What follows belongs to an exercise in optimizing a design on an open flow for small area and a short achievable clock period; a production flow would make more cautious choices. Where RTL was checked, it was by simulation tests only, not by an equivalence proof against the original. Not every run is shown, and edits may drop behaviour that the tests do not exercise. Only the layout flow was run in runs 2 to 13; the RTL was not checked for function there.

$ cat flow/run.sh
#!/bin/bash
# synth_recipe.tcl (not shown) runs the flow's synth.tcl, then flattens the netlist and writes it again
# the make line also repeats each setting of config.mk as NAME=value (left out here)
make -C /OpenROAD-flow-scripts/flow DESIGN_CONFIG=/design/flow/config.mk WORK_HOME=/design/flow/orfs CLKGATE_MAP_FILE= SYNTH_SCRIPT=/design/flow/synth_recipe.tcl finish
$ cat flow/config.mk
export PLATFORM = sky130hd
export DESIGN_NAME = matrix_mul_sa_pipe
export DESIGN_NICKNAME = matrix_mul_sa_pipe
export VERILOG_FILES = /design/flow/design.v
export SDC_FILE = /design/flow/constraint.sdc
export NUM_CORES = 4
export LEC_CHECK = 0
export CAP_MARGIN = 20
export CORE_MARGIN = 2
export CORE_UTILIZATION = 40
export SLEW_MARGIN = 20
$ cat flow/constraint.sdc
create_clock -name core_clock -period 5.5 [get_ports {clk}]
set_input_delay 1.1000 -clock core_clock [delete_from_list [all_inputs] [get_ports {clk}]]
set_output_delay 1.1000 -clock core_clock [all_outputs]
set_load 0.01 [all_outputs]
$ cat flow/design.v
module pe#(
parameter DW = 8
)(
input clk,
input rst_n,
input clr,
input signed[DW-1:0] x_i,y_i,
output signed[DW-1:0] x_o,y_o,
output signed[2*DW:0] pe_out
);
reg signed[DW-1:0] x_reg,y_reg;
reg signed[2*DW:0] pe_reg;
wire signed[2*DW-1:0] x_mul_y = x_i * y_i ;
wire signed[2*DW:0] pe_t = x_mul_y + pe_reg;
always @(posedge clk , negedge rst_n )
	begin
		if (!rst_n) begin
			pe_reg <= 0;
			x_reg <= 0;
			y_reg <= 0;
			end
			else if (clr) begin
				pe_reg <= 0;
				x_reg <= 0;
				y_reg <= 0;
				end 
				else begin
					pe_reg <= pe_t;
					x_reg <= x_i;
					y_reg <= y_i;
					end
	end
assign x_o = x_reg;
assign y_o = y_reg;
assign pe_out = pe_reg;
endmodule
module matrix_mul_sa_pipe#(
parameter DW = 8
)(
input 				clk,
input 				rst_n,
input				start,
input signed[DW-1:0]		x_1,x_2,x_3,y_1,y_2,y_3,
output				p11_v,p1221_v,p132231_v,p3223_v,p33_v,
output signed[2*DW:0]	p_1_1,p_1_2,p_1_3,p_2_1,p_2_2,p_2_3,p_3_1,p_3_2,p_3_3
);
reg[3:0] counter,counter_1,counter_2,counter_3,counter_4;
wire signed[2*DW:0]	p_1_1_t,p_1_2_t,p_1_3_t,p_2_1_t,p_2_2_t,p_2_3_t,p_3_1_t,p_3_2_t,p_3_3_t;
wire signed[DW-1:0] p11_x,p11_y;
wire signed[DW-1:0] p12_x,p12_y;
wire signed[DW-1:0] p21_x,p21_y;
wire signed[DW-1:0] p22_x,p22_y;
wire signed[DW-1:0] p31_x;
wire signed[DW-1:0] p32_x;
wire signed[DW-1:0] p13_y;
wire signed[DW-1:0] p23_y;
always @(posedge clk , negedge rst_n)
	begin
		if (!rst_n) begin
		counter <= 0;
		counter_1 <= 0;
		counter_2 <= 0;
		counter_3 <= 0;
		counter_4 <= 0;
		end
			else if (start) 
				begin
				    counter_1 <= counter;
					counter_2 <= counter_1;
					counter_3 <= counter_2;
					counter_4 <= counter_3;
				if (counter == 3)
					counter <= 0;
						else
							counter <= counter + 1;
				end
				else
				counter <= 0;
end
assign p11_v = (counter == 3);
assign p1221_v = (counter_1 == 3);
assign p132231_v = (counter_2 == 3);
assign p3223_v = (counter_3 == 3);
assign p33_v = (counter_4 == 3);
wire p11_clr = (counter == 3) ;
wire p1221_clr = (counter_1 == 3);
wire p132231_clr = (counter_2 == 3);
wire p3223_clr = (counter_3 == 3);
wire p33_clr =  (counter_4 == 3);
pe#(.DW(DW))
    pe_11
    (
    .clk(clk),
    .rst_n(rst_n),
    .clr(p11_clr),
    .x_i(x_1),
    .y_i(y_1),
    .x_o(p11_x),
    .y_o(p11_y),
    .pe_out(p_1_1_t)
    );
pe#(.DW(DW))
    pe_12
    (
    .clk(clk),
    .rst_n(rst_n),
    .clr(p1221_clr),
    .x_i(p11_x),
    .y_i(y_2),
    .x_o(p12_x),
    .y_o(p12_y),
    .pe_out(p_1_2_t)
    );
pe#(.DW(DW))
    pe_13
    (
    .clk(clk),
    .rst_n(rst_n),
    .clr(p132231_clr),
    .x_i(p12_x),
    .y_i(y_3),
    .x_o(),
    .y_o(p13_y),
    .pe_out(p_1_3_t)
    );
pe#(.DW(DW))
    pe_21
    (
    .clk(clk),
    .rst_n(rst_n),
    .clr(p1221_clr),
    .x_i(x_2),
    .y_i(p11_y),
    .x_o(p21_x),
    .y_o(p21_y),
    .pe_out(p_2_1_t)
    );
pe#(.DW(DW))
    pe_22
    (
    .clk(clk),
    .rst_n(rst_n),
    .clr(p132231_clr),
    .x_i(p21_x),
    .y_i(p12_y),
    .x_o(p22_x),
    .y_o(p22_y),
    .pe_out(p_2_2_t)
    );
pe#(.DW(DW))
    pe_23
    (
    .clk(clk),
    .rst_n(rst_n),
    .clr(p3223_clr),
    .x_i(p22_x),
    .y_i(p13_y),
    .x_o(),
    .y_o(p23_y),
    .pe_out(p_2_3_t)
    );
pe#(.DW(DW))
    pe_31
    (
    .clk(clk),
    .rst_n(rst_n),
    .clr(p132231_clr),
    .x_i(x_3),
    .y_i(p21_y),
    .x_o(p31_x),
    .y_o(),
    .pe_out(p_3_1_t)
    );
pe#(.DW(DW))
    pe_32
    (
    .clk(clk),
    .rst_n(rst_n),
    .clr(p3223_clr),
    .x_i(p31_x),
    .y_i(p22_y),
    .x_o(p32_x),
    .y_o(),
    .pe_out(p_3_2_t)
    );
pe#(.DW(DW))
    pe_33
    (
    .clk(clk),
    .rst_n(rst_n),
    .clr(p33_clr),
    .x_i(p32_x),
    .y_i(p23_y),
    .x_o(),
    .y_o(),
    .pe_out(p_3_3_t)
    );
assign p_1_1 = (p11_v) ? p_1_1_t : 17'sb0;
assign p_1_2 = (p1221_v) ? p_1_2_t : 17'sb0;
assign p_1_3 = (p132231_v) ? p_1_3_t : 17'sb0;
assign p_2_1 = (p1221_v) ? p_2_1_t : 17'sb0;
assign p_2_2 = (p132231_v) ? p_2_2_t : 17'sb0;
assign p_2_3 = (p3223_v) ? p_2_3_t : 17'sb0;
assign p_3_1 = (p132231_v) ? p_3_1_t : 17'sb0;
assign p_3_2 = (p3223_v) ? p_3_2_t : 17'sb0;
assign p_3_3 = (p33_v) ? p_3_3_t : 17'sb0;
endmodule
Figure 1. Routed clock nets over the placement (run 1).
Drawn at 1.5 px/um.
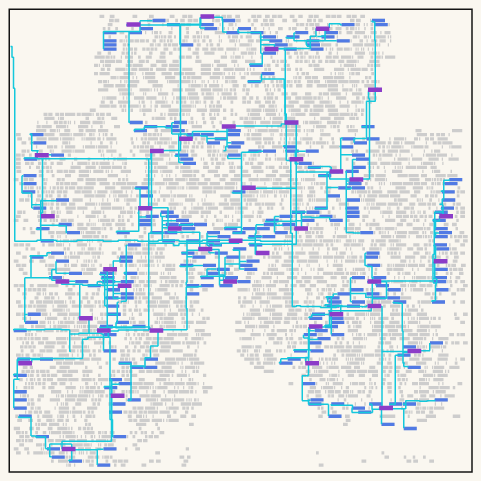
Key: purple = cells driving clock nets [count 40]; blue = flip-flops [count 269]; cyan = clock wires [length 5200 um]
Position of the flops: spread over the die. There are 41 routed clock nets.
clock latency on the worst-skew pair: 590 ps
clock skew after layout: 27.2 ps

Figure 2. Signal routing as the flow saved it (run 1).
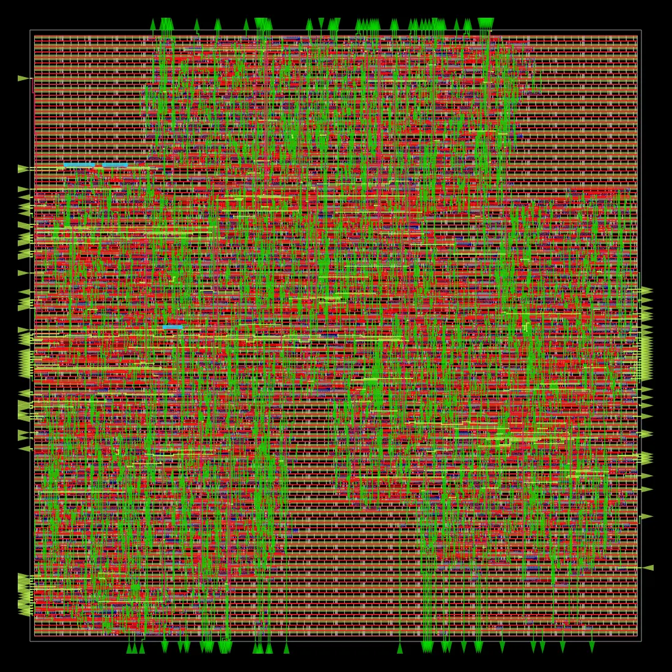
detailed-route wire length per cell: 16.1 um
Final Routed Wirelength: 84200 um

Figure 3. Placed cells, one colour a class (run 1).
Drawn at 1.5 px/um. Fill, decap, tap and diode cells in grey.
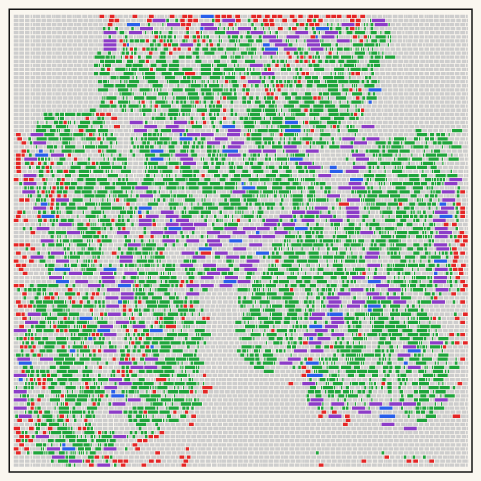
Key: red = other buffers and delay cells [cells 444, share of their area 9.4%]; purple = flops [cells 269, share of their area 16%]; blue = clock drivers and dummy loads [cells 73, share of their area 3.3%]; green = all other logic [cells 3269, share of their area 71%]
placeable core area: 91500 um2
final core occ: 47.4%

==> run notes, run 1 <==
Signal routing reaches up to met5. The post-detailed-placement half-perimeter wirelength is 71300 um. Sorting the synthesized cells by area gives the leading types as sky130_fd_sc_hd__fa_1, sky130_fd_sc_hd__dfrtp_1, sky130_fd_sc_hd__ha_1, sky130_fd_sc_hd__and2_1, sky130_fd_sc_hd__inv_1. The critical path starts at y_2[0].

0 antenna diodes ended up in the layout. The global-route wire length before repair came out at 144000 um. Counting plain and timing-repair buffers in the layout gives 444. The area of the mapped netlist is 36900 um2.

Counting stages on the worst path, the most repeated cell is sky130_fd_sc_hd__fa_1. The post-route standard cell area excluding fillers came out at 43400 um2. Of all the cell area in the finished design, non-clock buffers hold 9.09%. The remaining max-slew budget at the tightest pin is 35.5%.

The total count of hold-check failures in the final report came out at 0. Leaving out fill and tap cells, the most frequent cell in the layout is sky130_fd_sc_hd__inv_1. The die extent in x came out at 308 um. The final setup violation count is 0. The run finished with no timing, DRC or antenna violations. The share of final-layout standard cells stronger than drive strength 1 is 8.53%.

After synthesis, the most frequently instantiated cells are sky130_fd_sc_hd__inv_1, sky130_fd_sc_hd__fa_1, sky130_fd_sc_hd__and2_1. Based on the critical path, the design can be clocked at up to 188 MHz. The depth of the most critical reg-to-reg path is 13. Dividing the detail-routed via count by the number of cells gives 4.73. The critical path is of the input port to flop type. After layout, the worst setup slack is 189 ps.

The start point of the worst hold path is counter[0]. From synthesis to final layout, the design area changed by 17.7%. In this run the number of H-tree levels came out at 2. The xor/xnor share of the synthesized area came out at 3.33%. Input and output buffers added on the ports amount to 208. No sink is reached through more buffers than the 3 on the longest clock path. The number of flip-flops and latches is 269.

The simple logic cell fraction of the synthesized area is 16.0%. The number of hold buffers added after cts is 0. The count of non-filler cells in the finished layout came out at 5241. STA classifies the critical path startpoint as an input port. The number of enable flip-flop cells after synthesis came out at 0. The clock network takes up 3.21% of total cell area after layout. The synthesized-area fraction occupied by ao, oa, aoi and oai cells is 4.48%.
==> run 2: a larger rewrite; changed files in full <==
==> flow/design.v <==
module pe (
    input                    clk,
    input                    load,
    input  signed [7:0]      a,
    input  signed [7:0]      b,
    output reg signed [16:0] acc
);
    localparam [16:0] K3 = 17'b01000001100000000;
    wire [16:0] base = load ? K3 : acc;
    wire pp1;
    wire pp2;
    wire pp3;
    wire pp4;
    wire pp5;
    wire pp6;
    wire pp7;
    wire pp8;
    wire pp9;
    wire pp10;
    wire pp11;
    wire pp12;
    wire pp13;
    wire pp14;
    wire pp15;
    wire pp16;
    wire pp17;
    wire pp18;
    wire pp19;
    wire pp20;
    wire pp21;
    wire pp22;
    wire pp23;
    wire pp24;
    wire pp25;
    wire pp26;
    wire pp27;
    wire pp28;
    wire pp29;
    wire pp30;
    wire pp31;
    wire pp32;
    wire pp33;
    wire pp34;
    wire pp35;
    wire pp36;
    wire pp37;
    wire pp38;
    wire pp39;
    wire pp40;
    wire pp41;
    wire pp42;
    wire pp43;
    wire pp44;
    wire pp45;
    wire pp46;
    wire pp47;
    wire pp48;
    wire pp49;
    wire pp50;
    wire pp51;
    wire pp52;
    wire pp53;
    wire pp54;
    wire pp55;
    wire pp56;
    wire pp57;
    wire pp58;
    wire pp59;
    wire pp60;
    wire pp61;
    wire pp62;
    wire pp63;
    wire pp64;
    wire s65;
    wire c66;
    wire s67;
    wire c68;
    wire s69;
    wire c70;
    wire s71;
    wire c72;
    wire s73;
    wire c74;
    wire s75;
    wire c76;
    wire s77;
    wire c78;
    wire s79;
    wire c80;
    wire s81;
    wire c82;
    wire s83;
    wire c84;
    wire s85;
    wire c86;
    wire s87;
    wire c88;
    wire s89;
    wire c90;
    wire s91;
    wire c92;
    wire s93;
    wire c94;
    wire s95;
    wire c96;
    wire s97;
    wire c98;
    wire s99;
    wire c100;
    wire s101;
    wire c102;
    wire s103;
    wire c104;
    wire s105;
    wire c106;
    wire s107;
    wire c108;
    wire s109;
    wire c110;
    wire s111;
    wire c112;
    wire s113;
    wire c114;
    wire s115;
    wire c116;
    wire s117;
    wire c118;
    wire s119;
    wire c120;
    wire s121;
    wire c122;
    wire s123;
    wire c124;
    wire s125;
    wire c126;
    wire s127;
    wire c128;
    wire s129;
    wire c130;
    wire s131;
    wire c132;
    wire s133;
    wire c134;
    wire s135;
    wire c136;
    wire s137;
    wire c138;
    wire s139;
    wire c140;
    wire s141;
    wire c142;
    wire s143;
    wire c144;
    wire s145;
    wire c146;
    wire s147;
    wire c148;
    wire s149;
    wire c150;
    wire s151;
    wire c152;
    wire s153;
    wire c154;
    wire s155;
    wire c156;
    wire s157;
    wire c158;
    wire s159;
    wire c160;
    wire s161;
    wire c162;
    wire s163;
    wire c164;
    wire s165;
    wire c166;
    wire s167;
    wire c168;
    wire s169;
    wire c170;
    wire s171;
    wire c172;
    wire s173;
    wire c174;
    wire s175;
    wire c176;
    assign pp1 = (a[0] & b[0]);
    assign pp2 = (a[0] & b[1]);
    assign pp3 = (a[1] & b[0]);
    assign pp4 = (a[0] & b[2]);
    assign pp5 = (a[1] & b[1]);
    assign pp6 = (a[2] & b[0]);
    assign pp7 = (a[0] & b[3]);
    assign pp8 = (a[1] & b[2]);
    assign pp9 = (a[2] & b[1]);
    assign pp10 = (a[3] & b[0]);
    assign pp11 = (a[0] & b[4]);
    assign pp12 = (a[1] & b[3]);
    assign pp13 = (a[2] & b[2]);
    assign pp14 = (a[3] & b[1]);
    assign pp15 = (a[4] & b[0]);
    assign pp16 = (a[0] & b[5]);
    assign pp17 = (a[1] & b[4]);
    assign pp18 = (a[2] & b[3]);
    assign pp19 = (a[3] & b[2]);
    assign pp20 = (a[4] & b[1]);
    assign pp21 = (a[5] & b[0]);
    assign pp22 = (a[0] & b[6]);
    assign pp23 = (a[1] & b[5]);
    assign pp24 = (a[2] & b[4]);
    assign pp25 = (a[3] & b[3]);
    assign pp26 = (a[4] & b[2]);
    assign pp27 = (a[5] & b[1]);
    assign pp28 = (a[6] & b[0]);
    assign pp29 = ~(a[0] & b[7]);
    assign pp30 = (a[1] & b[6]);
    assign pp31 = (a[2] & b[5]);
    assign pp32 = (a[3] & b[4]);
    assign pp33 = (a[4] & b[3]);
    assign pp34 = (a[5] & b[2]);
    assign pp35 = (a[6] & b[1]);
    assign pp36 = ~(a[7] & b[0]);
    assign pp37 = ~(a[1] & b[7]);
    assign pp38 = (a[2] & b[6]);
    assign pp39 = (a[3] & b[5]);
    assign pp40 = (a[4] & b[4]);
    assign pp41 = (a[5] & b[3]);
    assign pp42 = (a[6] & b[2]);
    assign pp43 = ~(a[7] & b[1]);
    assign pp44 = ~(a[2] & b[7]);
    assign pp45 = (a[3] & b[6]);
    assign pp46 = (a[4] & b[5]);
    assign pp47 = (a[5] & b[4]);
    assign pp48 = (a[6] & b[3]);
    assign pp49 = ~(a[7] & b[2]);
    assign pp50 = ~(a[3] & b[7]);
    assign pp51 = (a[4] & b[6]);
    assign pp52 = (a[5] & b[5]);
    assign pp53 = (a[6] & b[4]);
    assign pp54 = ~(a[7] & b[3]);
    assign pp55 = ~(a[4] & b[7]);
    assign pp56 = (a[5] & b[6]);
    assign pp57 = (a[6] & b[5]);
    assign pp58 = ~(a[7] & b[4]);
    assign pp59 = ~(a[5] & b[7]);
    assign pp60 = (a[6] & b[6]);
    assign pp61 = ~(a[7] & b[5]);
    assign pp62 = ~(a[6] & b[7]);
    assign pp63 = ~(a[7] & b[6]);
    assign pp64 = (a[7] & b[7]);
    assign s65 = base[5] ^ pp16;
    assign c66 = base[5] & pp16;
    assign s67 = base[6] ^ pp22 ^ pp23;
    assign c68 = (base[6] & pp22) | (base[6] & pp23) | (pp22 & pp23);
    assign s69 = pp24 ^ pp25;
    assign c70 = pp24 & pp25;
    assign s71 = base[7] ^ pp29 ^ pp30;
    assign c72 = (base[7] & pp29) | (base[7] & pp30) | (pp29 & pp30);
    assign s73 = pp31 ^ pp32 ^ pp33;
    assign c74 = (pp31 & pp32) | (pp31 & pp33) | (pp32 & pp33);
    assign s75 = pp34 ^ pp35;
    assign c76 = pp34 & pp35;
    assign s77 = base[8] ^ pp37 ^ pp38;
    assign c78 = (base[8] & pp37) | (base[8] & pp38) | (pp37 & pp38);
    assign s79 = pp39 ^ pp40 ^ pp41;
    assign c80 = (pp39 & pp40) | (pp39 & pp41) | (pp40 & pp41);
    assign s81 = pp42 ^ pp43;
    assign c82 = pp42 & pp43;
    assign s83 = base[9] ^ pp44 ^ pp45;
    assign c84 = (base[9] & pp44) | (base[9] & pp45) | (pp44 & pp45);
    assign s85 = pp46 ^ pp47 ^ pp48;
    assign c86 = (pp46 & pp47) | (pp46 & pp48) | (pp47 & pp48);
    assign s87 = base[10] ^ pp50 ^ pp51;
    assign c88 = (base[10] & pp50) | (base[10] & pp51) | (pp50 & pp51);
    assign s89 = base[3] ^ pp7;
    assign c90 = base[3] & pp7;
    assign s91 = base[4] ^ pp11 ^ pp12;
    assign c92 = (base[4] & pp11) | (base[4] & pp12) | (pp11 & pp12);
    assign s93 = pp13 ^ pp14;
    assign c94 = pp13 & pp14;
    assign s95 = pp17 ^ pp18 ^ pp19;
    assign c96 = (pp17 & pp18) | (pp17 & pp19) | (pp18 & pp19);
    assign s97 = pp20 ^ pp21 ^ s65;
    assign c98 = (pp20 & pp21) | (pp20 & s65) | (pp21 & s65);
    assign s99 = pp26 ^ pp27 ^ pp28;
    assign c100 = (pp26 & pp27) | (pp26 & pp28) | (pp27 & pp28);
    assign s101 = s67 ^ s69 ^ c66;
    assign c102 = (s67 & s69) | (s67 & c66) | (s69 & c66);
    assign s103 = pp36 ^ s71 ^ s73;
    assign c104 = (pp36 & s71) | (pp36 & s73) | (s71 & s73);
    assign s105 = s75 ^ c68 ^ c70;
    assign c106 = (s75 & c68) | (s75 & c70) | (c68 & c70);
    assign s107 = s77 ^ s79 ^ s81;
    assign c108 = (s77 & s79) | (s77 & s81) | (s79 & s81);
    assign s109 = c72 ^ c74 ^ c76;
    assign c110 = (c72 & c74) | (c72 & c76) | (c74 & c76);
    assign s111 = pp49 ^ s83 ^ s85;
    assign c112 = (pp49 & s83) | (pp49 & s85) | (s83 & s85);
    assign s113 = c78 ^ c80 ^ c82;
    assign c114 = (c78 & c80) | (c78 & c82) | (c80 & c82);
    assign s115 = pp52 ^ pp53 ^ pp54;
    assign c116 = (pp52 & pp53) | (pp52 & pp54) | (pp53 & pp54);
    assign s117 = s87 ^ c84 ^ c86;
    assign c118 = (s87 & c84) | (s87 & c86) | (c84 & c86);
    assign s119 = base[11] ^ pp55 ^ pp56;
    assign c120 = (base[11] & pp55) | (base[11] & pp56) | (pp55 & pp56);
    assign s121 = pp57 ^ pp58 ^ c88;
    assign c122 = (pp57 & pp58) | (pp57 & c88) | (pp58 & c88);
    assign s123 = base[12] ^ pp59 ^ pp60;
    assign c124 = (base[12] & pp59) | (base[12] & pp60) | (pp59 & pp60);
    assign s125 = base[2] ^ pp4;
    assign c126 = base[2] & pp4;
    assign s127 = pp8 ^ pp9 ^ pp10;
    assign c128 = (pp8 & pp9) | (pp8 & pp10) | (pp9 & pp10);
    assign s129 = pp15 ^ s91 ^ s93;
    assign c130 = (pp15 & s91) | (pp15 & s93) | (s91 & s93);
    assign s131 = s95 ^ s97 ^ c92;
    assign c132 = (s95 & s97) | (s95 & c92) | (s97 & c92);
    assign s133 = s99 ^ s101 ^ c96;
    assign c134 = (s99 & s101) | (s99 & c96) | (s101 & c96);
    assign s135 = s103 ^ s105 ^ c100;
    assign c136 = (s103 & s105) | (s103 & c100) | (s105 & c100);
    assign s137 = s107 ^ s109 ^ c104;
    assign c138 = (s107 & s109) | (s107 & c104) | (s109 & c104);
    assign s139 = s111 ^ s113 ^ c108;
    assign c140 = (s111 & s113) | (s111 & c108) | (s113 & c108);
    assign s141 = s115 ^ s117 ^ c112;
    assign c142 = (s115 & s117) | (s115 & c112) | (s117 & c112);
    assign s143 = s119 ^ s121 ^ c116;
    assign c144 = (s119 & s121) | (s119 & c116) | (s121 & c116);
    assign s145 = pp61 ^ s123 ^ c120;
    assign c146 = (pp61 & s123) | (pp61 & c120) | (s123 & c120);
    assign s147 = base[13] ^ pp62 ^ pp63;
    assign c148 = (base[13] & pp62) | (base[13] & pp63) | (pp62 & pp63);
    assign s149 = base[1] ^ pp2;
    assign c150 = base[1] & pp2;
    assign s151 = pp5 ^ pp6 ^ s125;
    assign c152 = (pp5 & pp6) | (pp5 & s125) | (pp6 & s125);
    assign s153 = s89 ^ s127 ^ c126;
    assign c154 = (s89 & s127) | (s89 & c126) | (s127 & c126);
    assign s155 = c90 ^ s129 ^ c128;
    assign c156 = (c90 & s129) | (c90 & c128) | (s129 & c128);
    assign s157 = c94 ^ s131 ^ c130;
    assign c158 = (c94 & s131) | (c94 & c130) | (s131 & c130);
    assign s159 = c98 ^ s133 ^ c132;
    assign c160 = (c98 & s133) | (c98 & c132) | (s133 & c132);
    assign s161 = c102 ^ s135 ^ c134;
    assign c162 = (c102 & s135) | (c102 & c134) | (s135 & c134);
    assign s163 = c106 ^ s137 ^ c136;
    assign c164 = (c106 & s137) | (c106 & c136) | (s137 & c136);
    assign s165 = c110 ^ s139 ^ c138;
    assign c166 = (c110 & s139) | (c110 & c138) | (s139 & c138);
    assign s167 = c114 ^ s141 ^ c140;
    assign c168 = (c114 & s141) | (c114 & c140) | (s141 & c140);
    assign s169 = c118 ^ s143 ^ c142;
    assign c170 = (c118 & s143) | (c118 & c142) | (s143 & c142);
    assign s171 = c122 ^ s145 ^ c144;
    assign c172 = (c122 & s145) | (c122 & c144) | (s145 & c144);
    assign s173 = c124 ^ s147 ^ c146;
    assign c174 = (c124 & s147) | (c124 & c146) | (s147 & c146);
    assign s175 = base[14] ^ pp64 ^ c148;
    assign c176 = (base[14] & pp64) | (base[14] & c148) | (pp64 & c148);
    wire [16:0] r0 = {base[16], base[15], s175, s173, s171, s169, s167, s165, s163, s161, s159, s157, s155, s153, s151, pp3, base[0]};
    wire [16:0] r1 = {1'b0, c176, c174, c172, c170, c168, c166, c164, c162, c160, c158, c156, c154, c152, c150, s149, pp1};
    always @(posedge clk)
        acc <= r0 + r1;
endmodule
module matrix_mul_sa_pipe #(
    parameter DW = 8
)(
    input                    clk,
    input                    rst_n,
    input                    start,
    input  signed [DW-1:0]   x_1, x_2, x_3, y_1, y_2, y_3,
    output                   p11_v, p1221_v, p132231_v, p3223_v, p33_v,
    output signed [2*DW:0]   p_1_1, p_1_2, p_1_3, p_2_1, p_2_2, p_2_3, p_3_1, p_3_2, p_3_3
);
    reg [1:0] ph;
    reg       run;
    reg       v0, v1, v2;
    always @(posedge clk or negedge rst_n) begin
        if (!rst_n) begin
            ph  <= 2'd0;
            run <= 1'b0;
            v0  <= 1'b0;
            v1  <= 1'b0;
            v2  <= 1'b0;
        end else if (start) begin
            ph  <= ph + 2'd1;
            if (ph == 2'd3) run <= 1'b1;
            v0  <= (ph == 2'd3);
            v1  <= run && (ph == 2'd0);
            v2  <= run && (ph == 2'd1);
        end
    end
    assign p11_v     = v0;
    assign p1221_v   = v1;
    assign p132231_v = v2;
    assign p3223_v   = v2;
    assign p33_v     = v2;
    reg signed [DW-1:0] x1d1, x1d2, x1d3, x2d1, x2d2, x3d1;
    reg signed [DW-1:0] y1d1, y1d2, y1d3, y2d1, y2d2, y3d1;
    always @(posedge clk) begin
        x1d1 <= x_1; x1d2 <= x1d1; x1d3 <= x1d2;
        x2d1 <= x_2; x2d2 <= x2d1;
        x3d1 <= x_3;
        y1d1 <= y_1; y1d2 <= y1d1; y1d3 <= y1d2;
        y2d1 <= y_2; y2d2 <= y2d1;
        y3d1 <= y_3;
    end
    wire ld1 = (ph == 2'd1);
    wire ld2 = (ph == 2'd2);
    wire ld3 = (ph == 2'd3);
    pe pe_11 (.clk(clk), .load(ld1), .a(x1d1), .b(y1d1), .acc(p_1_1));
    pe pe_12 (.clk(clk), .load(ld2), .a(x1d2), .b(y2d1), .acc(p_1_2));
    pe pe_13 (.clk(clk), .load(ld3), .a(x1d3), .b(y3d1), .acc(p_1_3));
    pe pe_21 (.clk(clk), .load(ld2), .a(x2d1), .b(y1d2), .acc(p_2_1));
    pe pe_22 (.clk(clk), .load(ld3), .a(x2d2), .b(y2d2), .acc(p_2_2));
    pe pe_23 (.clk(clk), .load(ld3), .a(x2d2), .b(y3d1), .acc(p_2_3));
    pe pe_31 (.clk(clk), .load(ld3), .a(x3d1), .b(y1d3), .acc(p_3_1));
    pe pe_32 (.clk(clk), .load(ld3), .a(x3d1), .b(y2d2), .acc(p_3_2));
    pe pe_33 (.clk(clk), .load(ld3), .a(x3d1), .b(y3d1), .acc(p_3_3));
endmodule
Figure 4. M4 wires (run 2).
Drawn at 2 px/um.
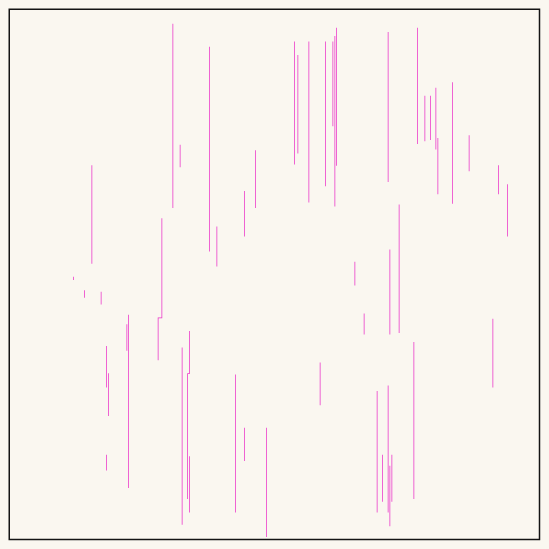
The layer holds 3.1% of the routed length. The longest straight run is 102 um. 41 nets have wire on it. The wires run mostly vertical.

==> run notes, run 2 <==
The flow ran to the end and the layout has no timing, DRC or antenna violations. The post-detailed-placement half-perimeter wirelength is 56100 um (-21%). The depth of the most critical reg-to-reg path is 14 (+1). The critical path in this run is classified as flop to flop.

The number of antenna cells inserted came out at 1 (+1). The maximum count of clock buffers along a single path is 3 (unchanged). The sort of element at the start of the critical path is a flop. The final core utilization is 47.0% (-0.38 points).

The most critical setup path has its startpoint at ph[0]. The vias per cell came to 5.07 (+7.2%). The die extent in x is 264 um (-14%). The detailed-route wire length came out at 70500 um (-16%).

The commonest cells after synthesis are sky130_fd_sc_hd__inv_1, sky130_fd_sc_hd__fa_1, sky130_fd_sc_hd__nand2_1. The number of hold buffers added after cts is 0 (unchanged). The proportion of final cell area spent on non-clock buffers is 7.69% (-1.4 points). The remaining max-slew budget at the tightest pin came out at 33.0% (-2.5 points).

The global-route wire length before repair came out at 117000 um (-19%). The fmax came to 191 MHz (+1.6%). The area fraction of clock buffers and clock inverters was 3.92% (+0.71 points). The synthesized-area fraction occupied by ao, oa, aoi and oai cells came to 8.90% (+4.4 points).

The total of buffers placed on input and output ports came to 208 (unchanged). Sorting the synthesized cells by area gives the leading types as sky130_fd_sc_hd__fa_1, sky130_fd_sc_hd__dfxtp_1, sky130_fd_sc_hd__ha_1, sky130_fd_sc_hd__and2_1, sky130_fd_sc_hd__inv_1. The area growth from synthesis to final layout is 16.4%. The count of non-filler cells in the finished layout was 3997 (-24%).

The setup clock skew after layout came to 19.6 ps (-7.51 ps). The most numerous cell type found on the critical path is sky130_fd_sc_hd__fa_1. The post-route standard cell area excluding fillers is 31600 um2 (-27%). The number of non-clock buffers in the layout came out at 251 (-43%). The total number of H-tree levels is 2 (unchanged). Leaving out fill and tap cells, the most frequent cell in the layout is sky130_fd_sc_hd__inv_1. The simple logic cell fraction of the synthesized area is 18.0% (+2.1 points). The final setup violation count came to 0 (unchanged). The area of the mapped netlist came out at 27100 um2 (-26%).
Figure 5. Signal routing as the flow saved it (run 2).
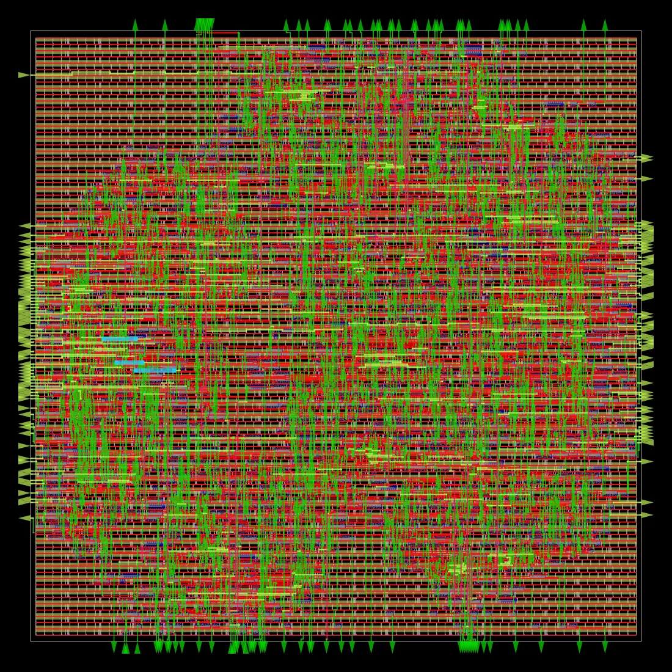
M1 WL: 30900 um
detailed-route wire length per cell: 17.6 um

Figure 6. PDN straps and rails (run 2).
Drawn at 1.5 px/um. Pins as bars on the die edge.
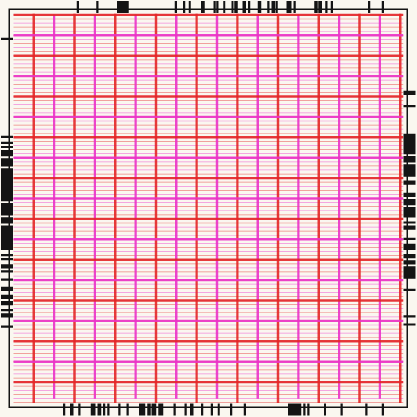

==> run 3, diff against run 2 <==
--- a/flow/design.v
+++ b/flow/design.v
@@ -408,7 +408,11 @@
         y3d1 <= y_3;
     end
-    wire ld1 = (ph == 2'd1);
-    wire ld2 = (ph == 2'd2);
-    wire ld3 = (ph == 2'd3);
+    wire [1:0] ph_nx = start ? ph + 2'd1 : ph;
+    reg ld1, ld2, ld3;
+    always @(posedge clk) begin
+        ld1 <= (ph_nx == 2'd1);
+        ld2 <= (ph_nx == 2'd2);
+        ld3 <= (ph_nx == 2'd3);
+    end
     pe pe_11 (.clk(clk), .load(ld1), .a(x1d1), .b(y1d1), .acc(p_1_1));
     pe pe_12 (.clk(clk), .load(ld2), .a(x1d2), .b(y2d1), .acc(p_1_2));
--- a/flow/config.mk
+++ b/flow/config.mk
@@ -6,4 +6,5 @@
 export NUM_CORES = 4
 export LEC_CHECK = 0
+export ABC_CLOCK_PERIOD_IN_PS = 2000
 export CAP_MARGIN = 20
 export CORE_MARGIN = 2
Figure 7. PDN straps and rails (run 3).
Drawn at 1.5 px/um. Pins as bars on the die edge.
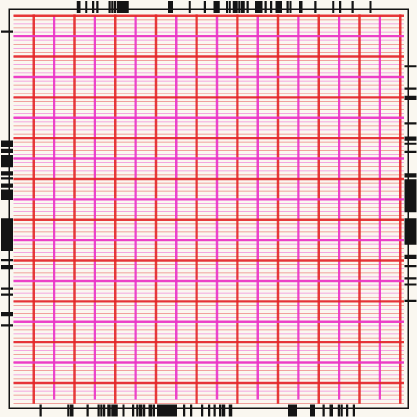
Key: magenta = VDD; red = VSS
The core has 95 rows. 96 met1 rails follow the rows. 19 straps on met5.
die height: 265 um

==> run notes, run 3 <==
The global-route wire length before repair came out at 119000 um (+1.5%). The fmax is 206 MHz (+7.6%). By instance count, the cell type seen most on the critical path is sky130_fd_sc_hd__fa_1. The type of the worst setup path is flop to flop. The simple logic cell fraction of the synthesized area is 18.5% (+0.44 points). The number of antenna cells inserted is 1 (unchanged).

The synthesized-area fraction occupied by ao, oa, aoi and oai cells is 8.94% (+0.041 points). The remaining max-slew budget at the tightest pin is 34.8% (+1.7 points). The total of buffers placed on input and output ports is 208 (unchanged). The sort of element at the start of the critical path is a flop. The area fraction of clock buffers and clock inverters came out at 3.84% (-0.079 points). The area growth from synthesis to final layout came out at 16.2%. The post-detailed-placement half-perimeter wirelength is 57800 um (+3.1%). The area of the mapped netlist is 27200 um2 (+0.42%). The number of hold buffers added after cts is 0 (unchanged).

The setup clock skew after layout came out at 22.7 ps (+3.04 ps). The post-route standard cell area excluding fillers came out at 31600 um2 (+0.19%). After synthesis, the most frequently instantiated cells are sky130_fd_sc_hd__fa_1, sky130_fd_sc_hd__inv_1, sky130_fd_sc_hd__nand2_1. The final setup violation count is 0 (unchanged).

The vias per cell is 5.08 (+0.16%). The final core utilization came out at 47.0% (about the same). The flow ran to the end and the layout has no timing, DRC or antenna violations. The count of non-filler cells in the finished layout was 4004 (+0.18%).

The total number of H-tree levels is 2 (unchanged).
Figure 8. Signal routing as the flow saved it (run 3).
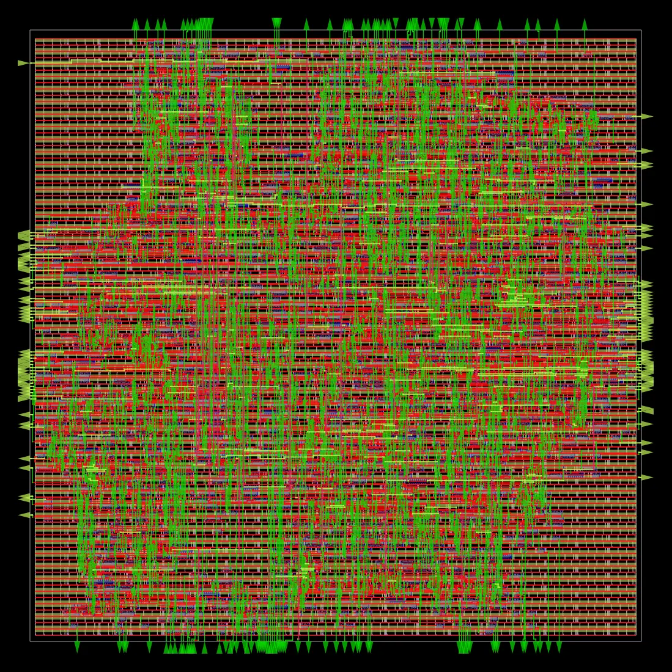
global-route usage over all layers: 21.2%
top layer reached by signal wires: met4
detailed-route wire length per cell: 17.9 um

==> run 4, diff against run 3 <==
--- a/flow/config.mk
+++ b/flow/config.mk
@@ -6,5 +6,4 @@
 export NUM_CORES = 4
 export LEC_CHECK = 0
-export ABC_CLOCK_PERIOD_IN_PS = 2000
 export CAP_MARGIN = 20
 export CORE_MARGIN = 2
Figure 9. M4 wires (run 4).
Drawn at 2 px/um.
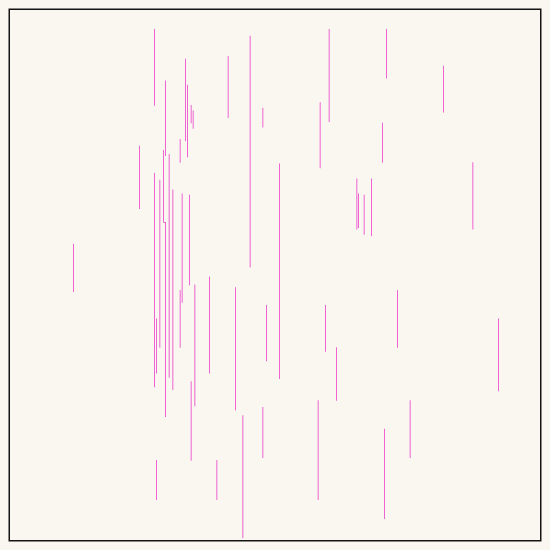
The layer carries 2060 um of wire. 31 nets have wire on it. The layer holds 2.9% of the routed length. The longest straight run is 116 um.
Final Routed Wirelength: 71800 um
detailed-route via count: 20345

Figure 10. Placed cells, one colour a class (run 4).
Drawn at 2 px/um. Fill, decap, tap and diode cells in grey.
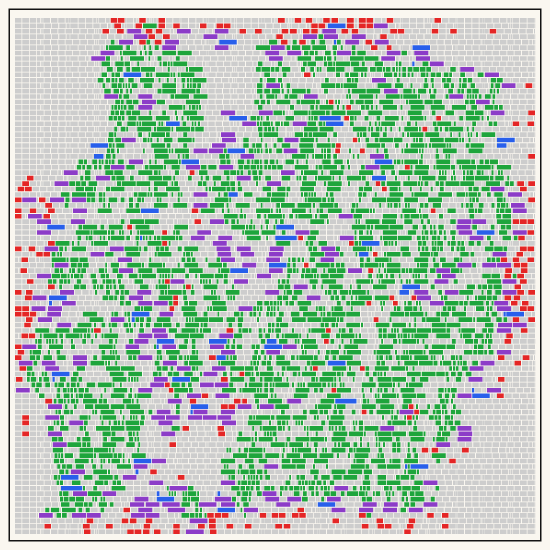
Key: purple = flops [cells 258, share of their area 17%]; red = other buffers and delay cells [cells 254, share of their area 7.9%]; green = all other logic [cells 2555, share of their area 71%]; blue = clock drivers and dummy loads [cells 63, share of their area 4.0%]
Finished Cell Area: 31600 um2
final core occ: 47.0%
total number of placement rows: 95

==> run notes, run 4 <==
The slew at the pin closest to its max-slew limit is 977 ps. The detailed route wirelength on metal2 is 35000 um. The initial antenna violation count is 0.

The number of hold buffers added after cts came out at 0 (unchanged). The area fraction of clock buffers and clock inverters is 3.84% (unchanged).

The number of sinks driven by the clock tree is 258. The setup clock skew after layout is 22.7 ps (unchanged). The library cells used most frequently in the layout, excluding fill and tap cells, are sky130_fd_sc_hd__fa_1, sky130_fd_sc_hd__inv_1, sky130_fd_sc_hd__nand2_1. Routed signal wires occupy layers up through met4. The remaining global-route overflow is 0. The non-clock inverter count in the final layout is 434.

The flow ran to the end and the layout has no timing, DRC or antenna violations. Data on the critical path is required at its endpoint by 6010 ps. The area growth from synthesis to final layout is 16.2% (unchanged). The die boundary height is 265 um (unchanged). The post-detailed-placement half-perimeter wirelength came to 57800 um (unchanged). The total number of H-tree levels is 2 (unchanged).

The shortest period the worst path allows is 4860 ps. The all-layer global routing usage is 21.2% (unchanged). The startpoint identified for the worst hold timing path is y2d1[6]. The critical path ends at pe_32.acc[15].

The number of antenna cells inserted came out at 1 (unchanged). For this run, the slowest stage of the critical path takes 850 ps. The count of non-filler cells in the finished layout came out at 4004 (unchanged). The critical path runs through a total of 13 cells. The clock transition at the registers of the reported paths came out at 60 ps. The area of the mapped netlist is 27200 um2 (unchanged). The synthesized-area fraction occupied by ao, oa, aoi and oai cells came out at 8.94% (unchanged).

The total of buffers placed on input and output ports was 208 (unchanged). The type of the worst setup path is flop to flop. The most crowded layer after global routing is met2. After synthesis, the most frequently instantiated cells are sky130_fd_sc_hd__fa_1, sky130_fd_sc_hd__inv_1, sky130_fd_sc_hd__nand2_1. The multi-input gate share of total cell area is 63.5%. The vias per cell is 5.08 (unchanged). The global-route wire length before repair is 119000 um (unchanged).

The largest family of logic cells by synthesized area is adder cells. Once the clock tree was built, the setup fixing pass inserted 0 buffers. The remaining max-slew budget at the tightest pin came out at 34.8% (unchanged). The simple logic cell fraction of the synthesized area came out at 18.5% (unchanged).

The critical path's most frequent cell is sky130_fd_sc_hd__fa_1. The worst setup path is launched from a flop. The routed length per placed instance came out at 17.9 um (unchanged). The fmax is 206 MHz (unchanged).

The final setup violation count is 0 (unchanged).
==> run 5, diff against run 4 <==
--- a/flow/config.mk
+++ b/flow/config.mk
@@ -9,3 +9,5 @@
 export CORE_MARGIN = 2
 export CORE_UTILIZATION = 40
+export SETUP_SLACK_MARGIN = 2.0
 export SLEW_MARGIN = 20
+export TNS_END_PERCENT = 100
Figure 11. Placed cells, one colour a class (run 5).
Drawn at 2 px/um. Fill, decap, tap and diode cells in grey.
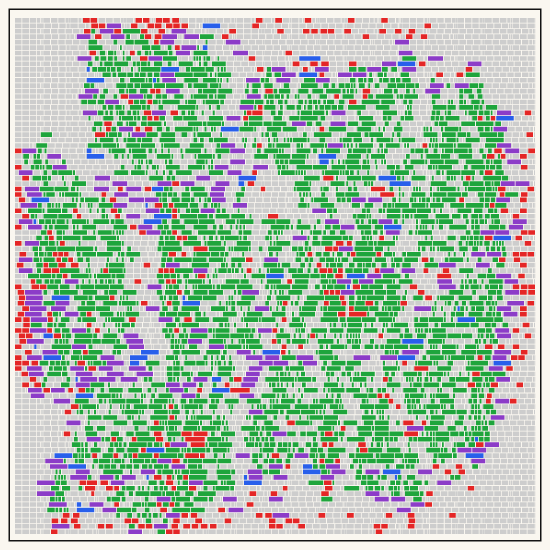
Key: green = all other logic [cells 2555, share of their area 69%]; red = other buffers and delay cells [cells 427, share of their area 12%]; blue = clock drivers and dummy loads [cells 63, share of their area 3.4%]; purple = flops [cells 258, share of their area 15%]
placeable core area: 67300 um2
Finished Cell Area: 36100 um2
Seq area share: 14.9%
final core occ: 53.6%

==> run notes, run 5 <==
The required time reported for the critical path endpoint came out at 6000 ps (about the same). The remaining max-slew budget at the tightest pin is 52.1% (+17 points). The global routing stage identified its most utilized layer as met2.

The final setup violation count is 0 (unchanged). The die boundary height came out at 265 um (unchanged). The critical path is of the flop to flop type. The number of antenna cells inserted came to 0 (-1). The initial antenna violation count came out at 1 (+1).

The routed length per placed instance came to 18.9 um (+5.6%). The non-clock inverter count in the final layout came to 434 (unchanged). The area fraction of clock buffers and clock inverters came out at 3.30% (-0.54 points). The vias per cell is 5.16 (+1.5%).

The detailed route wirelength on metal2 is 39600 um (+13%). In the layout the commonest cells are sky130_fd_sc_hd__fa_1, sky130_fd_sc_hd__inv_1, sky130_fd_sc_hd__nand2_1. The number of hold buffers added after cts came out at 0 (unchanged). The slew at the pin closest to its max-slew limit came out at 701 ps (-277 ps). The detailed-route wire length came out at 79100 um (+10%). The start point of the worst hold path is x1d1[0]. The instance count on the critical path came out at 15 (+2).

The largest stage delay on the critical path came out at 560 ps (-290 ps). The run finished with no timing, DRC or antenna violations. The post-CTS setup buffer count is 137 (+137). The uppermost signal routing layer after detailed routing is met5. By area, the combinational part of the netlist is dominated by adder cells. Ranked by instance count, the synthesized netlist is headed by sky130_fd_sc_hd__fa_1, sky130_fd_sc_hd__inv_1, sky130_fd_sc_hd__nand2_1. The total number of vias came out at 21547 (+5.9%).

The total number of H-tree levels came out at 2 (unchanged). The most critical setup path has its endpoint at pe_32.acc[15].
Figure 12. Routed clock nets over the placement (run 5).
Drawn at 2 px/um.
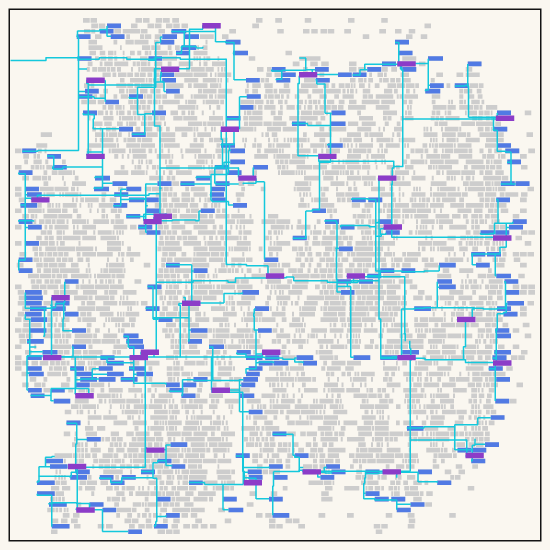
Key: blue = flip-flops [count 258]; purple = cells driving clock nets [count 36]; cyan = clock wires [length 4830 um]
There are 37 routed clock nets.
clock skew after layout: 29.2 ps

==> run 6, diff against run 5 <==
--- a/flow/config.mk
+++ b/flow/config.mk
@@ -9,5 +9,5 @@
 export CORE_MARGIN = 2
 export CORE_UTILIZATION = 40
-export SETUP_SLACK_MARGIN = 2.0
+export SETUP_SLACK_MARGIN = 3.0
 export SLEW_MARGIN = 20
 export TNS_END_PERCENT = 100
Figure 13. M4 wires (run 6).
Drawn at 2 px/um.
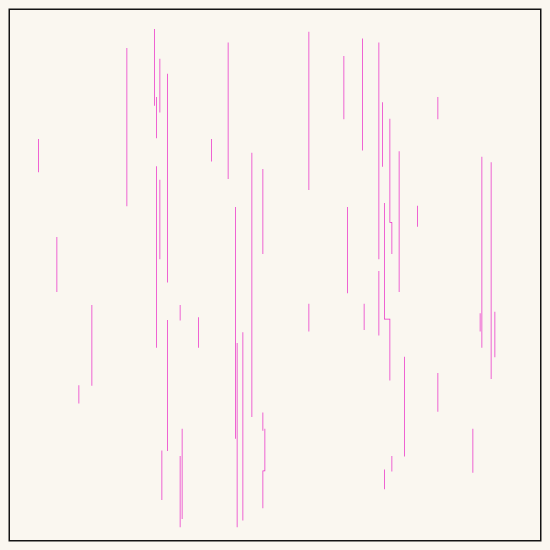
The layer carries 2290 um of wire. The layer holds 2.9% of the routed length. 37 nets have wire on it.
detailed-route via count: 21220
Final Routed Wirelength: 78700 um

==> run notes, run 6 <==
The run finished with no timing, DRC or antenna violations. The flip-flop and latch share of the layout cell area came to 15.2% (+0.27 points). The count of multi-input gates is 2121. The non-clock inverter count in the final layout is 434 (unchanged). The post-route standard cell area excluding fillers is 35900 um2 (-0.34%). The final core utilization came out at 53.4% (-0.18 points). The signal on the critical path passes through buf_4 > nand2_1 > fa_1 > inv_1 > fa_1 > inv_1 > fa_1 > fa_1 > ha_2 > and4_1 > nand2_1 > nor2_1 > a2111oi_4 > or4_1 > o21ai_1.

The detailed route wirelength on metal2 came to 39200 um (-1.0%). The critical path is of the flop to flop type. Ranked by instance count, the synthesized netlist is headed by sky130_fd_sc_hd__fa_1, sky130_fd_sc_hd__inv_1, sky130_fd_sc_hd__nand2_1.

The setup clock skew after layout was 33.7 ps (+4.58 ps). The vias per cell is 5.10 (-1.1%).

The aggregate negative setup slack is 0 ps. The slew at the pin closest to its max-slew limit came to 531 ps (-170 ps). The synthesized instance count came out at 2900.

The final setup violation count came out at 0 (unchanged). The number of antenna cells inserted came out at 0 (unchanged). The most critical setup path has its endpoint at pe_33.acc[16]. The initial antenna violation count came out at 2 (+1). The area fraction of clock buffers and clock inverters came out at 3.15% (-0.15 points).

Sorting the synthesized cells by area gives the leading types as sky130_fd_sc_hd__fa_1, sky130_fd_sc_hd__dfxtp_1, sky130_fd_sc_hd__ha_1, sky130_fd_sc_hd__and2_1, sky130_fd_sc_hd__inv_1. The die boundary height is 265 um (unchanged). The largest family of logic cells by synthesized area is adder cells. The synthesized netlist devotes 3.76% of its cell area to XOR and XNOR gates. The number of hold buffers added after cts came out at 0 (unchanged). The worst hold path begins at x2d1[3]. The top cell types in the final layout, fill and taps aside, are sky130_fd_sc_hd__fa_1, sky130_fd_sc_hd__inv_1, sky130_fd_sc_hd__nand2_1. The sum of met3 wire segment lengths after detailed routing came out at 4350 um. The floorplan core area is 67300 um2 (unchanged). The largest stage delay on the critical path came out at 520 ps (-40 ps). The global-route wire length before repair is 124000 um. In this run the most used layer during global routing was met2. The required time reported for the critical path endpoint came out at 5980 ps (-20 ps).

The final hold slack came out at 427 ps. The remaining max-slew budget at the tightest pin is 63.7% (+12 points).

The multiplexer fraction of the synthesized cell area came out at 0.0781%. The total number of yosys warnings is 2.

The instance count on the critical path is 15 (unchanged).
Figure 14. Placed cells, one colour a class (run 6).
Drawn at 2 px/um. Fill, decap, tap and diode cells in grey.
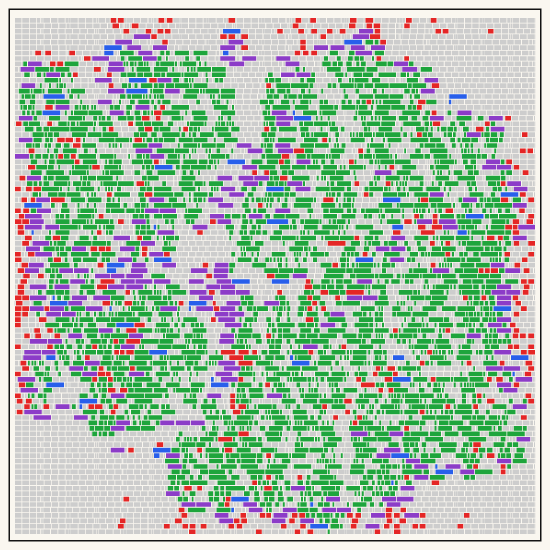
Key: red = other buffers and delay cells [cells 412, share of their area 11%]; blue = clock drivers and dummy loads [cells 61, share of their area 3.3%]; green = all other logic [cells 2555, share of their area 70%]; purple = flops [cells 258, share of their area 16%]

==> run 7, diff against run 6 <==
--- a/flow/config.mk
+++ b/flow/config.mk
@@ -9,5 +9,4 @@
 export CORE_MARGIN = 2
 export CORE_UTILIZATION = 40
-export SETUP_SLACK_MARGIN = 3.0
+export CTS_BUF_LIST = sky130_fd_sc_hd__clkbuf_4
 export SLEW_MARGIN = 20
-export TNS_END_PERCENT = 100
Figure 15. Placed cells, one colour a class (run 7).
Drawn at 2 px/um. Fill, decap, tap and diode cells in grey.
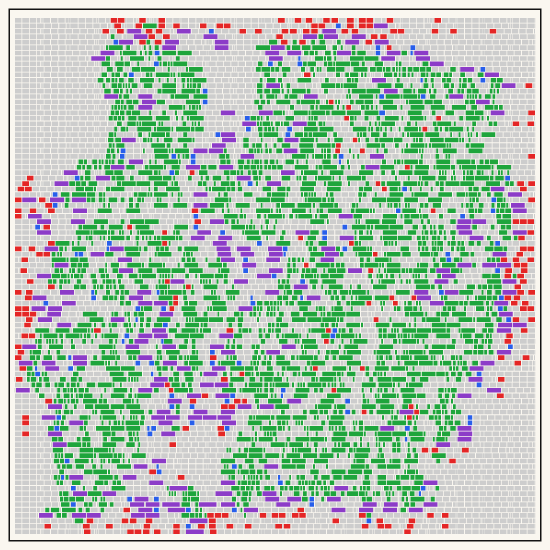
Key: blue = clock drivers and dummy loads [cells 140, share of their area 3.2%]; purple = flops [cells 258, share of their area 17%]; green = all other logic [cells 2555, share of their area 72%]; red = other buffers and delay cells [cells 254, share of their area 8.0%]

==> run notes, run 7 <==
The flow ran to the end and the layout has no timing, DRC or antenna violations. By count the netlist is led by sky130_fd_sc_hd__fa_1, sky130_fd_sc_hd__inv_1, sky130_fd_sc_hd__nand2_1. Leaving out fill and tap cells, the most frequent cells in the layout are sky130_fd_sc_hd__fa_1, sky130_fd_sc_hd__inv_1, sky130_fd_sc_hd__nand2_1. The setup clock skew after layout is 71.5 ps (+37.8 ps). The via count of the first global-routing pass is 22420.

The final antenna-violating net count came out at 0. The area fraction of clock buffers and clock inverters is 3.09% (-0.063 points). The floorplan core area came to 67300 um2 (unchanged). The remaining max-slew budget at the tightest pin came out at 33.1% (-31 points).

The final hold slack is 464 ps (+36.4 ps).

Sorting the synthesized cells by area gives the leading types as sky130_fd_sc_hd__fa_1, sky130_fd_sc_hd__dfxtp_1, sky130_fd_sc_hd__ha_1, sky130_fd_sc_hd__and2_1, sky130_fd_sc_hd__inv_1. The die boundary height came out at 265 um (unchanged). The number of antenna cells inserted is 2 (+2). The slew at the pin closest to its max-slew limit is 1000 ps (+471 ps). The detailed-route wire length is 72300 um (-8.2%).

The flip-flop and latch share of the layout cell area is 16.6% (+1.4 points). The most crowded layer after global routing is met2. The number of hold buffers added after cts came out at 0 (unchanged). The non-clock inverter count in the final layout came out at 434 (unchanged).

The final setup violation count came to 0 (unchanged). The area growth from synthesis to final layout came out at 15.3%. The largest fanout on the critical path came out at 17. The initial antenna violation count came out at 2 (unchanged). The largest family of logic cells by synthesized area is adder cells. The multiplexer fraction of the synthesized cell area came out at 0.0781% (unchanged). The detailed route wirelength on metal2 came to 35200 um (-10%). The synthesized instance count is 2900 (unchanged). The count of multi-input gates came to 2121 (unchanged). The final worst-path cycle share is 88.4%.

The area share of fa/ha/maj cells after synthesis is 42.5%. The post-CTS resize count came out at 0. The post-route standard cell area excluding fillers is 31400 um2 (-13%). The total number of yosys warnings is 2 (unchanged). The sum of met3 wire segment lengths after detailed routing is 3550 um (-19%). Walking the worst path, the cells encountered are buf_4 > buf_4 > and2_1 > ha_1 > fa_1 > fa_1 > fa_1 > ha_1 > a21o_1 > o41ai_1 > o21ai_0 > a21oi_1 > xnor2_1. The clock transition at the registers of the reported paths is 70 ps. The kind of capture point of the worst setup path is a flop. The post-CTS setup buffer count came out at 0.

The largest stage delay on the critical path is 860 ps (+340 ps). Among all cell classes, the greatest summed area belongs to multi-input combinational cells. The vias per cell came out at 5.05 (-1.0%). In this run the most critical hold path is launched from y2d1[6]. The worst setup path is of the flop to flop kind. CTS saw 258 sinks. The total number of vias came to 20609 (-2.9%).
Figure 16. Routed clock nets over the placement (run 7).
Drawn at 2 px/um.
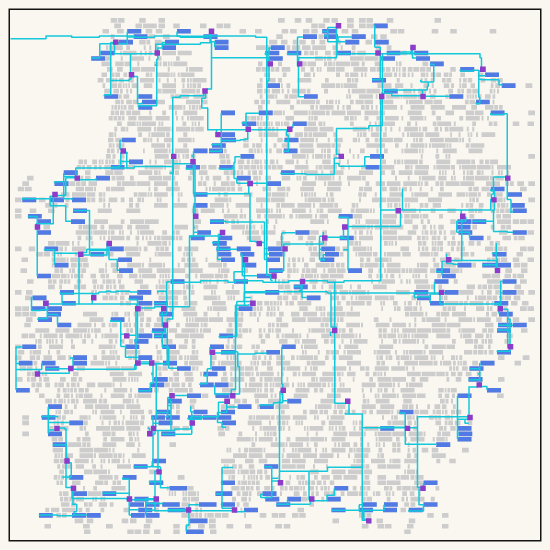
Key: blue = flip-flops [count 258]; purple = cells driving clock nets [count 80]; cyan = clock wires [length 5280 um]
There are 81 routed clock nets.

==> run 8, diff against run 7 <==
--- a/flow/config.mk
+++ b/flow/config.mk
@@ -8,5 +8,7 @@
 export CAP_MARGIN = 20
 export CORE_MARGIN = 2
-export CORE_UTILIZATION = 40
-export CTS_BUF_LIST = sky130_fd_sc_hd__clkbuf_4
+export CORE_UTILIZATION = 60
+export CTS_BUF_LIST = sky130_fd_sc_hd__clkbuf_8
+export CTS_CLUSTER_SIZE = 30
+export PLACE_DENSITY = 0.7
 export SLEW_MARGIN = 20
Figure 17. Placed cells, one colour a class (run 8).
Drawn at 2 px/um. Fill, decap, tap and diode cells in grey.
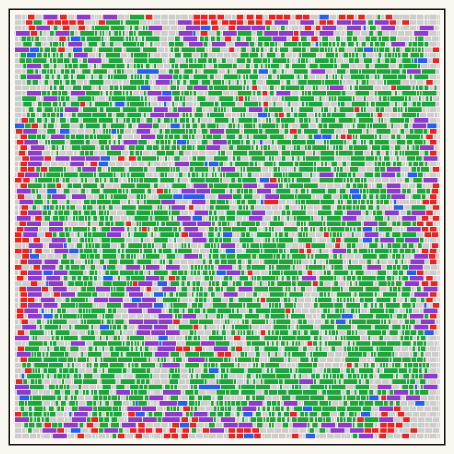
Key: purple = flops [cells 258, share of their area 17%]; green = all other logic [cells 2555, share of their area 72%]; red = other buffers and delay cells [cells 245, share of their area 7.8%]; blue = clock drivers and dummy loads [cells 90, share of their area 3.5%]

==> run notes, run 8 <==
The count of multi-input gates is 2121 (unchanged). The largest fanout on the critical path is 24 (+7). The flip-flop and latch share of the layout cell area is 16.7% (+0.16 points). Walking the worst path, the cells encountered are nand2_1 > fa_1 > inv_1 > fa_1 > fa_1 > inv_1 > fa_1 > inv_1 > ha_1 > a21oi_1 > nor2_1 > o21ai_0 > o21ai_0 > a211oi_1 > xnor2_1. By area, the class that comes first in the final layout consists of multi-input combinational cells. Compared with the post-synthesis result, the final layout area differs by 14.2%. The startpoint identified for the worst hold timing path is y2d1[4]. The total number of vias is 20522 (-0.42%).

The post-CTS setup buffer count came out at 0 (unchanged). The clock transition at the registers of the reported paths came out at 60 ps (about the same). The sum of met3 wire segment lengths after detailed routing came to 4140 um (+17%). The flow ran to the end and the layout has no timing, DRC or antenna violations. Yosys attributes the largest share of cell area to sky130_fd_sc_hd__fa_1, sky130_fd_sc_hd__dfxtp_1, sky130_fd_sc_hd__ha_1, sky130_fd_sc_hd__and2_1, sky130_fd_sc_hd__inv_1. In the layout the commonest cells are sky130_fd_sc_hd__inv_1, sky130_fd_sc_hd__fa_1, sky130_fd_sc_hd__nand2_1. The slew at the pin closest to its max-slew limit came to 951 ps (-51.4 ps). The detailed-route wire length came out at 67300 um (-6.9%). The worst setup path is captured at a flop. The area share of fa/ha/maj cells after synthesis came out at 42.5% (unchanged).

The final worst-path cycle share is 89.3% (+0.94 points). The number of hold buffers added after cts came out at 0 (unchanged). The remaining max-slew budget at the tightest pin is 36.5% (+3.4 points). The largest family of logic cells by synthesized area is adder cells. The post-route standard cell area excluding fillers is 31100 um2 (-0.95%).

The total number of yosys warnings is 2 (unchanged). The most crowded layer after global routing is met2. The floorplan core area came out at 45100 um2 (-33%). The number of antenna cells inserted is 1 (-1). The multiplexer fraction of the synthesized cell area came to 0.0781% (unchanged).

The number of sinks driven by the clock tree is 258 (unchanged). The non-clock inverter count in the final layout is 434 (unchanged).

The final hold slack came out at 453 ps (-10.6 ps). The synthesized instance count came out at 2900 (unchanged).

The largest stage delay on the critical path is 940 ps (+80 ps). Counting instances in the post-synthesis netlist gives the leading cell types as sky130_fd_sc_hd__fa_1, sky130_fd_sc_hd__inv_1, sky130_fd_sc_hd__nand2_1. The final antenna-violating net count is 0 (unchanged).
Figure 18. Routed clock nets over the placement (run 8).
Drawn at 2 px/um.
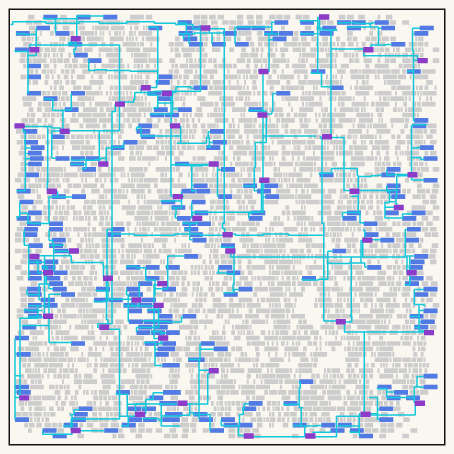
Key: cyan = clock wires [length 4470 um]; purple = cells driving clock nets [count 49]; blue = flip-flops [count 258]
There are 50 routed clock nets.
clock latency on the worst-skew pair: 660 ps
clock skew after layout: 17.4 ps

## Run 9: files that changed since run 8, shown whole
==> flow/design.v <==
module pe (
    input                    clk,
    input                    load,
    input  signed [7:0]      a,
    input  signed [7:0]      b,
    output reg signed [16:0] acc
);
    localparam [16:0] K3 = 17'b01000001100000000;
    wire pp1;
    wire pp2;
    wire pp3;
    wire pp4;
    wire pp5;
    wire pp6;
    wire pp7;
    wire pp8;
    wire pp9;
    wire pp10;
    wire pp11;
    wire pp12;
    wire pp13;
    wire pp14;
    wire pp15;
    wire pp16;
    wire pp17;
    wire pp18;
    wire pp19;
    wire pp20;
    wire pp21;
    wire pp22;
    wire pp23;
    wire pp24;
    wire pp25;
    wire pp26;
    wire pp27;
    wire pp28;
    wire pp29;
    wire pp30;
    wire pp31;
    wire pp32;
    wire pp33;
    wire pp34;
    wire pp35;
    wire pp36;
    wire pp37;
    wire pp38;
    wire pp39;
    wire pp40;
    wire pp41;
    wire pp42;
    wire pp43;
    wire pp44;
    wire pp45;
    wire pp46;
    wire pp47;
    wire pp48;
    wire pp49;
    wire pp50;
    wire pp51;
    wire pp52;
    wire pp53;
    wire pp54;
    wire pp55;
    wire pp56;
    wire pp57;
    wire pp58;
    wire pp59;
    wire pp60;
    wire pp61;
    wire pp62;
    wire pp63;
    wire pp64;
    wire s65;
    wire c66;
    wire s67;
    wire c68;
    wire s69;
    wire c70;
    wire s71;
    wire c72;
    wire s73;
    wire c74;
    wire s75;
    wire c76;
    wire s77;
    wire c78;
    wire s79;
    wire c80;
    wire s81;
    wire c82;
    wire s83;
    wire c84;
    wire s85;
    wire c86;
    wire s87;
    wire c88;
    wire s89;
    wire c90;
    wire s91;
    wire c92;
    wire s93;
    wire c94;
    wire s95;
    wire c96;
    wire s97;
    wire c98;
    wire s99;
    wire c100;
    wire s101;
    wire c102;
    wire s103;
    wire c104;
    wire s105;
    wire c106;
    wire s107;
    wire c108;
    wire s109;
    wire c110;
    wire s111;
    wire c112;
    wire s113;
    wire c114;
    wire s115;
    wire c116;
    wire s117;
    wire c118;
    wire s119;
    wire c120;
    wire s121;
    wire c122;
    wire s123;
    wire c124;
    wire s125;
    wire c126;
    wire s127;
    wire c128;
    wire s129;
    wire c130;
    wire s131;
    wire c132;
    wire s133;
    wire c134;
    wire s135;
    wire c136;
    wire s137;
    wire c138;
    wire s139;
    wire c140;
    wire s141;
    wire c142;
    wire s143;
    wire c144;
    wire s145;
    wire c146;
    wire s147;
    wire c148;
    wire s149;
    wire c150;
    wire s151;
    wire c152;
    wire s153;
    wire c154;
    wire s155;
    wire c156;
    wire s157;
    wire c158;
    wire s159;
    wire c160;
    wire s161;
    wire c162;
    wire s163;
    wire c164;
    wire s165;
    wire c166;
    wire s167;
    wire c168;
    wire s169;
    wire c170;
    wire s171;
    wire c172;
    wire s173;
    wire c174;
    wire s175;
    wire c176;
    reg q0_0;
    reg q0_1;
    reg q1_1;
    reg q0_2;
    reg q1_2;
    reg q0_3;
    reg q1_3;
    reg q0_4;
    reg q1_4;
    reg q0_5;
    reg q1_5;
    reg q0_6;
    reg q1_6;
    reg q0_7;
    reg q1_7;
    reg q0_8;
    reg q1_8;
    reg q0_9;
    reg q1_9;
    reg q0_10;
    reg q1_10;
    reg q0_11;
    reg q1_11;
    reg q0_12;
    reg q1_12;
    reg q0_13;
    reg q1_13;
    reg q0_14;
    reg q1_14;
    assign pp1 = a[0] & b[0];
    assign pp2 = a[0] & b[1];
    assign pp3 = a[0] & b[2];
    assign pp4 = a[0] & b[3];
    assign pp5 = a[0] & b[4];
    assign pp6 = a[0] & b[5];
    assign pp7 = a[0] & b[6];
    assign pp8 = ~(a[0] & b[7]);
    assign pp9 = a[1] & b[0];
    assign pp10 = a[1] & b[1];
    assign pp11 = a[1] & b[2];
    assign pp12 = a[1] & b[3];
    assign pp13 = a[1] & b[4];
    assign pp14 = a[1] & b[5];
    assign pp15 = a[1] & b[6];
    assign pp16 = ~(a[1] & b[7]);
    assign pp17 = a[2] & b[0];
    assign pp18 = a[2] & b[1];
    assign pp19 = a[2] & b[2];
    assign pp20 = a[2] & b[3];
    assign pp21 = a[2] & b[4];
    assign pp22 = a[2] & b[5];
    assign pp23 = a[2] & b[6];
    assign pp24 = ~(a[2] & b[7]);
    assign pp25 = a[3] & b[0];
    assign pp26 = a[3] & b[1];
    assign pp27 = a[3] & b[2];
    assign pp28 = a[3] & b[3];
    assign pp29 = a[3] & b[4];
    assign pp30 = a[3] & b[5];
    assign pp31 = a[3] & b[6];
    assign pp32 = ~(a[3] & b[7]);
    assign pp33 = a[4] & b[0];
    assign pp34 = a[4] & b[1];
    assign pp35 = a[4] & b[2];
    assign pp36 = a[4] & b[3];
    assign pp37 = a[4] & b[4];
    assign pp38 = a[4] & b[5];
    assign pp39 = a[4] & b[6];
    assign pp40 = ~(a[4] & b[7]);
    assign pp41 = a[5] & b[0];
    assign pp42 = a[5] & b[1];
    assign pp43 = a[5] & b[2];
    assign pp44 = a[5] & b[3];
    assign pp45 = a[5] & b[4];
    assign pp46 = a[5] & b[5];
    assign pp47 = a[5] & b[6];
    assign pp48 = ~(a[5] & b[7]);
    assign pp49 = a[6] & b[0];
    assign pp50 = a[6] & b[1];
    assign pp51 = a[6] & b[2];
    assign pp52 = a[6] & b[3];
    assign pp53 = a[6] & b[4];
    assign pp54 = a[6] & b[5];
    assign pp55 = a[6] & b[6];
    assign pp56 = ~(a[6] & b[7]);
    assign pp57 = ~(a[7] & b[0]);
    assign pp58 = ~(a[7] & b[1]);
    assign pp59 = ~(a[7] & b[2]);
    assign pp60 = ~(a[7] & b[3]);
    assign pp61 = ~(a[7] & b[4]);
    assign pp62 = ~(a[7] & b[5]);
    assign pp63 = ~(a[7] & b[6]);
    assign pp64 = a[7] & b[7];
    assign s65 = pp7 ^ pp14;
    assign c66 = pp7 & pp14;
    assign s67 = pp8 ^ pp15 ^ pp22;
    assign c68 = (pp8 & pp15) | (pp8 & pp22) | (pp15 & pp22);
    assign s69 = pp29 ^ pp36;
    assign c70 = pp29 & pp36;
    assign s71 = pp16 ^ pp23 ^ pp30;
    assign c72 = (pp16 & pp23) | (pp16 & pp30) | (pp23 & pp30);
    assign s73 = pp37 ^ pp44;
    assign c74 = pp37 & pp44;
    assign s75 = pp24 ^ pp31 ^ pp38;
    assign c76 = (pp24 & pp31) | (pp24 & pp38) | (pp31 & pp38);
    assign s77 = pp5 ^ pp12;
    assign c78 = pp5 & pp12;
    assign s79 = pp6 ^ pp13 ^ pp20;
    assign c80 = (pp6 & pp13) | (pp6 & pp20) | (pp13 & pp20);
    assign s81 = pp27 ^ pp34;
    assign c82 = pp27 & pp34;
    assign s83 = pp21 ^ pp28 ^ pp35;
    assign c84 = (pp21 & pp28) | (pp21 & pp35) | (pp28 & pp35);
    assign s85 = pp42 ^ pp49 ^ s65;
    assign c86 = (pp42 & pp49) | (pp42 & s65) | (pp49 & s65);
    assign s87 = pp43 ^ pp50 ^ pp57;
    assign c88 = (pp43 & pp50) | (pp43 & pp57) | (pp50 & pp57);
    assign s89 = s67 ^ s69 ^ c66;
    assign c90 = (s67 & s69) | (s67 & c66) | (s69 & c66);
    assign s91 = pp51 ^ pp58 ^ s71;
    assign c92 = (pp51 & pp58) | (pp51 & s71) | (pp58 & s71);
    assign s93 = s73 ^ c68 ^ c70;
    assign c94 = (s73 & c68) | (s73 & c70) | (c68 & c70);
    assign s95 = pp45 ^ pp52 ^ pp59;
    assign c96 = (pp45 & pp52) | (pp45 & pp59) | (pp52 & pp59);
    assign s97 = s75 ^ c72 ^ c74;
    assign c98 = (s75 & c72) | (s75 & c74) | (c72 & c74);
    assign s99 = pp32 ^ pp39 ^ pp46;
    assign c100 = (pp32 & pp39) | (pp32 & pp46) | (pp39 & pp46);
    assign s101 = pp53 ^ pp60 ^ c76;
    assign c102 = (pp53 & pp60) | (pp53 & c76) | (pp60 & c76);
    assign s103 = pp40 ^ pp47 ^ pp54;
    assign c104 = (pp40 & pp47) | (pp40 & pp54) | (pp47 & pp54);
    assign s105 = pp4 ^ pp11;
    assign c106 = pp4 & pp11;
    assign s107 = pp19 ^ pp26 ^ pp33;
    assign c108 = (pp19 & pp26) | (pp19 & pp33) | (pp26 & pp33);
    assign s109 = pp41 ^ s79 ^ s81;
    assign c110 = (pp41 & s79) | (pp41 & s81) | (s79 & s81);
    assign s111 = s83 ^ s85 ^ c80;
    assign c112 = (s83 & s85) | (s83 & c80) | (s85 & c80);
    assign s113 = s87 ^ s89 ^ c84;
    assign c114 = (s87 & s89) | (s87 & c84) | (s89 & c84);
    assign s115 = s91 ^ s93 ^ c88;
    assign c116 = (s91 & s93) | (s91 & c88) | (s93 & c88);
    assign s117 = s95 ^ s97 ^ c92;
    assign c118 = (s95 & s97) | (s95 & c92) | (s97 & c92);
    assign s119 = s99 ^ s101 ^ c96;
    assign c120 = (s99 & s101) | (s99 & c96) | (s101 & c96);
    assign s121 = pp61 ^ s103 ^ c100;
    assign c122 = (pp61 & s103) | (pp61 & c100) | (s103 & c100);
    assign s123 = pp48 ^ pp55 ^ pp62;
    assign c124 = (pp48 & pp55) | (pp48 & pp62) | (pp55 & pp62);
    assign s125 = pp3 ^ pp10;
    assign c126 = pp3 & pp10;
    assign s127 = pp18 ^ pp25 ^ s105;
    assign c128 = (pp18 & pp25) | (pp18 & s105) | (pp25 & s105);
    assign s129 = s77 ^ s107 ^ c106;
    assign c130 = (s77 & s107) | (s77 & c106) | (s107 & c106);
    assign s131 = c78 ^ s109 ^ c108;
    assign c132 = (c78 & s109) | (c78 & c108) | (s109 & c108);
    assign s133 = c82 ^ s111 ^ c110;
    assign c134 = (c82 & s111) | (c82 & c110) | (s111 & c110);
    assign s135 = c86 ^ s113 ^ c112;
    assign c136 = (c86 & s113) | (c86 & c112) | (s113 & c112);
    assign s137 = c90 ^ s115 ^ c114;
    assign c138 = (c90 & s115) | (c90 & c114) | (s115 & c114);
    assign s139 = c94 ^ s117 ^ c116;
    assign c140 = (c94 & s117) | (c94 & c116) | (s117 & c116);
    assign s141 = c98 ^ s119 ^ c118;
    assign c142 = (c98 & s119) | (c98 & c118) | (s119 & c118);
    assign s143 = c102 ^ s121 ^ c120;
    assign c144 = (c102 & s121) | (c102 & c120) | (s121 & c120);
    assign s145 = c104 ^ s123 ^ c122;
    assign c146 = (c104 & s123) | (c104 & c122) | (s123 & c122);
    assign s147 = pp56 ^ pp63 ^ c124;
    assign c148 = (pp56 & pp63) | (pp56 & c124) | (pp63 & c124);
    always @(posedge clk) begin
        q0_0 <= pp1;
        q0_1 <= pp2;
        q1_1 <= pp9;
        q0_2 <= pp17;
        q1_2 <= s125;
        q0_3 <= s127;
        q1_3 <= c126;
        q0_4 <= s129;
        q1_4 <= c128;
        q0_5 <= s131;
        q1_5 <= c130;
        q0_6 <= s133;
        q1_6 <= c132;
        q0_7 <= s135;
        q1_7 <= c134;
        q0_8 <= s137;
        q1_8 <= c136;
        q0_9 <= s139;
        q1_9 <= c138;
        q0_10 <= s141;
        q1_10 <= c140;
        q0_11 <= s143;
        q1_11 <= c142;
        q0_12 <= s145;
        q1_12 <= c144;
        q0_13 <= s147;
        q1_13 <= c146;
        q0_14 <= pp64;
        q1_14 <= c148;
    end
    wire [16:0] base = load ? K3 : acc;
    assign s149 = base[1] ^ q0_1;
    assign c150 = base[1] & q0_1;
    assign s151 = base[2] ^ q0_2 ^ q1_2;
    assign c152 = (base[2] & q0_2) | (base[2] & q1_2) | (q0_2 & q1_2);
    assign s153 = base[3] ^ q0_3 ^ q1_3;
    assign c154 = (base[3] & q0_3) | (base[3] & q1_3) | (q0_3 & q1_3);
    assign s155 = base[4] ^ q0_4 ^ q1_4;
    assign c156 = (base[4] & q0_4) | (base[4] & q1_4) | (q0_4 & q1_4);
    assign s157 = base[5] ^ q0_5 ^ q1_5;
    assign c158 = (base[5] & q0_5) | (base[5] & q1_5) | (q0_5 & q1_5);
    assign s159 = base[6] ^ q0_6 ^ q1_6;
    assign c160 = (base[6] & q0_6) | (base[6] & q1_6) | (q0_6 & q1_6);
    assign s161 = base[7] ^ q0_7 ^ q1_7;
    assign c162 = (base[7] & q0_7) | (base[7] & q1_7) | (q0_7 & q1_7);
    assign s163 = base[8] ^ q0_8 ^ q1_8;
    assign c164 = (base[8] & q0_8) | (base[8] & q1_8) | (q0_8 & q1_8);
    assign s165 = base[9] ^ q0_9 ^ q1_9;
    assign c166 = (base[9] & q0_9) | (base[9] & q1_9) | (q0_9 & q1_9);
    assign s167 = base[10] ^ q0_10 ^ q1_10;
    assign c168 = (base[10] & q0_10) | (base[10] & q1_10) | (q0_10 & q1_10);
    assign s169 = base[11] ^ q0_11 ^ q1_11;
    assign c170 = (base[11] & q0_11) | (base[11] & q1_11) | (q0_11 & q1_11);
    assign s171 = base[12] ^ q0_12 ^ q1_12;
    assign c172 = (base[12] & q0_12) | (base[12] & q1_12) | (q0_12 & q1_12);
    assign s173 = base[13] ^ q0_13 ^ q1_13;
    assign c174 = (base[13] & q0_13) | (base[13] & q1_13) | (q0_13 & q1_13);
    assign s175 = base[14] ^ q0_14 ^ q1_14;
    assign c176 = (base[14] & q0_14) | (base[14] & q1_14) | (q0_14 & q1_14);
    wire [16:0] r0 = {base[16], base[15], s175, s173, s171, s169, s167, s165, s163, s161, s159, s157, s155, s153, s151, q1_1, base[0]};
    wire [16:0] r1 = {1'b0, c176, c174, c172, c170, c168, c166, c164, c162, c160, c158, c156, c154, c152, c150, s149, q0_0};
    always @(posedge clk)
        acc <= r0 + r1;
endmodule
module matrix_mul_sa_pipe #(
    parameter DW = 8
)(
    input                    clk,
    input                    rst_n,
    input                    start,
    input  signed [DW-1:0]   x_1, x_2, x_3, y_1, y_2, y_3,
    output                   p11_v, p1221_v, p132231_v, p3223_v, p33_v,
    output signed [2*DW:0]   p_1_1, p_1_2, p_1_3, p_2_1, p_2_2, p_2_3, p_3_1, p_3_2, p_3_3
);
    reg [1:0] ph;
    reg       run;
    reg       v0, v1, v2;
    always @(posedge clk or negedge rst_n) begin
        if (!rst_n) begin
            ph  <= 2'd0;
            run <= 1'b0;
            v0  <= 1'b0;
            v1  <= 1'b0;
            v2  <= 1'b0;
        end else if (start) begin
            ph  <= ph + 2'd1;
            if (ph == 2'd3) run <= 1'b1;
            v0  <= run && (ph == 2'd0);
            v1  <= run && (ph == 2'd1);
            v2  <= run && (ph == 2'd2);
        end
    end
    assign p11_v     = v0;
    assign p1221_v   = v1;
    assign p132231_v = v2;
    assign p3223_v   = v2;
    assign p33_v     = v2;
    reg signed [DW-1:0] x1d1, x1d2, x1d3, x2d1, x2d2, x3d1;
    reg signed [DW-1:0] y1d1, y1d2, y1d3, y2d1, y2d2, y3d1;
    always @(posedge clk) begin
        x1d1 <= x_1; x1d2 <= x1d1; x1d3 <= x1d2;
        x2d1 <= x_2; x2d2 <= x2d1;
        x3d1 <= x_3;
        y1d1 <= y_1; y1d2 <= y1d1; y1d3 <= y1d2;
        y2d1 <= y_2; y2d2 <= y2d1;
        y3d1 <= y_3;
    end
    wire [1:0] ph_nx = start ? ph + 2'd1 : ph;
    reg ld1, ld2, ld3;
    always @(posedge clk) begin
        ld1 <= (ph_nx == 2'd2);
        ld2 <= (ph_nx == 2'd3);
        ld3 <= (ph_nx == 2'd0);
    end
    pe pe_11 (.clk(clk), .load(ld1), .a(x1d1), .b(y1d1), .acc(p_1_1));
    pe pe_12 (.clk(clk), .load(ld2), .a(x1d2), .b(y2d1), .acc(p_1_2));
    pe pe_13 (.clk(clk), .load(ld3), .a(x1d3), .b(y3d1), .acc(p_1_3));
    pe pe_21 (.clk(clk), .load(ld2), .a(x2d1), .b(y1d2), .acc(p_2_1));
    pe pe_22 (.clk(clk), .load(ld3), .a(x2d2), .b(y2d2), .acc(p_2_2));
    pe pe_23 (.clk(clk), .load(ld3), .a(x2d2), .b(y3d1), .acc(p_2_3));
    pe pe_31 (.clk(clk), .load(ld3), .a(x3d1), .b(y1d3), .acc(p_3_1));
    pe pe_32 (.clk(clk), .load(ld3), .a(x3d1), .b(y2d2), .acc(p_3_2));
    pe pe_33 (.clk(clk), .load(ld3), .a(x3d1), .b(y3d1), .acc(p_3_3));
endmodule
==> flow/config.mk <==
export PLATFORM = sky130hd
export DESIGN_NAME = matrix_mul_sa_pipe
export DESIGN_NICKNAME = matrix_mul_sa_pipe
export VERILOG_FILES = /design/flow/design.v
export SDC_FILE = /design/flow/constraint.sdc
export NUM_CORES = 4
export LEC_CHECK = 0
export CAP_MARGIN = 20
export CORE_MARGIN = 2
export CORE_UTILIZATION = 40
export SLEW_MARGIN = 20
==> run notes, run 9 <==
The largest fanout on the critical path is 29 (+21%). By area, the combinational part of the netlist is dominated by adder cells. The number of antenna cells inserted came out at 0 (-1).

The flip-flop and latch share of the layout cell area is 26.9% (+10 points). The final worst-path cycle share came out at 67.0% (-22 points). The final hold slack is 451 ps (-1.80 ps). The number of hold buffers added after cts is 0 (unchanged). The number of gates resized after CTS was 0. The worst endpoint data arrival time is 4170 ps. The floorplan core area is 83300 um2 (+85%). The remaining max-slew budget at the tightest pin came out at 29.3% (-7.2 points). The area-dominant cell class after layout is multi-input combinational cells. The most crowded layer after global routing is met2. The slew at the pin closest to its max-slew limit came out at 1060 ps (+108 ps).

The worst-skew pair later-pin latency came out at 600 ps (-60 ps). The total count of hold-check failures in the final report was 0. The TritonCTS clock tree is yes. The total number of yosys warnings is 2 (unchanged). The run finished with no timing, DRC or antenna violations. The number of sinks driven by the clock tree came to 519 (+100%). The clock transition at the registers of the reported paths is 60 ps (about the same). The detailed-route wire length is 73400 um (+9.1%). The largest stage delay on the critical path was 1010 ps (+70 ps).

The final antenna-violating net count came to 0 (unchanged). By area the synthesized netlist is led by sky130_fd_sc_hd__dfxtp_1, sky130_fd_sc_hd__fa_1, sky130_fd_sc_hd__inv_1, sky130_fd_sc_hd__ha_1, sky130_fd_sc_hd__and2_1.

After synthesis, the most frequently instantiated cells are sky130_fd_sc_hd__inv_1, sky130_fd_sc_hd__dfxtp_1, sky130_fd_sc_hd__fa_1. The total number of vias was 22062 (+7.5%). The slack of the worst reg-to-reg path came out at 1810 ps. The non-clock inverter count in the final layout is 764 (+76%). The area share of fa/ha/maj cells after synthesis is 34.6% (-7.9 points). Measured in cells, the most critical reg-to-reg path has a length of 11. The synthesized instance count is 3423 (+18%). The sum of met3 wire segment lengths after detailed routing came out at 3030 um (-27%). Clock tree buffers and inverters occupy 5.40% of the routed design's cell area.

The top cell types in the final layout, fill and taps aside, are sky130_fd_sc_hd__inv_1, sky130_fd_sc_hd__dfxtp_1, sky130_fd_sc_hd__fa_1. The post-route standard cell area excluding fillers is 38800 um2 (+25%). The multiplexer fraction of the synthesized cell area came to 0% (-0.078 points). The startpoint identified for the worst hold timing path is pe_33.q0_0.

The post-CTS setup buffer count came to 0 (unchanged). The via count of the first global-routing pass was 23226. STA classifies the critical path endpoint as a flop.

The setup clock skew after layout came out at 21.9 ps (+4.53 ps). The area growth from synthesis to final layout came out at 16.0%.
Figure 19. M4 wires (run 9).
Drawn at 2 px/um.
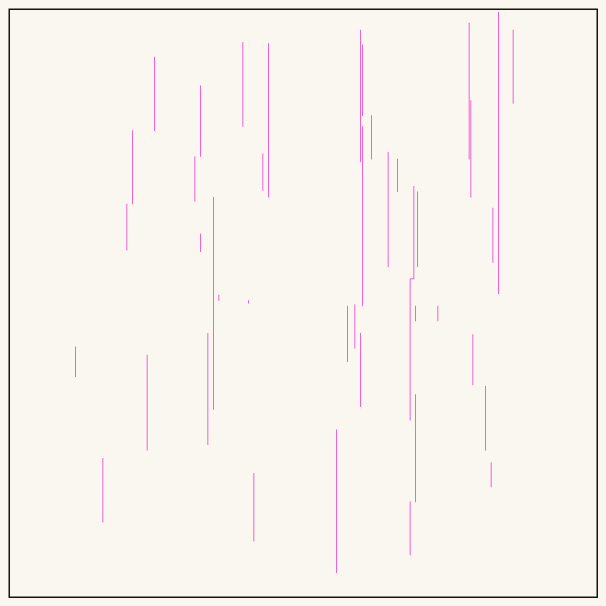
The longest straight run is 141 um. The layer holds 2.3% of the routed length. The wires run mostly vertical.

Figure 20. PDN straps and rails (run 9).
Drawn at 1 px/um. Pins as bars on the die edge.
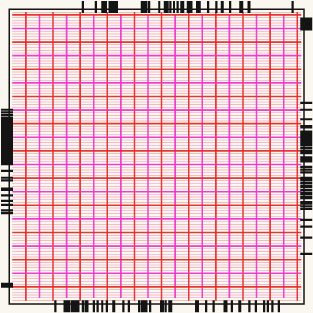
Key: magenta = VDD; red = VSS
The core has 106 rows. 209 signal pins sit on the boundary. 107 met1 rails follow the rows. 21 straps on met5. 21 straps on met4.

--- run 10: outline of the changes from run 9 ---
flow/design.v: 486 -> 522 lines; modules unchanged: 0
  pe: edited, 426 -> 459 lines
  matrix_mul_sa_pipe: edited, 60 -> 63 lines
==> module matrix_mul_sa_pipe as of run 10 <==
module matrix_mul_sa_pipe #(
    parameter DW = 8
)(
    input                    clk,
    input                    rst_n,
    input                    start,
    input  signed [DW-1:0]   x_1, x_2, x_3, y_1, y_2, y_3,
    output                   p11_v, p1221_v, p132231_v, p3223_v, p33_v,
    output signed [2*DW:0]   p_1_1, p_1_2, p_1_3, p_2_1, p_2_2, p_2_3, p_3_1, p_3_2, p_3_3
);
    reg [1:0] ph;
    reg       run;
    reg       v0, v1, v2;
    always @(posedge clk or negedge rst_n) begin
        if (!rst_n) begin
            ph  <= 2'd0;
            run <= 1'b0;
            v0  <= 1'b0;
            v1  <= 1'b0;
            v2  <= 1'b0;
        end else begin
            ph  <= ph + {1'b0, start};
            run <= run | (start & (ph == 2'd3));
            v0  <= start & run & (ph == 2'd0);
            v1  <= start & run & (ph == 2'd1);
            v2  <= start & run & (ph == 2'd2);
        end
    end
    assign p11_v     = v0;
    assign p1221_v   = v1;
    assign p132231_v = v2;
    assign p3223_v   = v2;
    assign p33_v     = v2;
    reg signed [DW-1:0] x1d1, x1d2, x1d3, x2d1, x2d2, x3d1;
    reg signed [DW-1:0] y1d1, y1d2, y1d3, y2d1, y2d2, y3d1;
    always @(posedge clk) begin
        x1d1 <= x_1; x1d2 <= x1d1; x1d3 <= x1d2;
        x2d1 <= x_2; x2d2 <= x2d1;
        x3d1 <= x_3;
        y1d1 <= y_1; y1d2 <= y1d1; y1d3 <= y1d2;
        y2d1 <= y_2; y2d2 <= y2d1;
        y3d1 <= y_3;
    end
    wire [1:0] ph_nx = ph + {1'b0, start};
    reg ld1, ld2, ld3, nld1, nld2, nld3;
    always @(posedge clk) begin
        ld1  <= (ph_nx == 2'd2);
        ld2  <= (ph_nx == 2'd3);
        ld3  <= (ph_nx == 2'd0);
        nld1 <= (ph_nx != 2'd2);
        nld2 <= (ph_nx != 2'd3);
        nld3 <= (ph_nx != 2'd0);
    end
    pe pe_11 (.clk(clk), .load(ld1), .nload(nld1), .a(x1d1), .b(y1d1), .acc(p_1_1));
    pe pe_12 (.clk(clk), .load(ld2), .nload(nld2), .a(x1d2), .b(y2d1), .acc(p_1_2));
    pe pe_13 (.clk(clk), .load(ld3), .nload(nld3), .a(x1d3), .b(y3d1), .acc(p_1_3));
    pe pe_21 (.clk(clk), .load(ld2), .nload(nld2), .a(x2d1), .b(y1d2), .acc(p_2_1));
    pe pe_22 (.clk(clk), .load(ld3), .nload(nld3), .a(x2d2), .b(y2d2), .acc(p_2_2));
    pe pe_23 (.clk(clk), .load(ld3), .nload(nld3), .a(x2d2), .b(y3d1), .acc(p_2_3));
    pe pe_31 (.clk(clk), .load(ld3), .nload(nld3), .a(x3d1), .b(y1d3), .acc(p_3_1));
    pe pe_32 (.clk(clk), .load(ld3), .nload(nld3), .a(x3d1), .b(y2d2), .acc(p_3_2));
    pe pe_33 (.clk(clk), .load(ld3), .nload(nld3), .a(x3d1), .b(y3d1), .acc(p_3_3));
endmodule
new, not shown: flow/flow/run.sh
new, not shown: flow/flow/gen.py
new, not shown: flow/standard.sh
removed: flow/run.sh
==> run notes, run 10 <==
The flow ran to the end and the layout has no timing, DRC or antenna violations. The depth of the most critical reg-to-reg path is 5 (-6). The largest fanout on the critical path is 24 (-17%).

The clock transition at the registers of the reported paths is 60 ps (about the same). The sum of met3 wire segment lengths after detailed routing is 5100 um (+68%). The worst-skew pair later-pin latency was 650 ps (+50 ps). In the layout the commonest cells are sky130_fd_sc_hd__nand2_1, sky130_fd_sc_hd__dfxtp_1, sky130_fd_sc_hd__fa_1. The TritonCTS clock tree is yes. The detailed-route wire length is 76500 um (+4.2%).

met2 is the most crowded layer. The post-CTS setup buffer count is 0 (unchanged). The final hold slack is 331 ps (-120 ps). The final antenna-violating net count is 0 (unchanged).

The via count of the first global-routing pass is 22984 (-1.0%). The area fraction of clock buffers and clock inverters was 6.11% (+0.71 points). The total count of hold-check failures in the final report came out at 0 (unchanged). The number of sinks driven by the clock tree was 522 (+0.58%).

The setup clock skew after layout came out at 27.1 ps (+5.24 ps). The slew at the pin closest to its max-slew limit is 1110 ps (+54.7 ps). The post-CTS resize count came out at 0 (unchanged). The synthesized instance count came out at 3057 (-11%).

The largest stage delay on the critical path was 1050 ps (+40 ps). The non-clock inverter count in the final layout is 36 (-95%).

The number of antenna cells inserted came out at 3 (+3). The total number of yosys warnings came out at 2 (unchanged). The slack of the worst reg-to-reg path is 2190 ps (+370 ps).
Figure 21. M4 wires (run 10).
Drawn at 2 px/um.
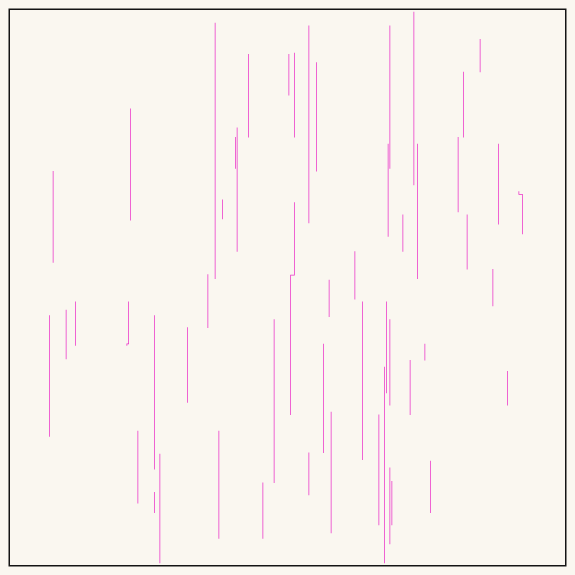
The longest straight run is 128 um. The layer carries 2340 um of wire. The layer holds 3.1% of the routed length. The wires run mostly vertical.

Figure 22. PDN straps and rails (run 10).
Drawn at 1.5 px/um. Pins as bars on the die edge.
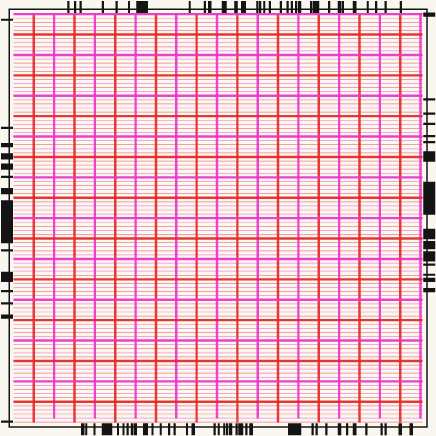
Key: magenta = VDD; red = VSS
209 signal pins sit on the boundary. 20 straps on met4. The core has 100 rows.
die height: 277 um
x dimension of the die: 277 um
placeable core area: 74200 um2

Figure 23. Signal routing as the flow saved it (run 10).
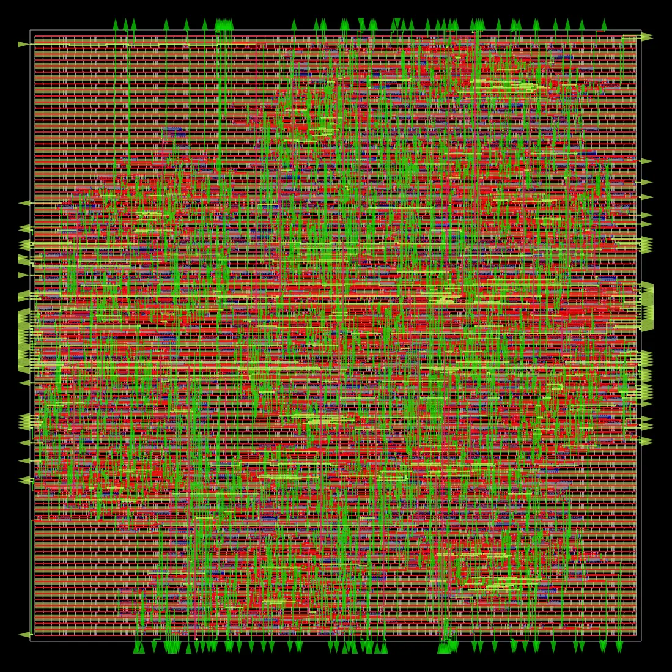

==> run 11, diff against run 10 <==
--- a/flow/config.mk
+++ b/flow/config.mk
@@ -9,3 +9,5 @@
 export CORE_MARGIN = 2
 export CORE_UTILIZATION = 40
+export SETUP_SLACK_MARGIN = 2.9
 export SLEW_MARGIN = 20
+export TNS_END_PERCENT = 100
Figure 24. Signal routing as the flow saved it (run 11).
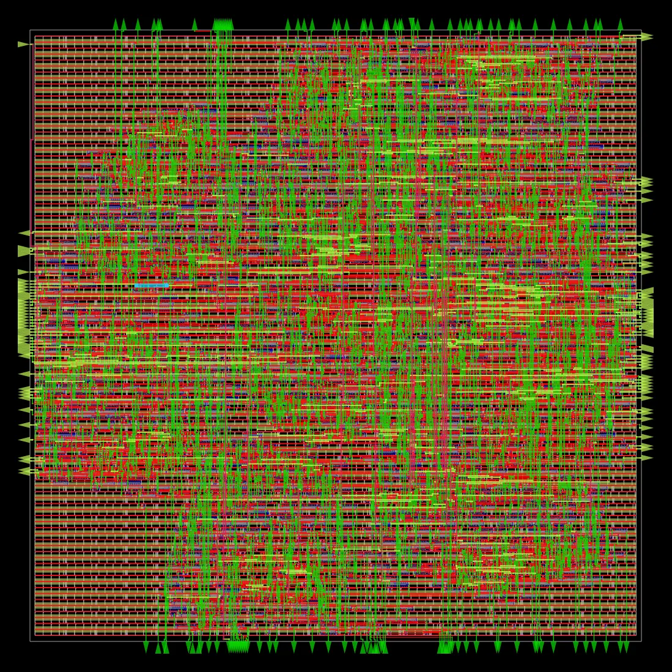
wire length on met2: 41000 um
top layer reached by signal wires: met5

Figure 25. M4 wires (run 11).
Drawn at 2 px/um.
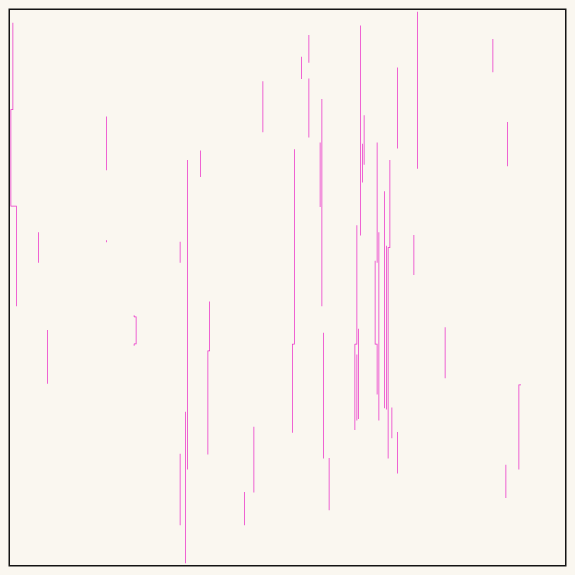
The layer holds 2.6% of the routed length. The longest straight run is 154 um. The layer carries 2280 um of wire. The wires run mostly vertical.
Final Routed Wirelength: 86500 um
detailed-route via count: 22672

==> run notes, run 11 <==
Clock tree synthesis selected as its root buffer the cell sky130_fd_sc_hd__clkbuf_16. The total number of tap cells is 969. The initial antenna violation count came out at 3. The slack of the worst reg-to-reg path came to 2720 ps (+530 ps). The non-clock inverter count in the final layout came out at 36 (unchanged).

The depth of the most critical reg-to-reg path was 6 (+1). The worst-skew pair later-pin latency is 660 ps (about the same).

The count of multi-input gates came out at 2497. The clock transition at the registers of the reported paths was 60 ps (about the same). The number of sinks driven by the clock tree is 522 (unchanged).

The most common cell after layout, fill and taps aside is sky130_fd_sc_hd__nand2_1. The area of the mapped netlist came out at 29900 um2. The final critical-path setup slack came out at 2720 ps. The flow ran to the end and the layout has no timing, DRC or antenna violations.

The via count of the first global-routing pass is 23312 (+1.4%). The largest fanout on the critical path came to 4 (-83%). The sum of met3 wire segment lengths after detailed routing is 5940 um (+16%). The number of antenna cells inserted is 0 (-3).

After global routing, the most crowded layer is met2. The cell count after placement came out at 4247. The count of non-filler cells in the finished layout is 4523.

The total count of hold-check failures in the final report is 0 (unchanged). The setup clock skew after layout came to 35.3 ps (+8.21 ps). The area fraction of clock buffers and clock inverters came out at 5.74% (-0.37 points). Summing all flip-flop and latch instances after layout gives 10700 um2.

Across the run, the number of max-cap violations was 0. The largest stage delay on the critical path came out at 550 ps (-500 ps). The TritonCTS clock tree is yes. The critical path's most frequent cell is sky130_fd_sc_hd__fa_2. The final weighted congestion in routability-driven placement came out at 0.911. The post-CTS setup buffer count came out at 74 (+74).

Counting buffers and inverters, the worst setup path is 6 cells deep. The synthesized instance count is 3057 (unchanged). The die boundary height was 277 um (unchanged).

The die extent in x came to 277 um (unchanged). The post-CTS resize count came out at 165 (+165). The final antenna-violating net count is 0 (unchanged). The final hold slack came out at 325 ps (-6.29 ps). The floorplan core area is 74200 um2 (unchanged).

The total number of yosys warnings came out at 2 (unchanged). The slew at the pin closest to its max-slew limit came out at 661 ps (-453 ps). The type of the worst setup path is flop to flop.

In the layout the commonest cells are sky130_fd_sc_hd__nand2_1, sky130_fd_sc_hd__dfxtp_1, sky130_fd_sc_hd__fa_1.
==> run 12, diff against run 11 <==
--- a/flow/config.mk
+++ b/flow/config.mk
@@ -9,5 +9,5 @@
 export CORE_MARGIN = 2
 export CORE_UTILIZATION = 40
-export SETUP_SLACK_MARGIN = 2.9
+export CTS_BUF_LIST = sky130_fd_sc_hd__clkbuf_4 sky130_fd_sc_hd__clkbuf_8
+export CTS_CLUSTER_SIZE = 20
 export SLEW_MARGIN = 20
-export TNS_END_PERCENT = 100
==> run notes, run 12 <==
The worst setup path is of the flop to flop kind. The total number of tap cells was 969 (unchanged). The combined buffer and inverter count along the critical path is 0. Global routing consumed, over all layers together, 20.4% of the routing resources. The total number of yosys warnings came out at 2 (unchanged). The area of all sequential standard cells is 10500 um2 (-1.8%). The origin of the worst setup path is y3d1[6]. The number of flip-flops and latches is 522. For this run, the detailed router's first-pass iteration total came to 5. The run finished with no timing, DRC or antenna violations.

Leaving out fill and tap cells, the most frequent cell in the layout is sky130_fd_sc_hd__nand2_1. The post-synthesis net count came out at 3540. The highest layer touched by signal routing is met5. The area of the mapped netlist came out at 29900 um2 (unchanged).

The TritonCTS clock tree is yes. The floorplan core area is 74200 um2 (unchanged). The post-CTS setup buffer count came to 0 (-100%). The final antenna-violating net count was 0 (unchanged). The die extent in x is 277 um (unchanged).

The max capacitance violation total came to 0 (unchanged). The post-route standard cell area excluding fillers is 34200 um2. The number of sinks driven by the clock tree came out at 522 (unchanged).

The via count of the first global-routing pass came out at 23319 (+0.030%). The count of multi-input gates came to 2497 (unchanged). The number of clock buffers added by TritonCTS is 95. The post-detailed-placement half-perimeter wirelength came out at 59200 um.

The instance count on the critical path came to 5 (-1). The met2 demand-to-capacity share in global routing is 33.9%. The final setup violation count is 0.

STA classifies the critical path endpoint as a flop.

The synthesized instance count came out at 3057 (unchanged). The cell count after placement is 4253 (+0.14%). The sum of met3 wire segment lengths after detailed routing is 4970 um (-16%). The number of hold buffers added after cts came out at 0. The most numerous cell type found on the critical path is sky130_fd_sc_hd__fa_1.

The final critical-path setup slack came out at 2160 ps (-562 ps). met2 is the most crowded layer. The slack of the worst reg-to-reg path came to 2160 ps (-560 ps). The count of non-filler cells in the finished layout is 4431 (-2.0%). The slew at the pin closest to its max-slew limit came to 1140 ps (+479 ps). The signal on the critical path passes through nand2_1 > fa_1 > fa_1 > fa_1 > fa_1. The die boundary height is 277 um (unchanged).

The largest stage delay on the critical path came to 1020 ps (+470 ps). The cell sitting at the root of the clock tree is a sky130_fd_sc_hd__clkbuf_8. The final weighted congestion in routability-driven placement is 0.903 (-0.89%).

The post-CTS resize count came out at 0 (-100%). The initial antenna violation count came out at 3 (unchanged). The detailed route wirelength on metal2 is 36700 um (-11%). The clock transition at the registers of the reported paths is 60 ps (about the same). The final hold slack was 272 ps (-52.3 ps). The total count of hold-check failures in the final report came out at 0 (unchanged). The area fraction of clock buffers and clock inverters is 6.15% (+0.40 points).
Figure 26. Placed cells, one colour a class (run 12).
Drawn at 1.5 px/um. Fill, decap, tap and diode cells in grey.
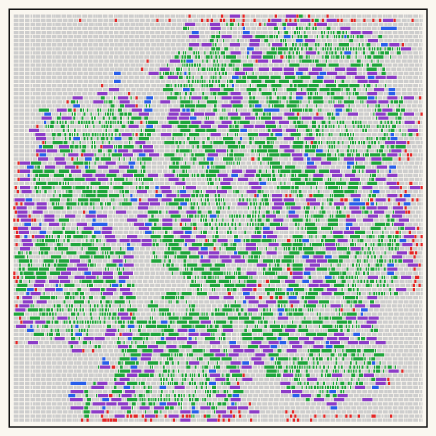
Key: red = other buffers and delay cells [cells 229, share of their area 2.8%]; purple = flops [cells 522, share of their area 32%]; green = all other logic [cells 2533, share of their area 59%]; blue = clock drivers and dummy loads [cells 174, share of their area 6.4%]

Figure 27. Routed clock nets over the placement (run 12).
Drawn at 1.5 px/um.
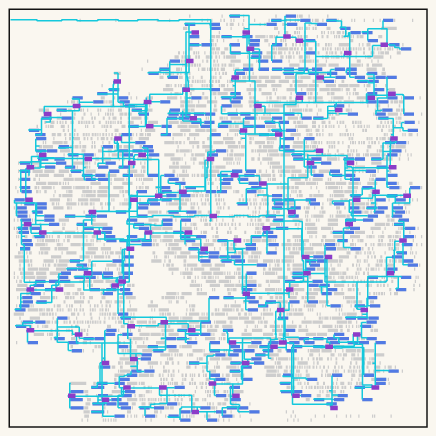
Key: purple = cells driving clock nets [count 95]; blue = flip-flops [count 522]; cyan = clock wires [length 7930 um]
Position of the flops: spread over the die.
clock latency on the worst-skew pair: 720 ps
clock skew after layout: 54.7 ps

Figure 28. Signal routing as the flow saved it (run 12).
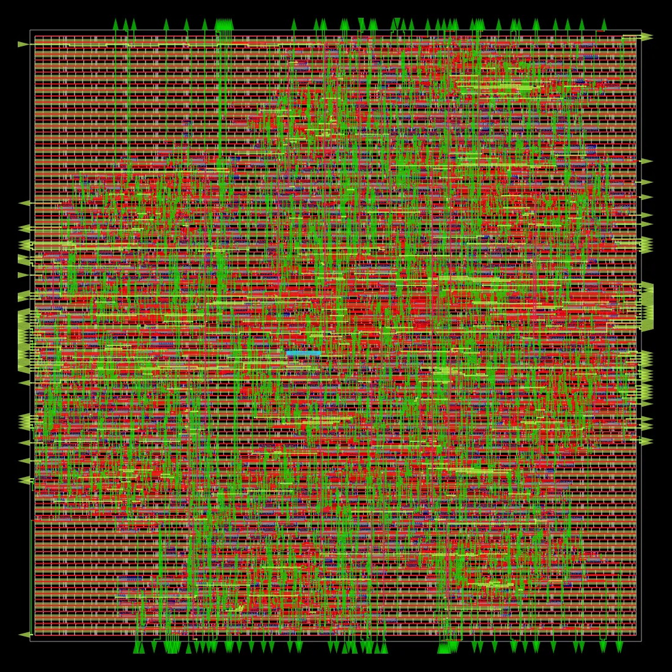

--- run 13: outline of the changes from run 12 ---
flow/design.v: 522 -> 395 lines; modules unchanged: 0
  pe: edited, 459 -> 329 lines
  matrix_mul_sa_pipe: edited, 63 -> 66 lines
==> module matrix_mul_sa_pipe as of run 13 <==
module matrix_mul_sa_pipe #(
    parameter DW = 8
)(
    input                    clk,
    input                    rst_n,
    input                    start,
    input  signed [DW-1:0]   x_1, x_2, x_3, y_1, y_2, y_3,
    output                   p11_v, p1221_v, p132231_v, p3223_v, p33_v,
    output signed [2*DW:0]   p_1_1, p_1_2, p_1_3, p_2_1, p_2_2, p_2_3, p_3_1, p_3_2, p_3_3
);
    reg [1:0] ph;
    reg       run;
    reg       v0, v1, v2;
    always @(posedge clk or negedge rst_n) begin
        if (!rst_n) begin
            ph  <= 2'd0;
            run <= 1'b0;
            v0  <= 1'b0;
            v1  <= 1'b0;
            v2  <= 1'b0;
        end else begin
            ph  <= ph + {1'b0, start};
            run <= run | (start & (ph == 2'd3));
            v0  <= start & run & (ph == 2'd0);
            v1  <= start & run & (ph == 2'd1);
            v2  <= start & run & (ph == 2'd2);
        end
    end
    assign p11_v     = v0;
    assign p1221_v   = v1;
    assign p132231_v = v2;
    assign p3223_v   = v2;
    assign p33_v     = v2;
    reg signed [DW-1:0] x1d1, x1d2, x1d3, x2d1, x2d2, x3d1;
    reg        [11:0] y1d1, y1d2, y1d3, y2d1, y2d2, y3d1;
    wire [11:0] ye1 = {~y_1[7], ~y_1[5], ~y_1[3], ~y_1[1], ((y_1[7] ^ y_1[6]) & ~(y_1[6] ^ y_1[5])), ((y_1[5] ^ y_1[4]) & ~(y_1[4] ^ y_1[3])), ((y_1[3] ^ y_1[2]) & ~(y_1[2] ^ y_1[1])), (y_1[1] & ~y_1[0]), (y_1[6] ^ y_1[5]), (y_1[4] ^ y_1[3]), (y_1[2] ^ y_1[1]), y_1[0]};
    wire [11:0] ye2 = {~y_2[7], ~y_2[5], ~y_2[3], ~y_2[1], ((y_2[7] ^ y_2[6]) & ~(y_2[6] ^ y_2[5])), ((y_2[5] ^ y_2[4]) & ~(y_2[4] ^ y_2[3])), ((y_2[3] ^ y_2[2]) & ~(y_2[2] ^ y_2[1])), (y_2[1] & ~y_2[0]), (y_2[6] ^ y_2[5]), (y_2[4] ^ y_2[3]), (y_2[2] ^ y_2[1]), y_2[0]};
    wire [11:0] ye3 = {~y_3[7], ~y_3[5], ~y_3[3], ~y_3[1], ((y_3[7] ^ y_3[6]) & ~(y_3[6] ^ y_3[5])), ((y_3[5] ^ y_3[4]) & ~(y_3[4] ^ y_3[3])), ((y_3[3] ^ y_3[2]) & ~(y_3[2] ^ y_3[1])), (y_3[1] & ~y_3[0]), (y_3[6] ^ y_3[5]), (y_3[4] ^ y_3[3]), (y_3[2] ^ y_3[1]), y_3[0]};
    always @(posedge clk) begin
        x1d1 <= x_1; x1d2 <= x1d1; x1d3 <= x1d2;
        x2d1 <= x_2; x2d2 <= x2d1;
        x3d1 <= x_3;
        y1d1 <= ye1; y1d2 <= y1d1; y1d3 <= y1d2;
        y2d1 <= ye2; y2d2 <= y2d1;
        y3d1 <= ye3;
    end
    wire [1:0] ph_nx = ph + {1'b0, start};
    reg ld1, ld2, ld3, nld1, nld2, nld3;
    always @(posedge clk) begin
        ld1  <= (ph_nx == 2'd2);
        ld2  <= (ph_nx == 2'd3);
        ld3  <= (ph_nx == 2'd0);
        nld1 <= (ph_nx != 2'd2);
        nld2 <= (ph_nx != 2'd3);
        nld3 <= (ph_nx != 2'd0);
    end
    pe pe_11 (.clk(clk), .load(ld1), .nload(nld1), .a(x1d1), .b(y1d1), .acc(p_1_1));
    pe pe_12 (.clk(clk), .load(ld2), .nload(nld2), .a(x1d2), .b(y2d1), .acc(p_1_2));
    pe pe_13 (.clk(clk), .load(ld3), .nload(nld3), .a(x1d3), .b(y3d1), .acc(p_1_3));
    pe pe_21 (.clk(clk), .load(ld2), .nload(nld2), .a(x2d1), .b(y1d2), .acc(p_2_1));
    pe pe_22 (.clk(clk), .load(ld3), .nload(nld3), .a(x2d2), .b(y2d2), .acc(p_2_2));
    pe pe_23 (.clk(clk), .load(ld3), .nload(nld3), .a(x2d2), .b(y3d1), .acc(p_2_3));
    pe pe_31 (.clk(clk), .load(ld3), .nload(nld3), .a(x3d1), .b(y1d3), .acc(p_3_1));
    pe pe_32 (.clk(clk), .load(ld3), .nload(nld3), .a(x3d1), .b(y2d2), .acc(p_3_2));
    pe pe_33 (.clk(clk), .load(ld3), .nload(nld3), .a(x3d1), .b(y3d1), .acc(p_3_3));
endmodule
--- a/flow/flow/gen.py
+++ b/flow/flow/gen.py
@@ -22,6 +22,11 @@
 T1 = 2                      # rows left after stage 1
 PREFIX = "ks"                # carry-propagate adder: "ks" Kogge-Stone, "sk" Sklansky
-K = (1 << 16) + (1 << 15) + (1 << 8)
+MULT = "booth"              # "bw" Baugh-Wooley array, "booth" radix-4 Booth on b
+if MULT == "bw":
+    K = (1 << 16) + (1 << 15) + (1 << 8)          # a*b = tree + K (mod 2^17)
+else:
+    K = -((1 << 8) + (1 << 10) + (1 << 12) + (1 << 14))
 K3 = (3 * K) % (1 << W)
+BW = 12 if MULT == "booth" else 8                 # width of a stored b operand
 
 # rough delays (ns) used only to order adder inputs
@@ -156,16 +161,52 @@
     the accumulator flip-flops; regnames: callable giving register nets."""
     B = Builder(prefix)
-    # stage 1: partial products, nand2 gives a&b inverted or ~(a&b) true
     cols = [[] for _ in range(W)]
-    for i in range(8):
-        for j in range(8):
-            y = B.net()
-            if (i == 7) != (j == 7):
-                B.cell("and2_1", A=a_nets[i], B=b_nets[j], X=y)
-                r = B.rtl_assign(f"~(a[{i}] & b[{j}])", "p")
-            else:
-                B.cell("nand2_1", A=a_nets[i], B=b_nets[j], Y=y)
-                r = B.rtl_assign(f"a[{i}] & b[{j}]", "p")
-            cols[i + j].append(Sig(r, y, 1, D_G))
+    if MULT == "bw":
+        # stage 1: partial products, all carried inverted
+        for i in range(8):
+            for j in range(8):
+                y = B.net()
+                if (i == 7) != (j == 7):
+                    B.cell("and2_1", A=a_nets[i], B=b_nets[j], X=y)
+                    r = B.rtl_assign(f"~(a[{i}] & b[{j}])", "p")
+                else:
+                    B.cell("nand2_1", A=a_nets[i], B=b_nets[j], Y=y)
+                    r = B.rtl_assign(f"a[{i}] & b[{j}]", "p")
+                cols[i + j].append(Sig(r, y, 1, D_G))
+    else:
+        # radix-4 Booth: b arrives encoded as one[k] = b[k], two[k] = b[4+k],
+        # nneg[k] = b[8+k]; row k = (sel ^ neg) with sel = one & a[j] | two & a[j-1],
+        # its top bit inverted (sign extension folded into K), plus neg at 2k
+        for k in range(4):
+            one, two, nneg = b_nets[k], b_nets[4 + k], b_nets[8 + k]
+            ro, rt, rn = f"b[{k}]", f"b[{4 + k}]", f"b[{8 + k}]"
+            for j in range(9):
+                ns = B.net()
+                aj = a_nets[min(j, 7)]
+                raj = f"a[{min(j, 7)}]"
+                if j == 0:
+                    B.cell("nand2_1", A=one, B=aj, Y=ns)
+                    rsel = f"({ro} & {raj})"
+                else:
+                    am = a_nets[j - 1]
+                    B.cell("a22oi_1", A1=one, A2=aj, B1=two, B2=am, Y=ns)
+                    rsel = f"(({ro} & {raj}) | ({rt} & a[{j - 1}]))"
+                y = B.net()
+                if j < 8:
+                    # ~x = ~sel ^ neg = ~(nsel ^ nneg)
+                    B.cell("xnor2_1", A=ns, B=nneg, Y=y)
+                    r = B.rtl_assign(f"{rsel} ^ ~{rn}", "p")
+                else:
+                    # bit is ~x, carried inverted: net = x = ~sel ^ ~nneg
+                    B.cell("xor2_1", A=ns, B=nneg, X=y)
+                    r = B.rtl_assign(f"~({rsel} ^ ~{rn})", "p")
+                cols[2 * k + j].append(Sig(r, y, 1, D_G + 0.2))
+            r = B.rtl_assign(f"~{rn}", "p")
+            cols[2 * k].append(Sig(r, nneg, 1, 0.0))
+        # column 0 holds x[0][0] and neg[0]; add them here so that no stage-1
+        # register is a plain copy of an operand bit
+        s0, c0 = B.ha(cols[0][0], cols[0][1])
+        cols[0] = [s0]
+        cols[1].append(c0)
     cols = B.reduce(cols, T1)
     # registered rows: register q{k}_{c} holds the row bit, inverted when its
@@ -341,5 +382,5 @@
     """Build the PE once with placeholder nets to get its RTL."""
     a = [f"a[{i}]" for i in range(8)]
-    b = [f"b[{i}]" for i in range(8)]
+    b = [f"b[{i}]" for i in range(BW)]
     acc = [f"acc[{i}]" for i in range(W)]
     return build_pe("t_", a, b, "load", "nload", acc, lambda q: q)
@@ -350,8 +391,8 @@
     o = []
     o.append("// Generated by gen/gen.py (see gen/README.md): two-stage signed 8x8")
-    o.append("// multiply-accumulate unit. Stage 1 reduces the Baugh-Wooley partial products")
+    o.append("// multiply-accumulate unit. Stage 1 reduces the " + ("Baugh-Wooley" if MULT == "bw" else "radix-4 Booth") + " partial products")
     o.append(f"// of a*b with a Dadda tree to {T1} rows and registers them (bits marked ~ are")
     o.append("// stored inverted). Stage 2 adds the rows to base = load ? 3K : acc, where")
-    o.append("// K = 2^16 + 2^15 + 2^8 is the Baugh-Wooley constant left out of stage 1, so")
+    o.append("// K is the constant left out of stage 1, so")
     o.append("// three products after a load acc holds their exact sum (mod 2^17).")
     o.append("// nload must be ~load.")
@@ -361,5 +402,5 @@
     o.append("    input                    nload,")
     o.append("    input  signed [7:0]      a,")
-    o.append("    input  signed [7:0]      b,")
+    o.append(f"    input         [{BW - 1}:0]      b,")
     o.append("    output reg signed [16:0] acc")
     o.append(");")
@@ -379,5 +420,38 @@
     o.append("endmodule")
     open(f"{outdir}/pe.v", "w").write("\n".join(o) + "\n")
-    open(f"{outdir}/matrix_mul_sa_pipe.v", "w").write(TOP_RTL)
+    open(f"{outdir}/matrix_mul_sa_pipe.v", "w").write(top_rtl())
+
+
+def booth_enc_exprs(y):
+    """RTL expressions of the 12 stored Booth bits of port y: one[0..3],
+    two[0..3], nneg[0..3]."""
+    one, two, nneg = [], [], []
+    for k in range(4):
+        if k == 0:
+            one.append(f"{y}[0]")
+            two.append(f"({y}[1] & ~{y}[0])")
+        else:
+            one.append(f"({y}[{2 * k}] ^ {y}[{2 * k - 1}])")
+            two.append(f"(({y}[{2 * k + 1}] ^ {y}[{2 * k}]) & ~({y}[{2 * k}] ^ {y}[{2 * k - 1}]))")
+        nneg.append(f"~{y}[{2 * k + 1}]")
+    return one + two + nneg
+
+
+def top_rtl():
+    t = TOP_RTL.replace("@BW1@", str(BW - 1))
+    if MULT == "booth":
+        enc = ["    // y operands are stored radix-4 Booth encoded: bits 3:0 one, 7:4 two,",
+               "    // 11:8 inverted sign of each digit"]
+        for i in (1, 2, 3):
+            ex = booth_enc_exprs(f"y_{i}")
+            enc.append(f"    wire [11:0] ye{i} = {{" + ", ".join(reversed(ex)) + "};")
+        t = t.replace("@YENC@", "\n".join(enc) + "\n")
+        for i in (1, 2, 3):
+            t = t.replace(f"@Y{i}@", f"ye{i}")
+    else:
+        t = t.replace("@YENC@", "")
+        for i in (1, 2, 3):
+            t = t.replace(f"@Y{i}@", f"y_{i}")
+    return t
 
 
@@ -421,12 +495,12 @@
     // operand delay lines (no reset: only values from the current stream are used)
     reg signed [DW-1:0] x1d1, x1d2, x1d3, x2d1, x2d2, x3d1;
-    reg signed [DW-1:0] y1d1, y1d2, y1d3, y2d1, y2d2, y3d1;
-    always @(posedge clk) begin
+    reg        [@BW1@:0] y1d1, y1d2, y1d3, y2d1, y2d2, y3d1;
+@YENC@    always @(posedge clk) begin
         x1d1 <= x_1; x1d2 <= x1d1; x1d3 <= x1d2;
         x2d1 <= x_2; x2d2 <= x2d1;
         x3d1 <= x_3;
-        y1d1 <= y_1; y1d2 <= y1d1; y1d3 <= y1d2;
-        y2d1 <= y_2; y2d2 <= y2d1;
-        y3d1 <= y_3;
+        y1d1 <= @Y1@; y1d2 <= y1d1; y1d3 <= y1d2;
+        y2d1 <= @Y2@; y2d2 <= y2d1;
+        y3d1 <= @Y3@;
     end
 
@@ -499,8 +573,29 @@
     opq = {}
     for r, src in OPREGS:
-        opq[r] = [net(f"{r}_q{i}") for i in range(8)]
+        opq[r] = [net(f"{r}_q{i}") for i in range(BW if r[0] == "y" else 8)]
+    enc = {}
+    if MULT == "booth":
+        for yi in ("y_1", "y_2", "y_3"):
+            e = [net(f"{yi}_e{i}") for i in range(12)]
+            b = [f"{yi}[{i}]" for i in range(8)]
+            for k in range(4):
+                if k == 0:
+                    gate("buf_1", A=b[0], X=e[0])
+                    gate("nor2b_1", A=b[0], B_N=b[1], Y=e[4])
+                else:
+                    x = net(f"{yi}_x{k}")
+                    gate("xor2_1", A=b[2 * k], B=b[2 * k - 1], X=e[k])
+                    gate("xnor2_1", A=b[2 * k + 1], B=b[2 * k], Y=x)
+                    gate("nor2_1", A=e[k], B=x, Y=e[4 + k])
+                gate("inv_1", A=b[2 * k + 1], Y=e[8 + k])
+            enc[yi] = e
     for r, src in OPREGS:
-        for i in range(8):
-            d = f"{src}[{i}]" if src.startswith(("x_", "y_")) else opq[src][i]
+        for i in range(len(opq[r])):
+            if src in enc:
+                d = enc[src][i]
+            elif src.startswith(("x_", "y_")):
+                d = f"{src}[{i}]"
+            else:
+                d = opq[src][i]
             reg(f"{r}[{i}]", d, opq[r][i])
     # control
@@ -563,4 +658,17 @@
         for c in range(W):
             reg(f"{name}.acc[{c}]", acc_d[c], acc[c])
+    # size flip-flops by fanout (the drive strength may differ from synthesis)
+    fo = {}
+    for typ, inst, pins in cells:
+        for k, v in pins.items():
+            if k not in ("X", "Y", "Q", "SUM", "COUT"):
+                fo[v] = fo.get(v, 0) + 1
+    for idx, (typ, inst, pins) in enumerate(cells):
+        if typ.startswith("dfxtp"):
+            n_ = fo.get(pins["Q"], 0)
+            if n_ > 12:
+                cells[idx] = ("dfxtp_4", inst, pins)
+            elif n_ > 5:
+                cells[idx] = ("dfxtp_2", inst, pins)
     missing = set(std) - set(regs_used)
     if missing:
--- a/flow/config.mk
+++ b/flow/config.mk
@@ -9,5 +9,3 @@
 export CORE_MARGIN = 2
 export CORE_UTILIZATION = 40
-export CTS_BUF_LIST = sky130_fd_sc_hd__clkbuf_4 sky130_fd_sc_hd__clkbuf_8
-export CTS_CLUSTER_SIZE = 20
 export SLEW_MARGIN = 20
Figure 29. Signal routing as the flow saved it (run 13).
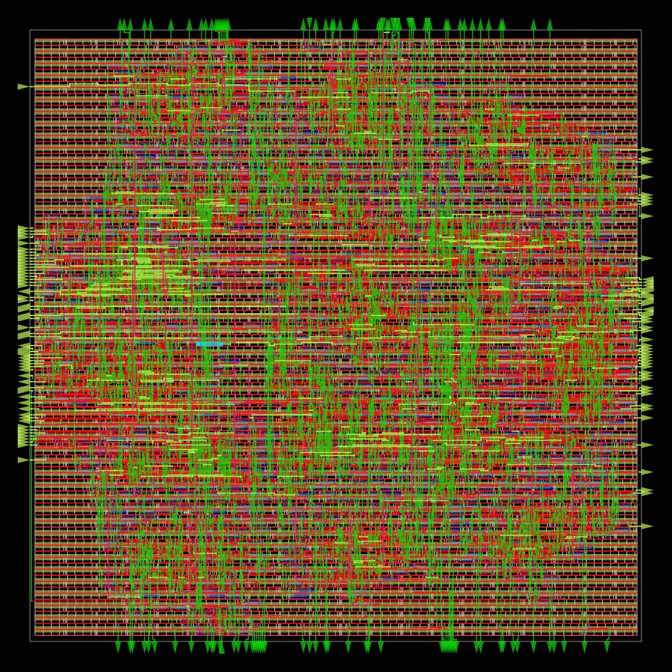
M1 WL: 34200 um
detailed-route via count: 22256
detailed-route wire length per cell: 17.7 um
routed wire length on met3: 4470 um
Final Routed Wirelength: 76400 um

Figure 30. PDN straps and rails (run 13).
Drawn at 1.5 px/um. Pins as bars on the die edge.
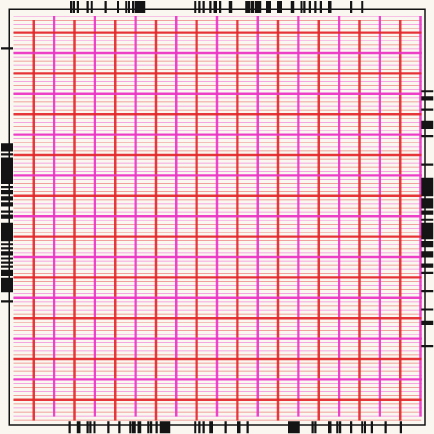
Key: red = VSS; magenta = VDD
19 straps on met5. The core has 99 rows. 209 signal pins sit on the boundary.
x dimension of the die: 276 um
die height: 276 um

==> run notes, run 13 <==
The clock transition at the registers of the reported paths is 60 ps (about the same). The setup clock skew after layout was 20.3 ps (-34.4 ps). The library cell used most frequently in the layout, excluding fill and tap cells, is sky130_fd_sc_hd__xnor2_1. The layer flagged by global routing as most heavily used is met2. The all-layer global routing usage was 19.9% (-0.50 points). The max capacitance violation total is 0 (unchanged). The slack of the worst reg-to-reg path came out at 2180 ps (+20 ps). The instance count on the critical path is 9 (+4). The area of the mapped netlist came out at 29600 um2 (-0.97%).

The met2 demand-to-capacity share in global routing came out at 32.7% (-1.3 points). In this run the worst setup path begins at nld3. The worst setup path is of the flop to flop kind. The run finished with no timing, DRC or antenna violations. The detailed route wirelength on metal2 came out at 35500 um (-3.2%).

The number of flip-flops and latches came out at 537 (+2.9%). The synthesized instance count came to 3045 (-0.39%). The final antenna-violating net count is 0 (unchanged). The post-CTS setup buffer count came out at 0 (unchanged). The count of non-filler cells in the finished layout is 4329 (-2.3%). The final critical-path setup slack is 2180 ps (+24.5 ps). The final hold slack came out at 399 ps (+126 ps). The number of sinks driven by the clock tree is 537 (+2.9%). The combined buffer and inverter count along the critical path came to 1 (+1). The TritonCTS clock tree is yes. The first-pass iteration count of the detailed router came to 8 (+3). The kind of capture point of the worst setup path is a flop. The post-route standard cell area excluding fillers is 33800 um2 (-1.1%). The via count of the first global-routing pass is 22664 (-2.8%). The post-synthesis net count is 3312 (-6.4%). In this run the clock root is driven by a sky130_fd_sc_hd__clkbuf_16. The TritonCTS buffer count came out at 66 (-31%). Traced cell by cell, the critical path runs through buf_4 > nand2_1 > fa_1 > xor2_1 > nand2_1 > o21ai_1 > a21oi_1 > o21ai_1 > xor2_1. The largest stage delay on the critical path is 1000 ps (-20 ps). The area fraction of clock buffers and clock inverters was 6.55% (+0.40 points). The number of hold buffers added after cts is 0 (unchanged).

==> gallery <==
Routed clock nets over the placement.
Plate I
Drawn at 1.5 px/um.
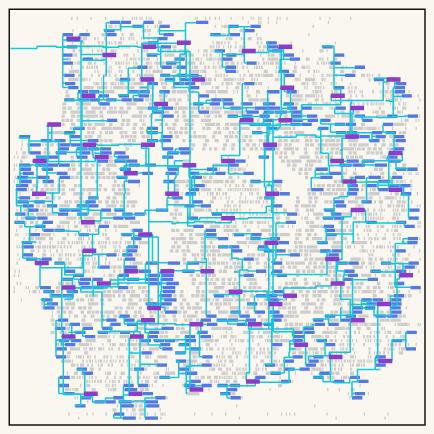
Plate II
Drawn at 1.5 px/um.
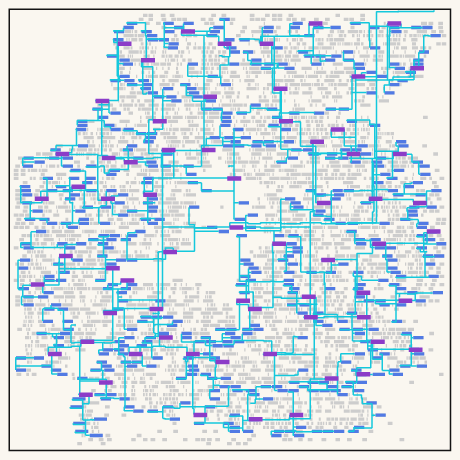
Plate III
Drawn at 2 px/um.
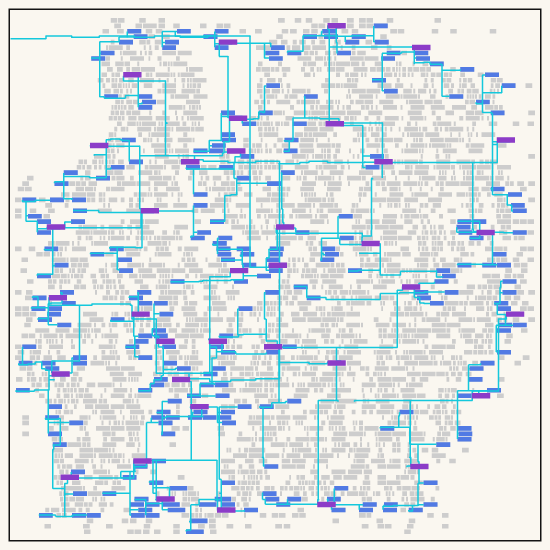
Plate IV
Drawn at 2 px/um.
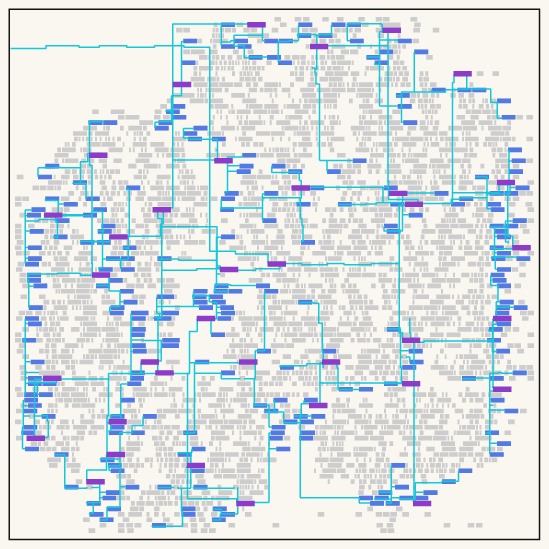
Plate V
Drawn at 1.5 px/um.
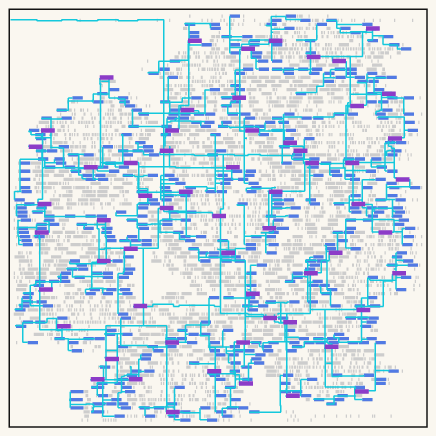
Plate VI
Drawn at 2 px/um.
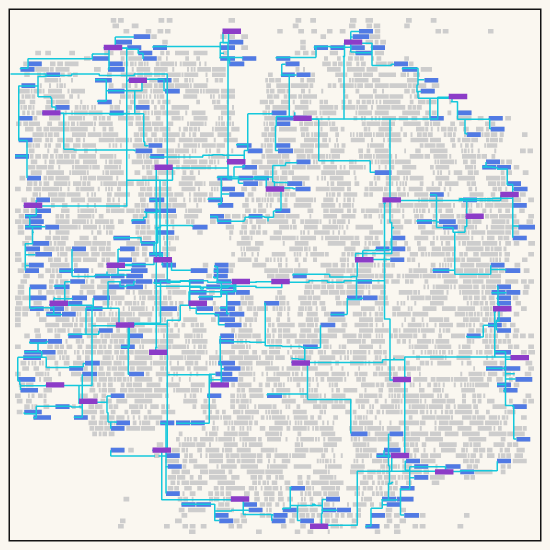
- Plate VI = run 6
- Plate III = run 4
- Plate I = run 13
- Plate II = run 9
- Plate IV = run 2
- Plate V = run 10

Key to Plate III:
Key: blue = flip-flops [count 258]; cyan = clock wires [length 4790 um]; purple = cells driving clock nets [count 36]
Position of the flops: spread over the die. There are 37 routed clock nets.


==> screenshots <==
Signal routing as the flow saved it.
panel A
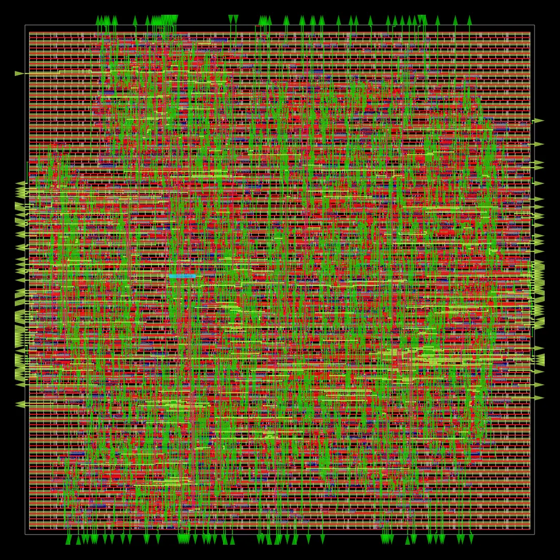
panel B
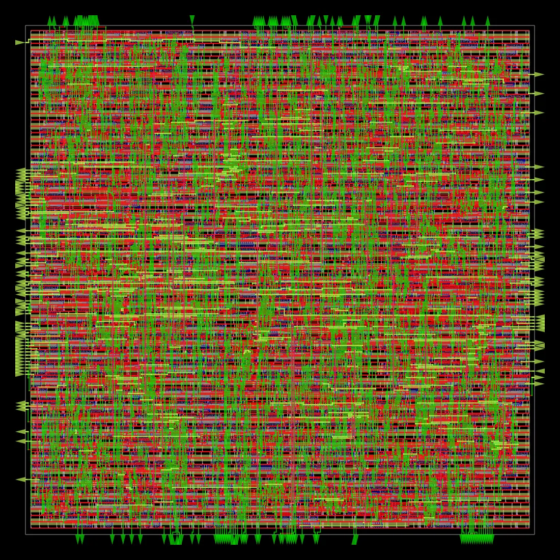
panel C
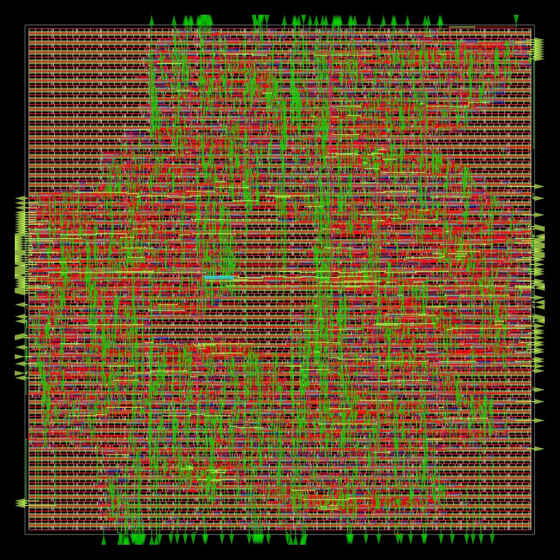
panel D
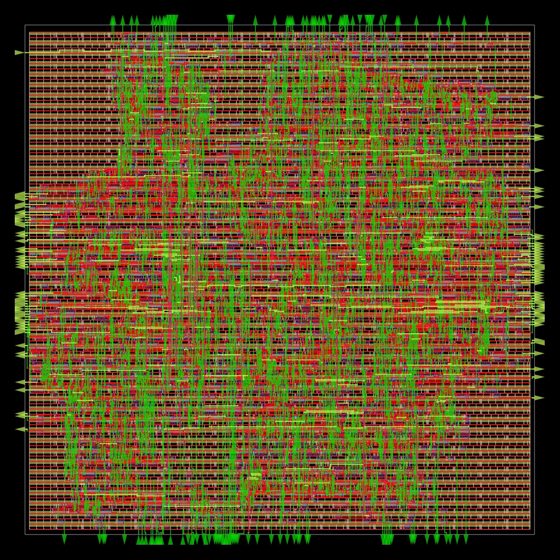
panel E
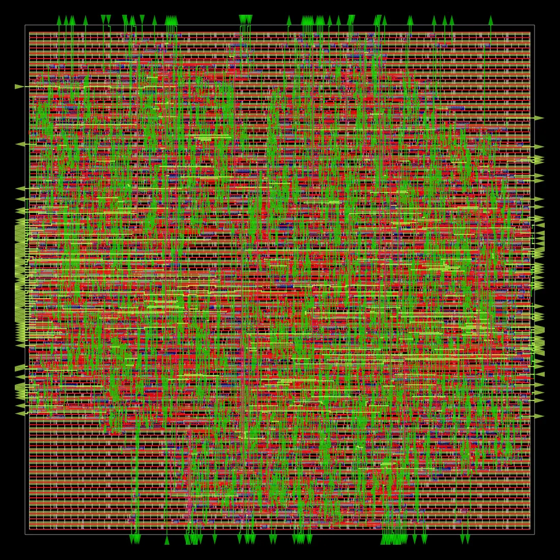
Panel B is run 8.
Panel C is run 9.
Panel A is run 5.
Panel D is run 7.
Panel E is run 6.
Of these, highest track usage: panel B

[separate check: timing with driven ports]
No port has a modelled driver above. Below, the same layouts with a new extraction and two added sets of constraints. Step 1: set_driving_cell puts a clkbuf_16 on clk and a buf_2 on each other input, an assumption about the parent block. Step 2 adds t to the input delays and takes it off the output delays; t is the mean of the earliest and latest rising clock arrival at the registers after step 1. Input paths then give back, and output paths get back, about the clock's delay inside the block. a / b / c = ideal ports / drivers / drivers and shift; a / b = the first two.
| run | shift t [ns] | setup slack, ns | worst setup path at the end | latest minus earliest clock arrival (ns) | pins driven straight from the clock port |
|---|---|---|---|---|---|
| run 1 | 0.645 | 0.189 / 0.206 / -0.439 | input to register | 0.028 / 0.028 | 1 |
| run 2 | 0.611 | 0.272 / 0.272 / 0.272 | register to register | 0.020 / 0.020 | 1 |
| run 3 | 0.623 | 0.641 / 0.641 / 0.641 | register to register | 0.025 / 0.025 | 1 |
| run 4 | 0.623 | 0.641 / 0.641 / 0.641 | register to register | 0.025 / 0.025 | 1 |
| run 5 | 0.633 | 1.196 / 1.196 / 1.196 | register to register | 0.030 / 0.029 | 1 |
| run 6 | 0.623 | 1.183 / 1.183 / 1.183 | register to register | 0.037 / 0.037 | 1 |
| run 7 | 0.893 | 0.638 / 0.638 / 0.638 | register to register | 0.082 / 0.082 | 1 |
| run 8 | 0.710 | 0.586 / 0.586 / 0.586 | register to register | 0.018 / 0.018 | 1 |
| run 9 | 0.655 | 1.814 / 1.814 / 1.814 | register to register | 0.022 / 0.023 | 1 |
| run 10 | 0.703 | 2.188 / 2.188 / 2.188 | register to register | 0.031 / 0.031 | 1 |
| run 11 | 0.705 | 2.719 / 2.719 / 2.719 | register to register | 0.035 / 0.036 | 1 |
| run 12 | 0.760 | 2.157 / 2.157 / 2.157 | register to register | 0.057 / 0.057 | 1 |
| run 13 | 0.653 | 2.182 / 2.182 / 2.182 | register to register | 0.024 / 0.025 | 1 |
With both steps, setup timing fails in run 1, where it was met with ideal ports. The setup slack of run 1, which loses most, moves by +0.017 ns with the drivers and by -0.628 ns with both steps.
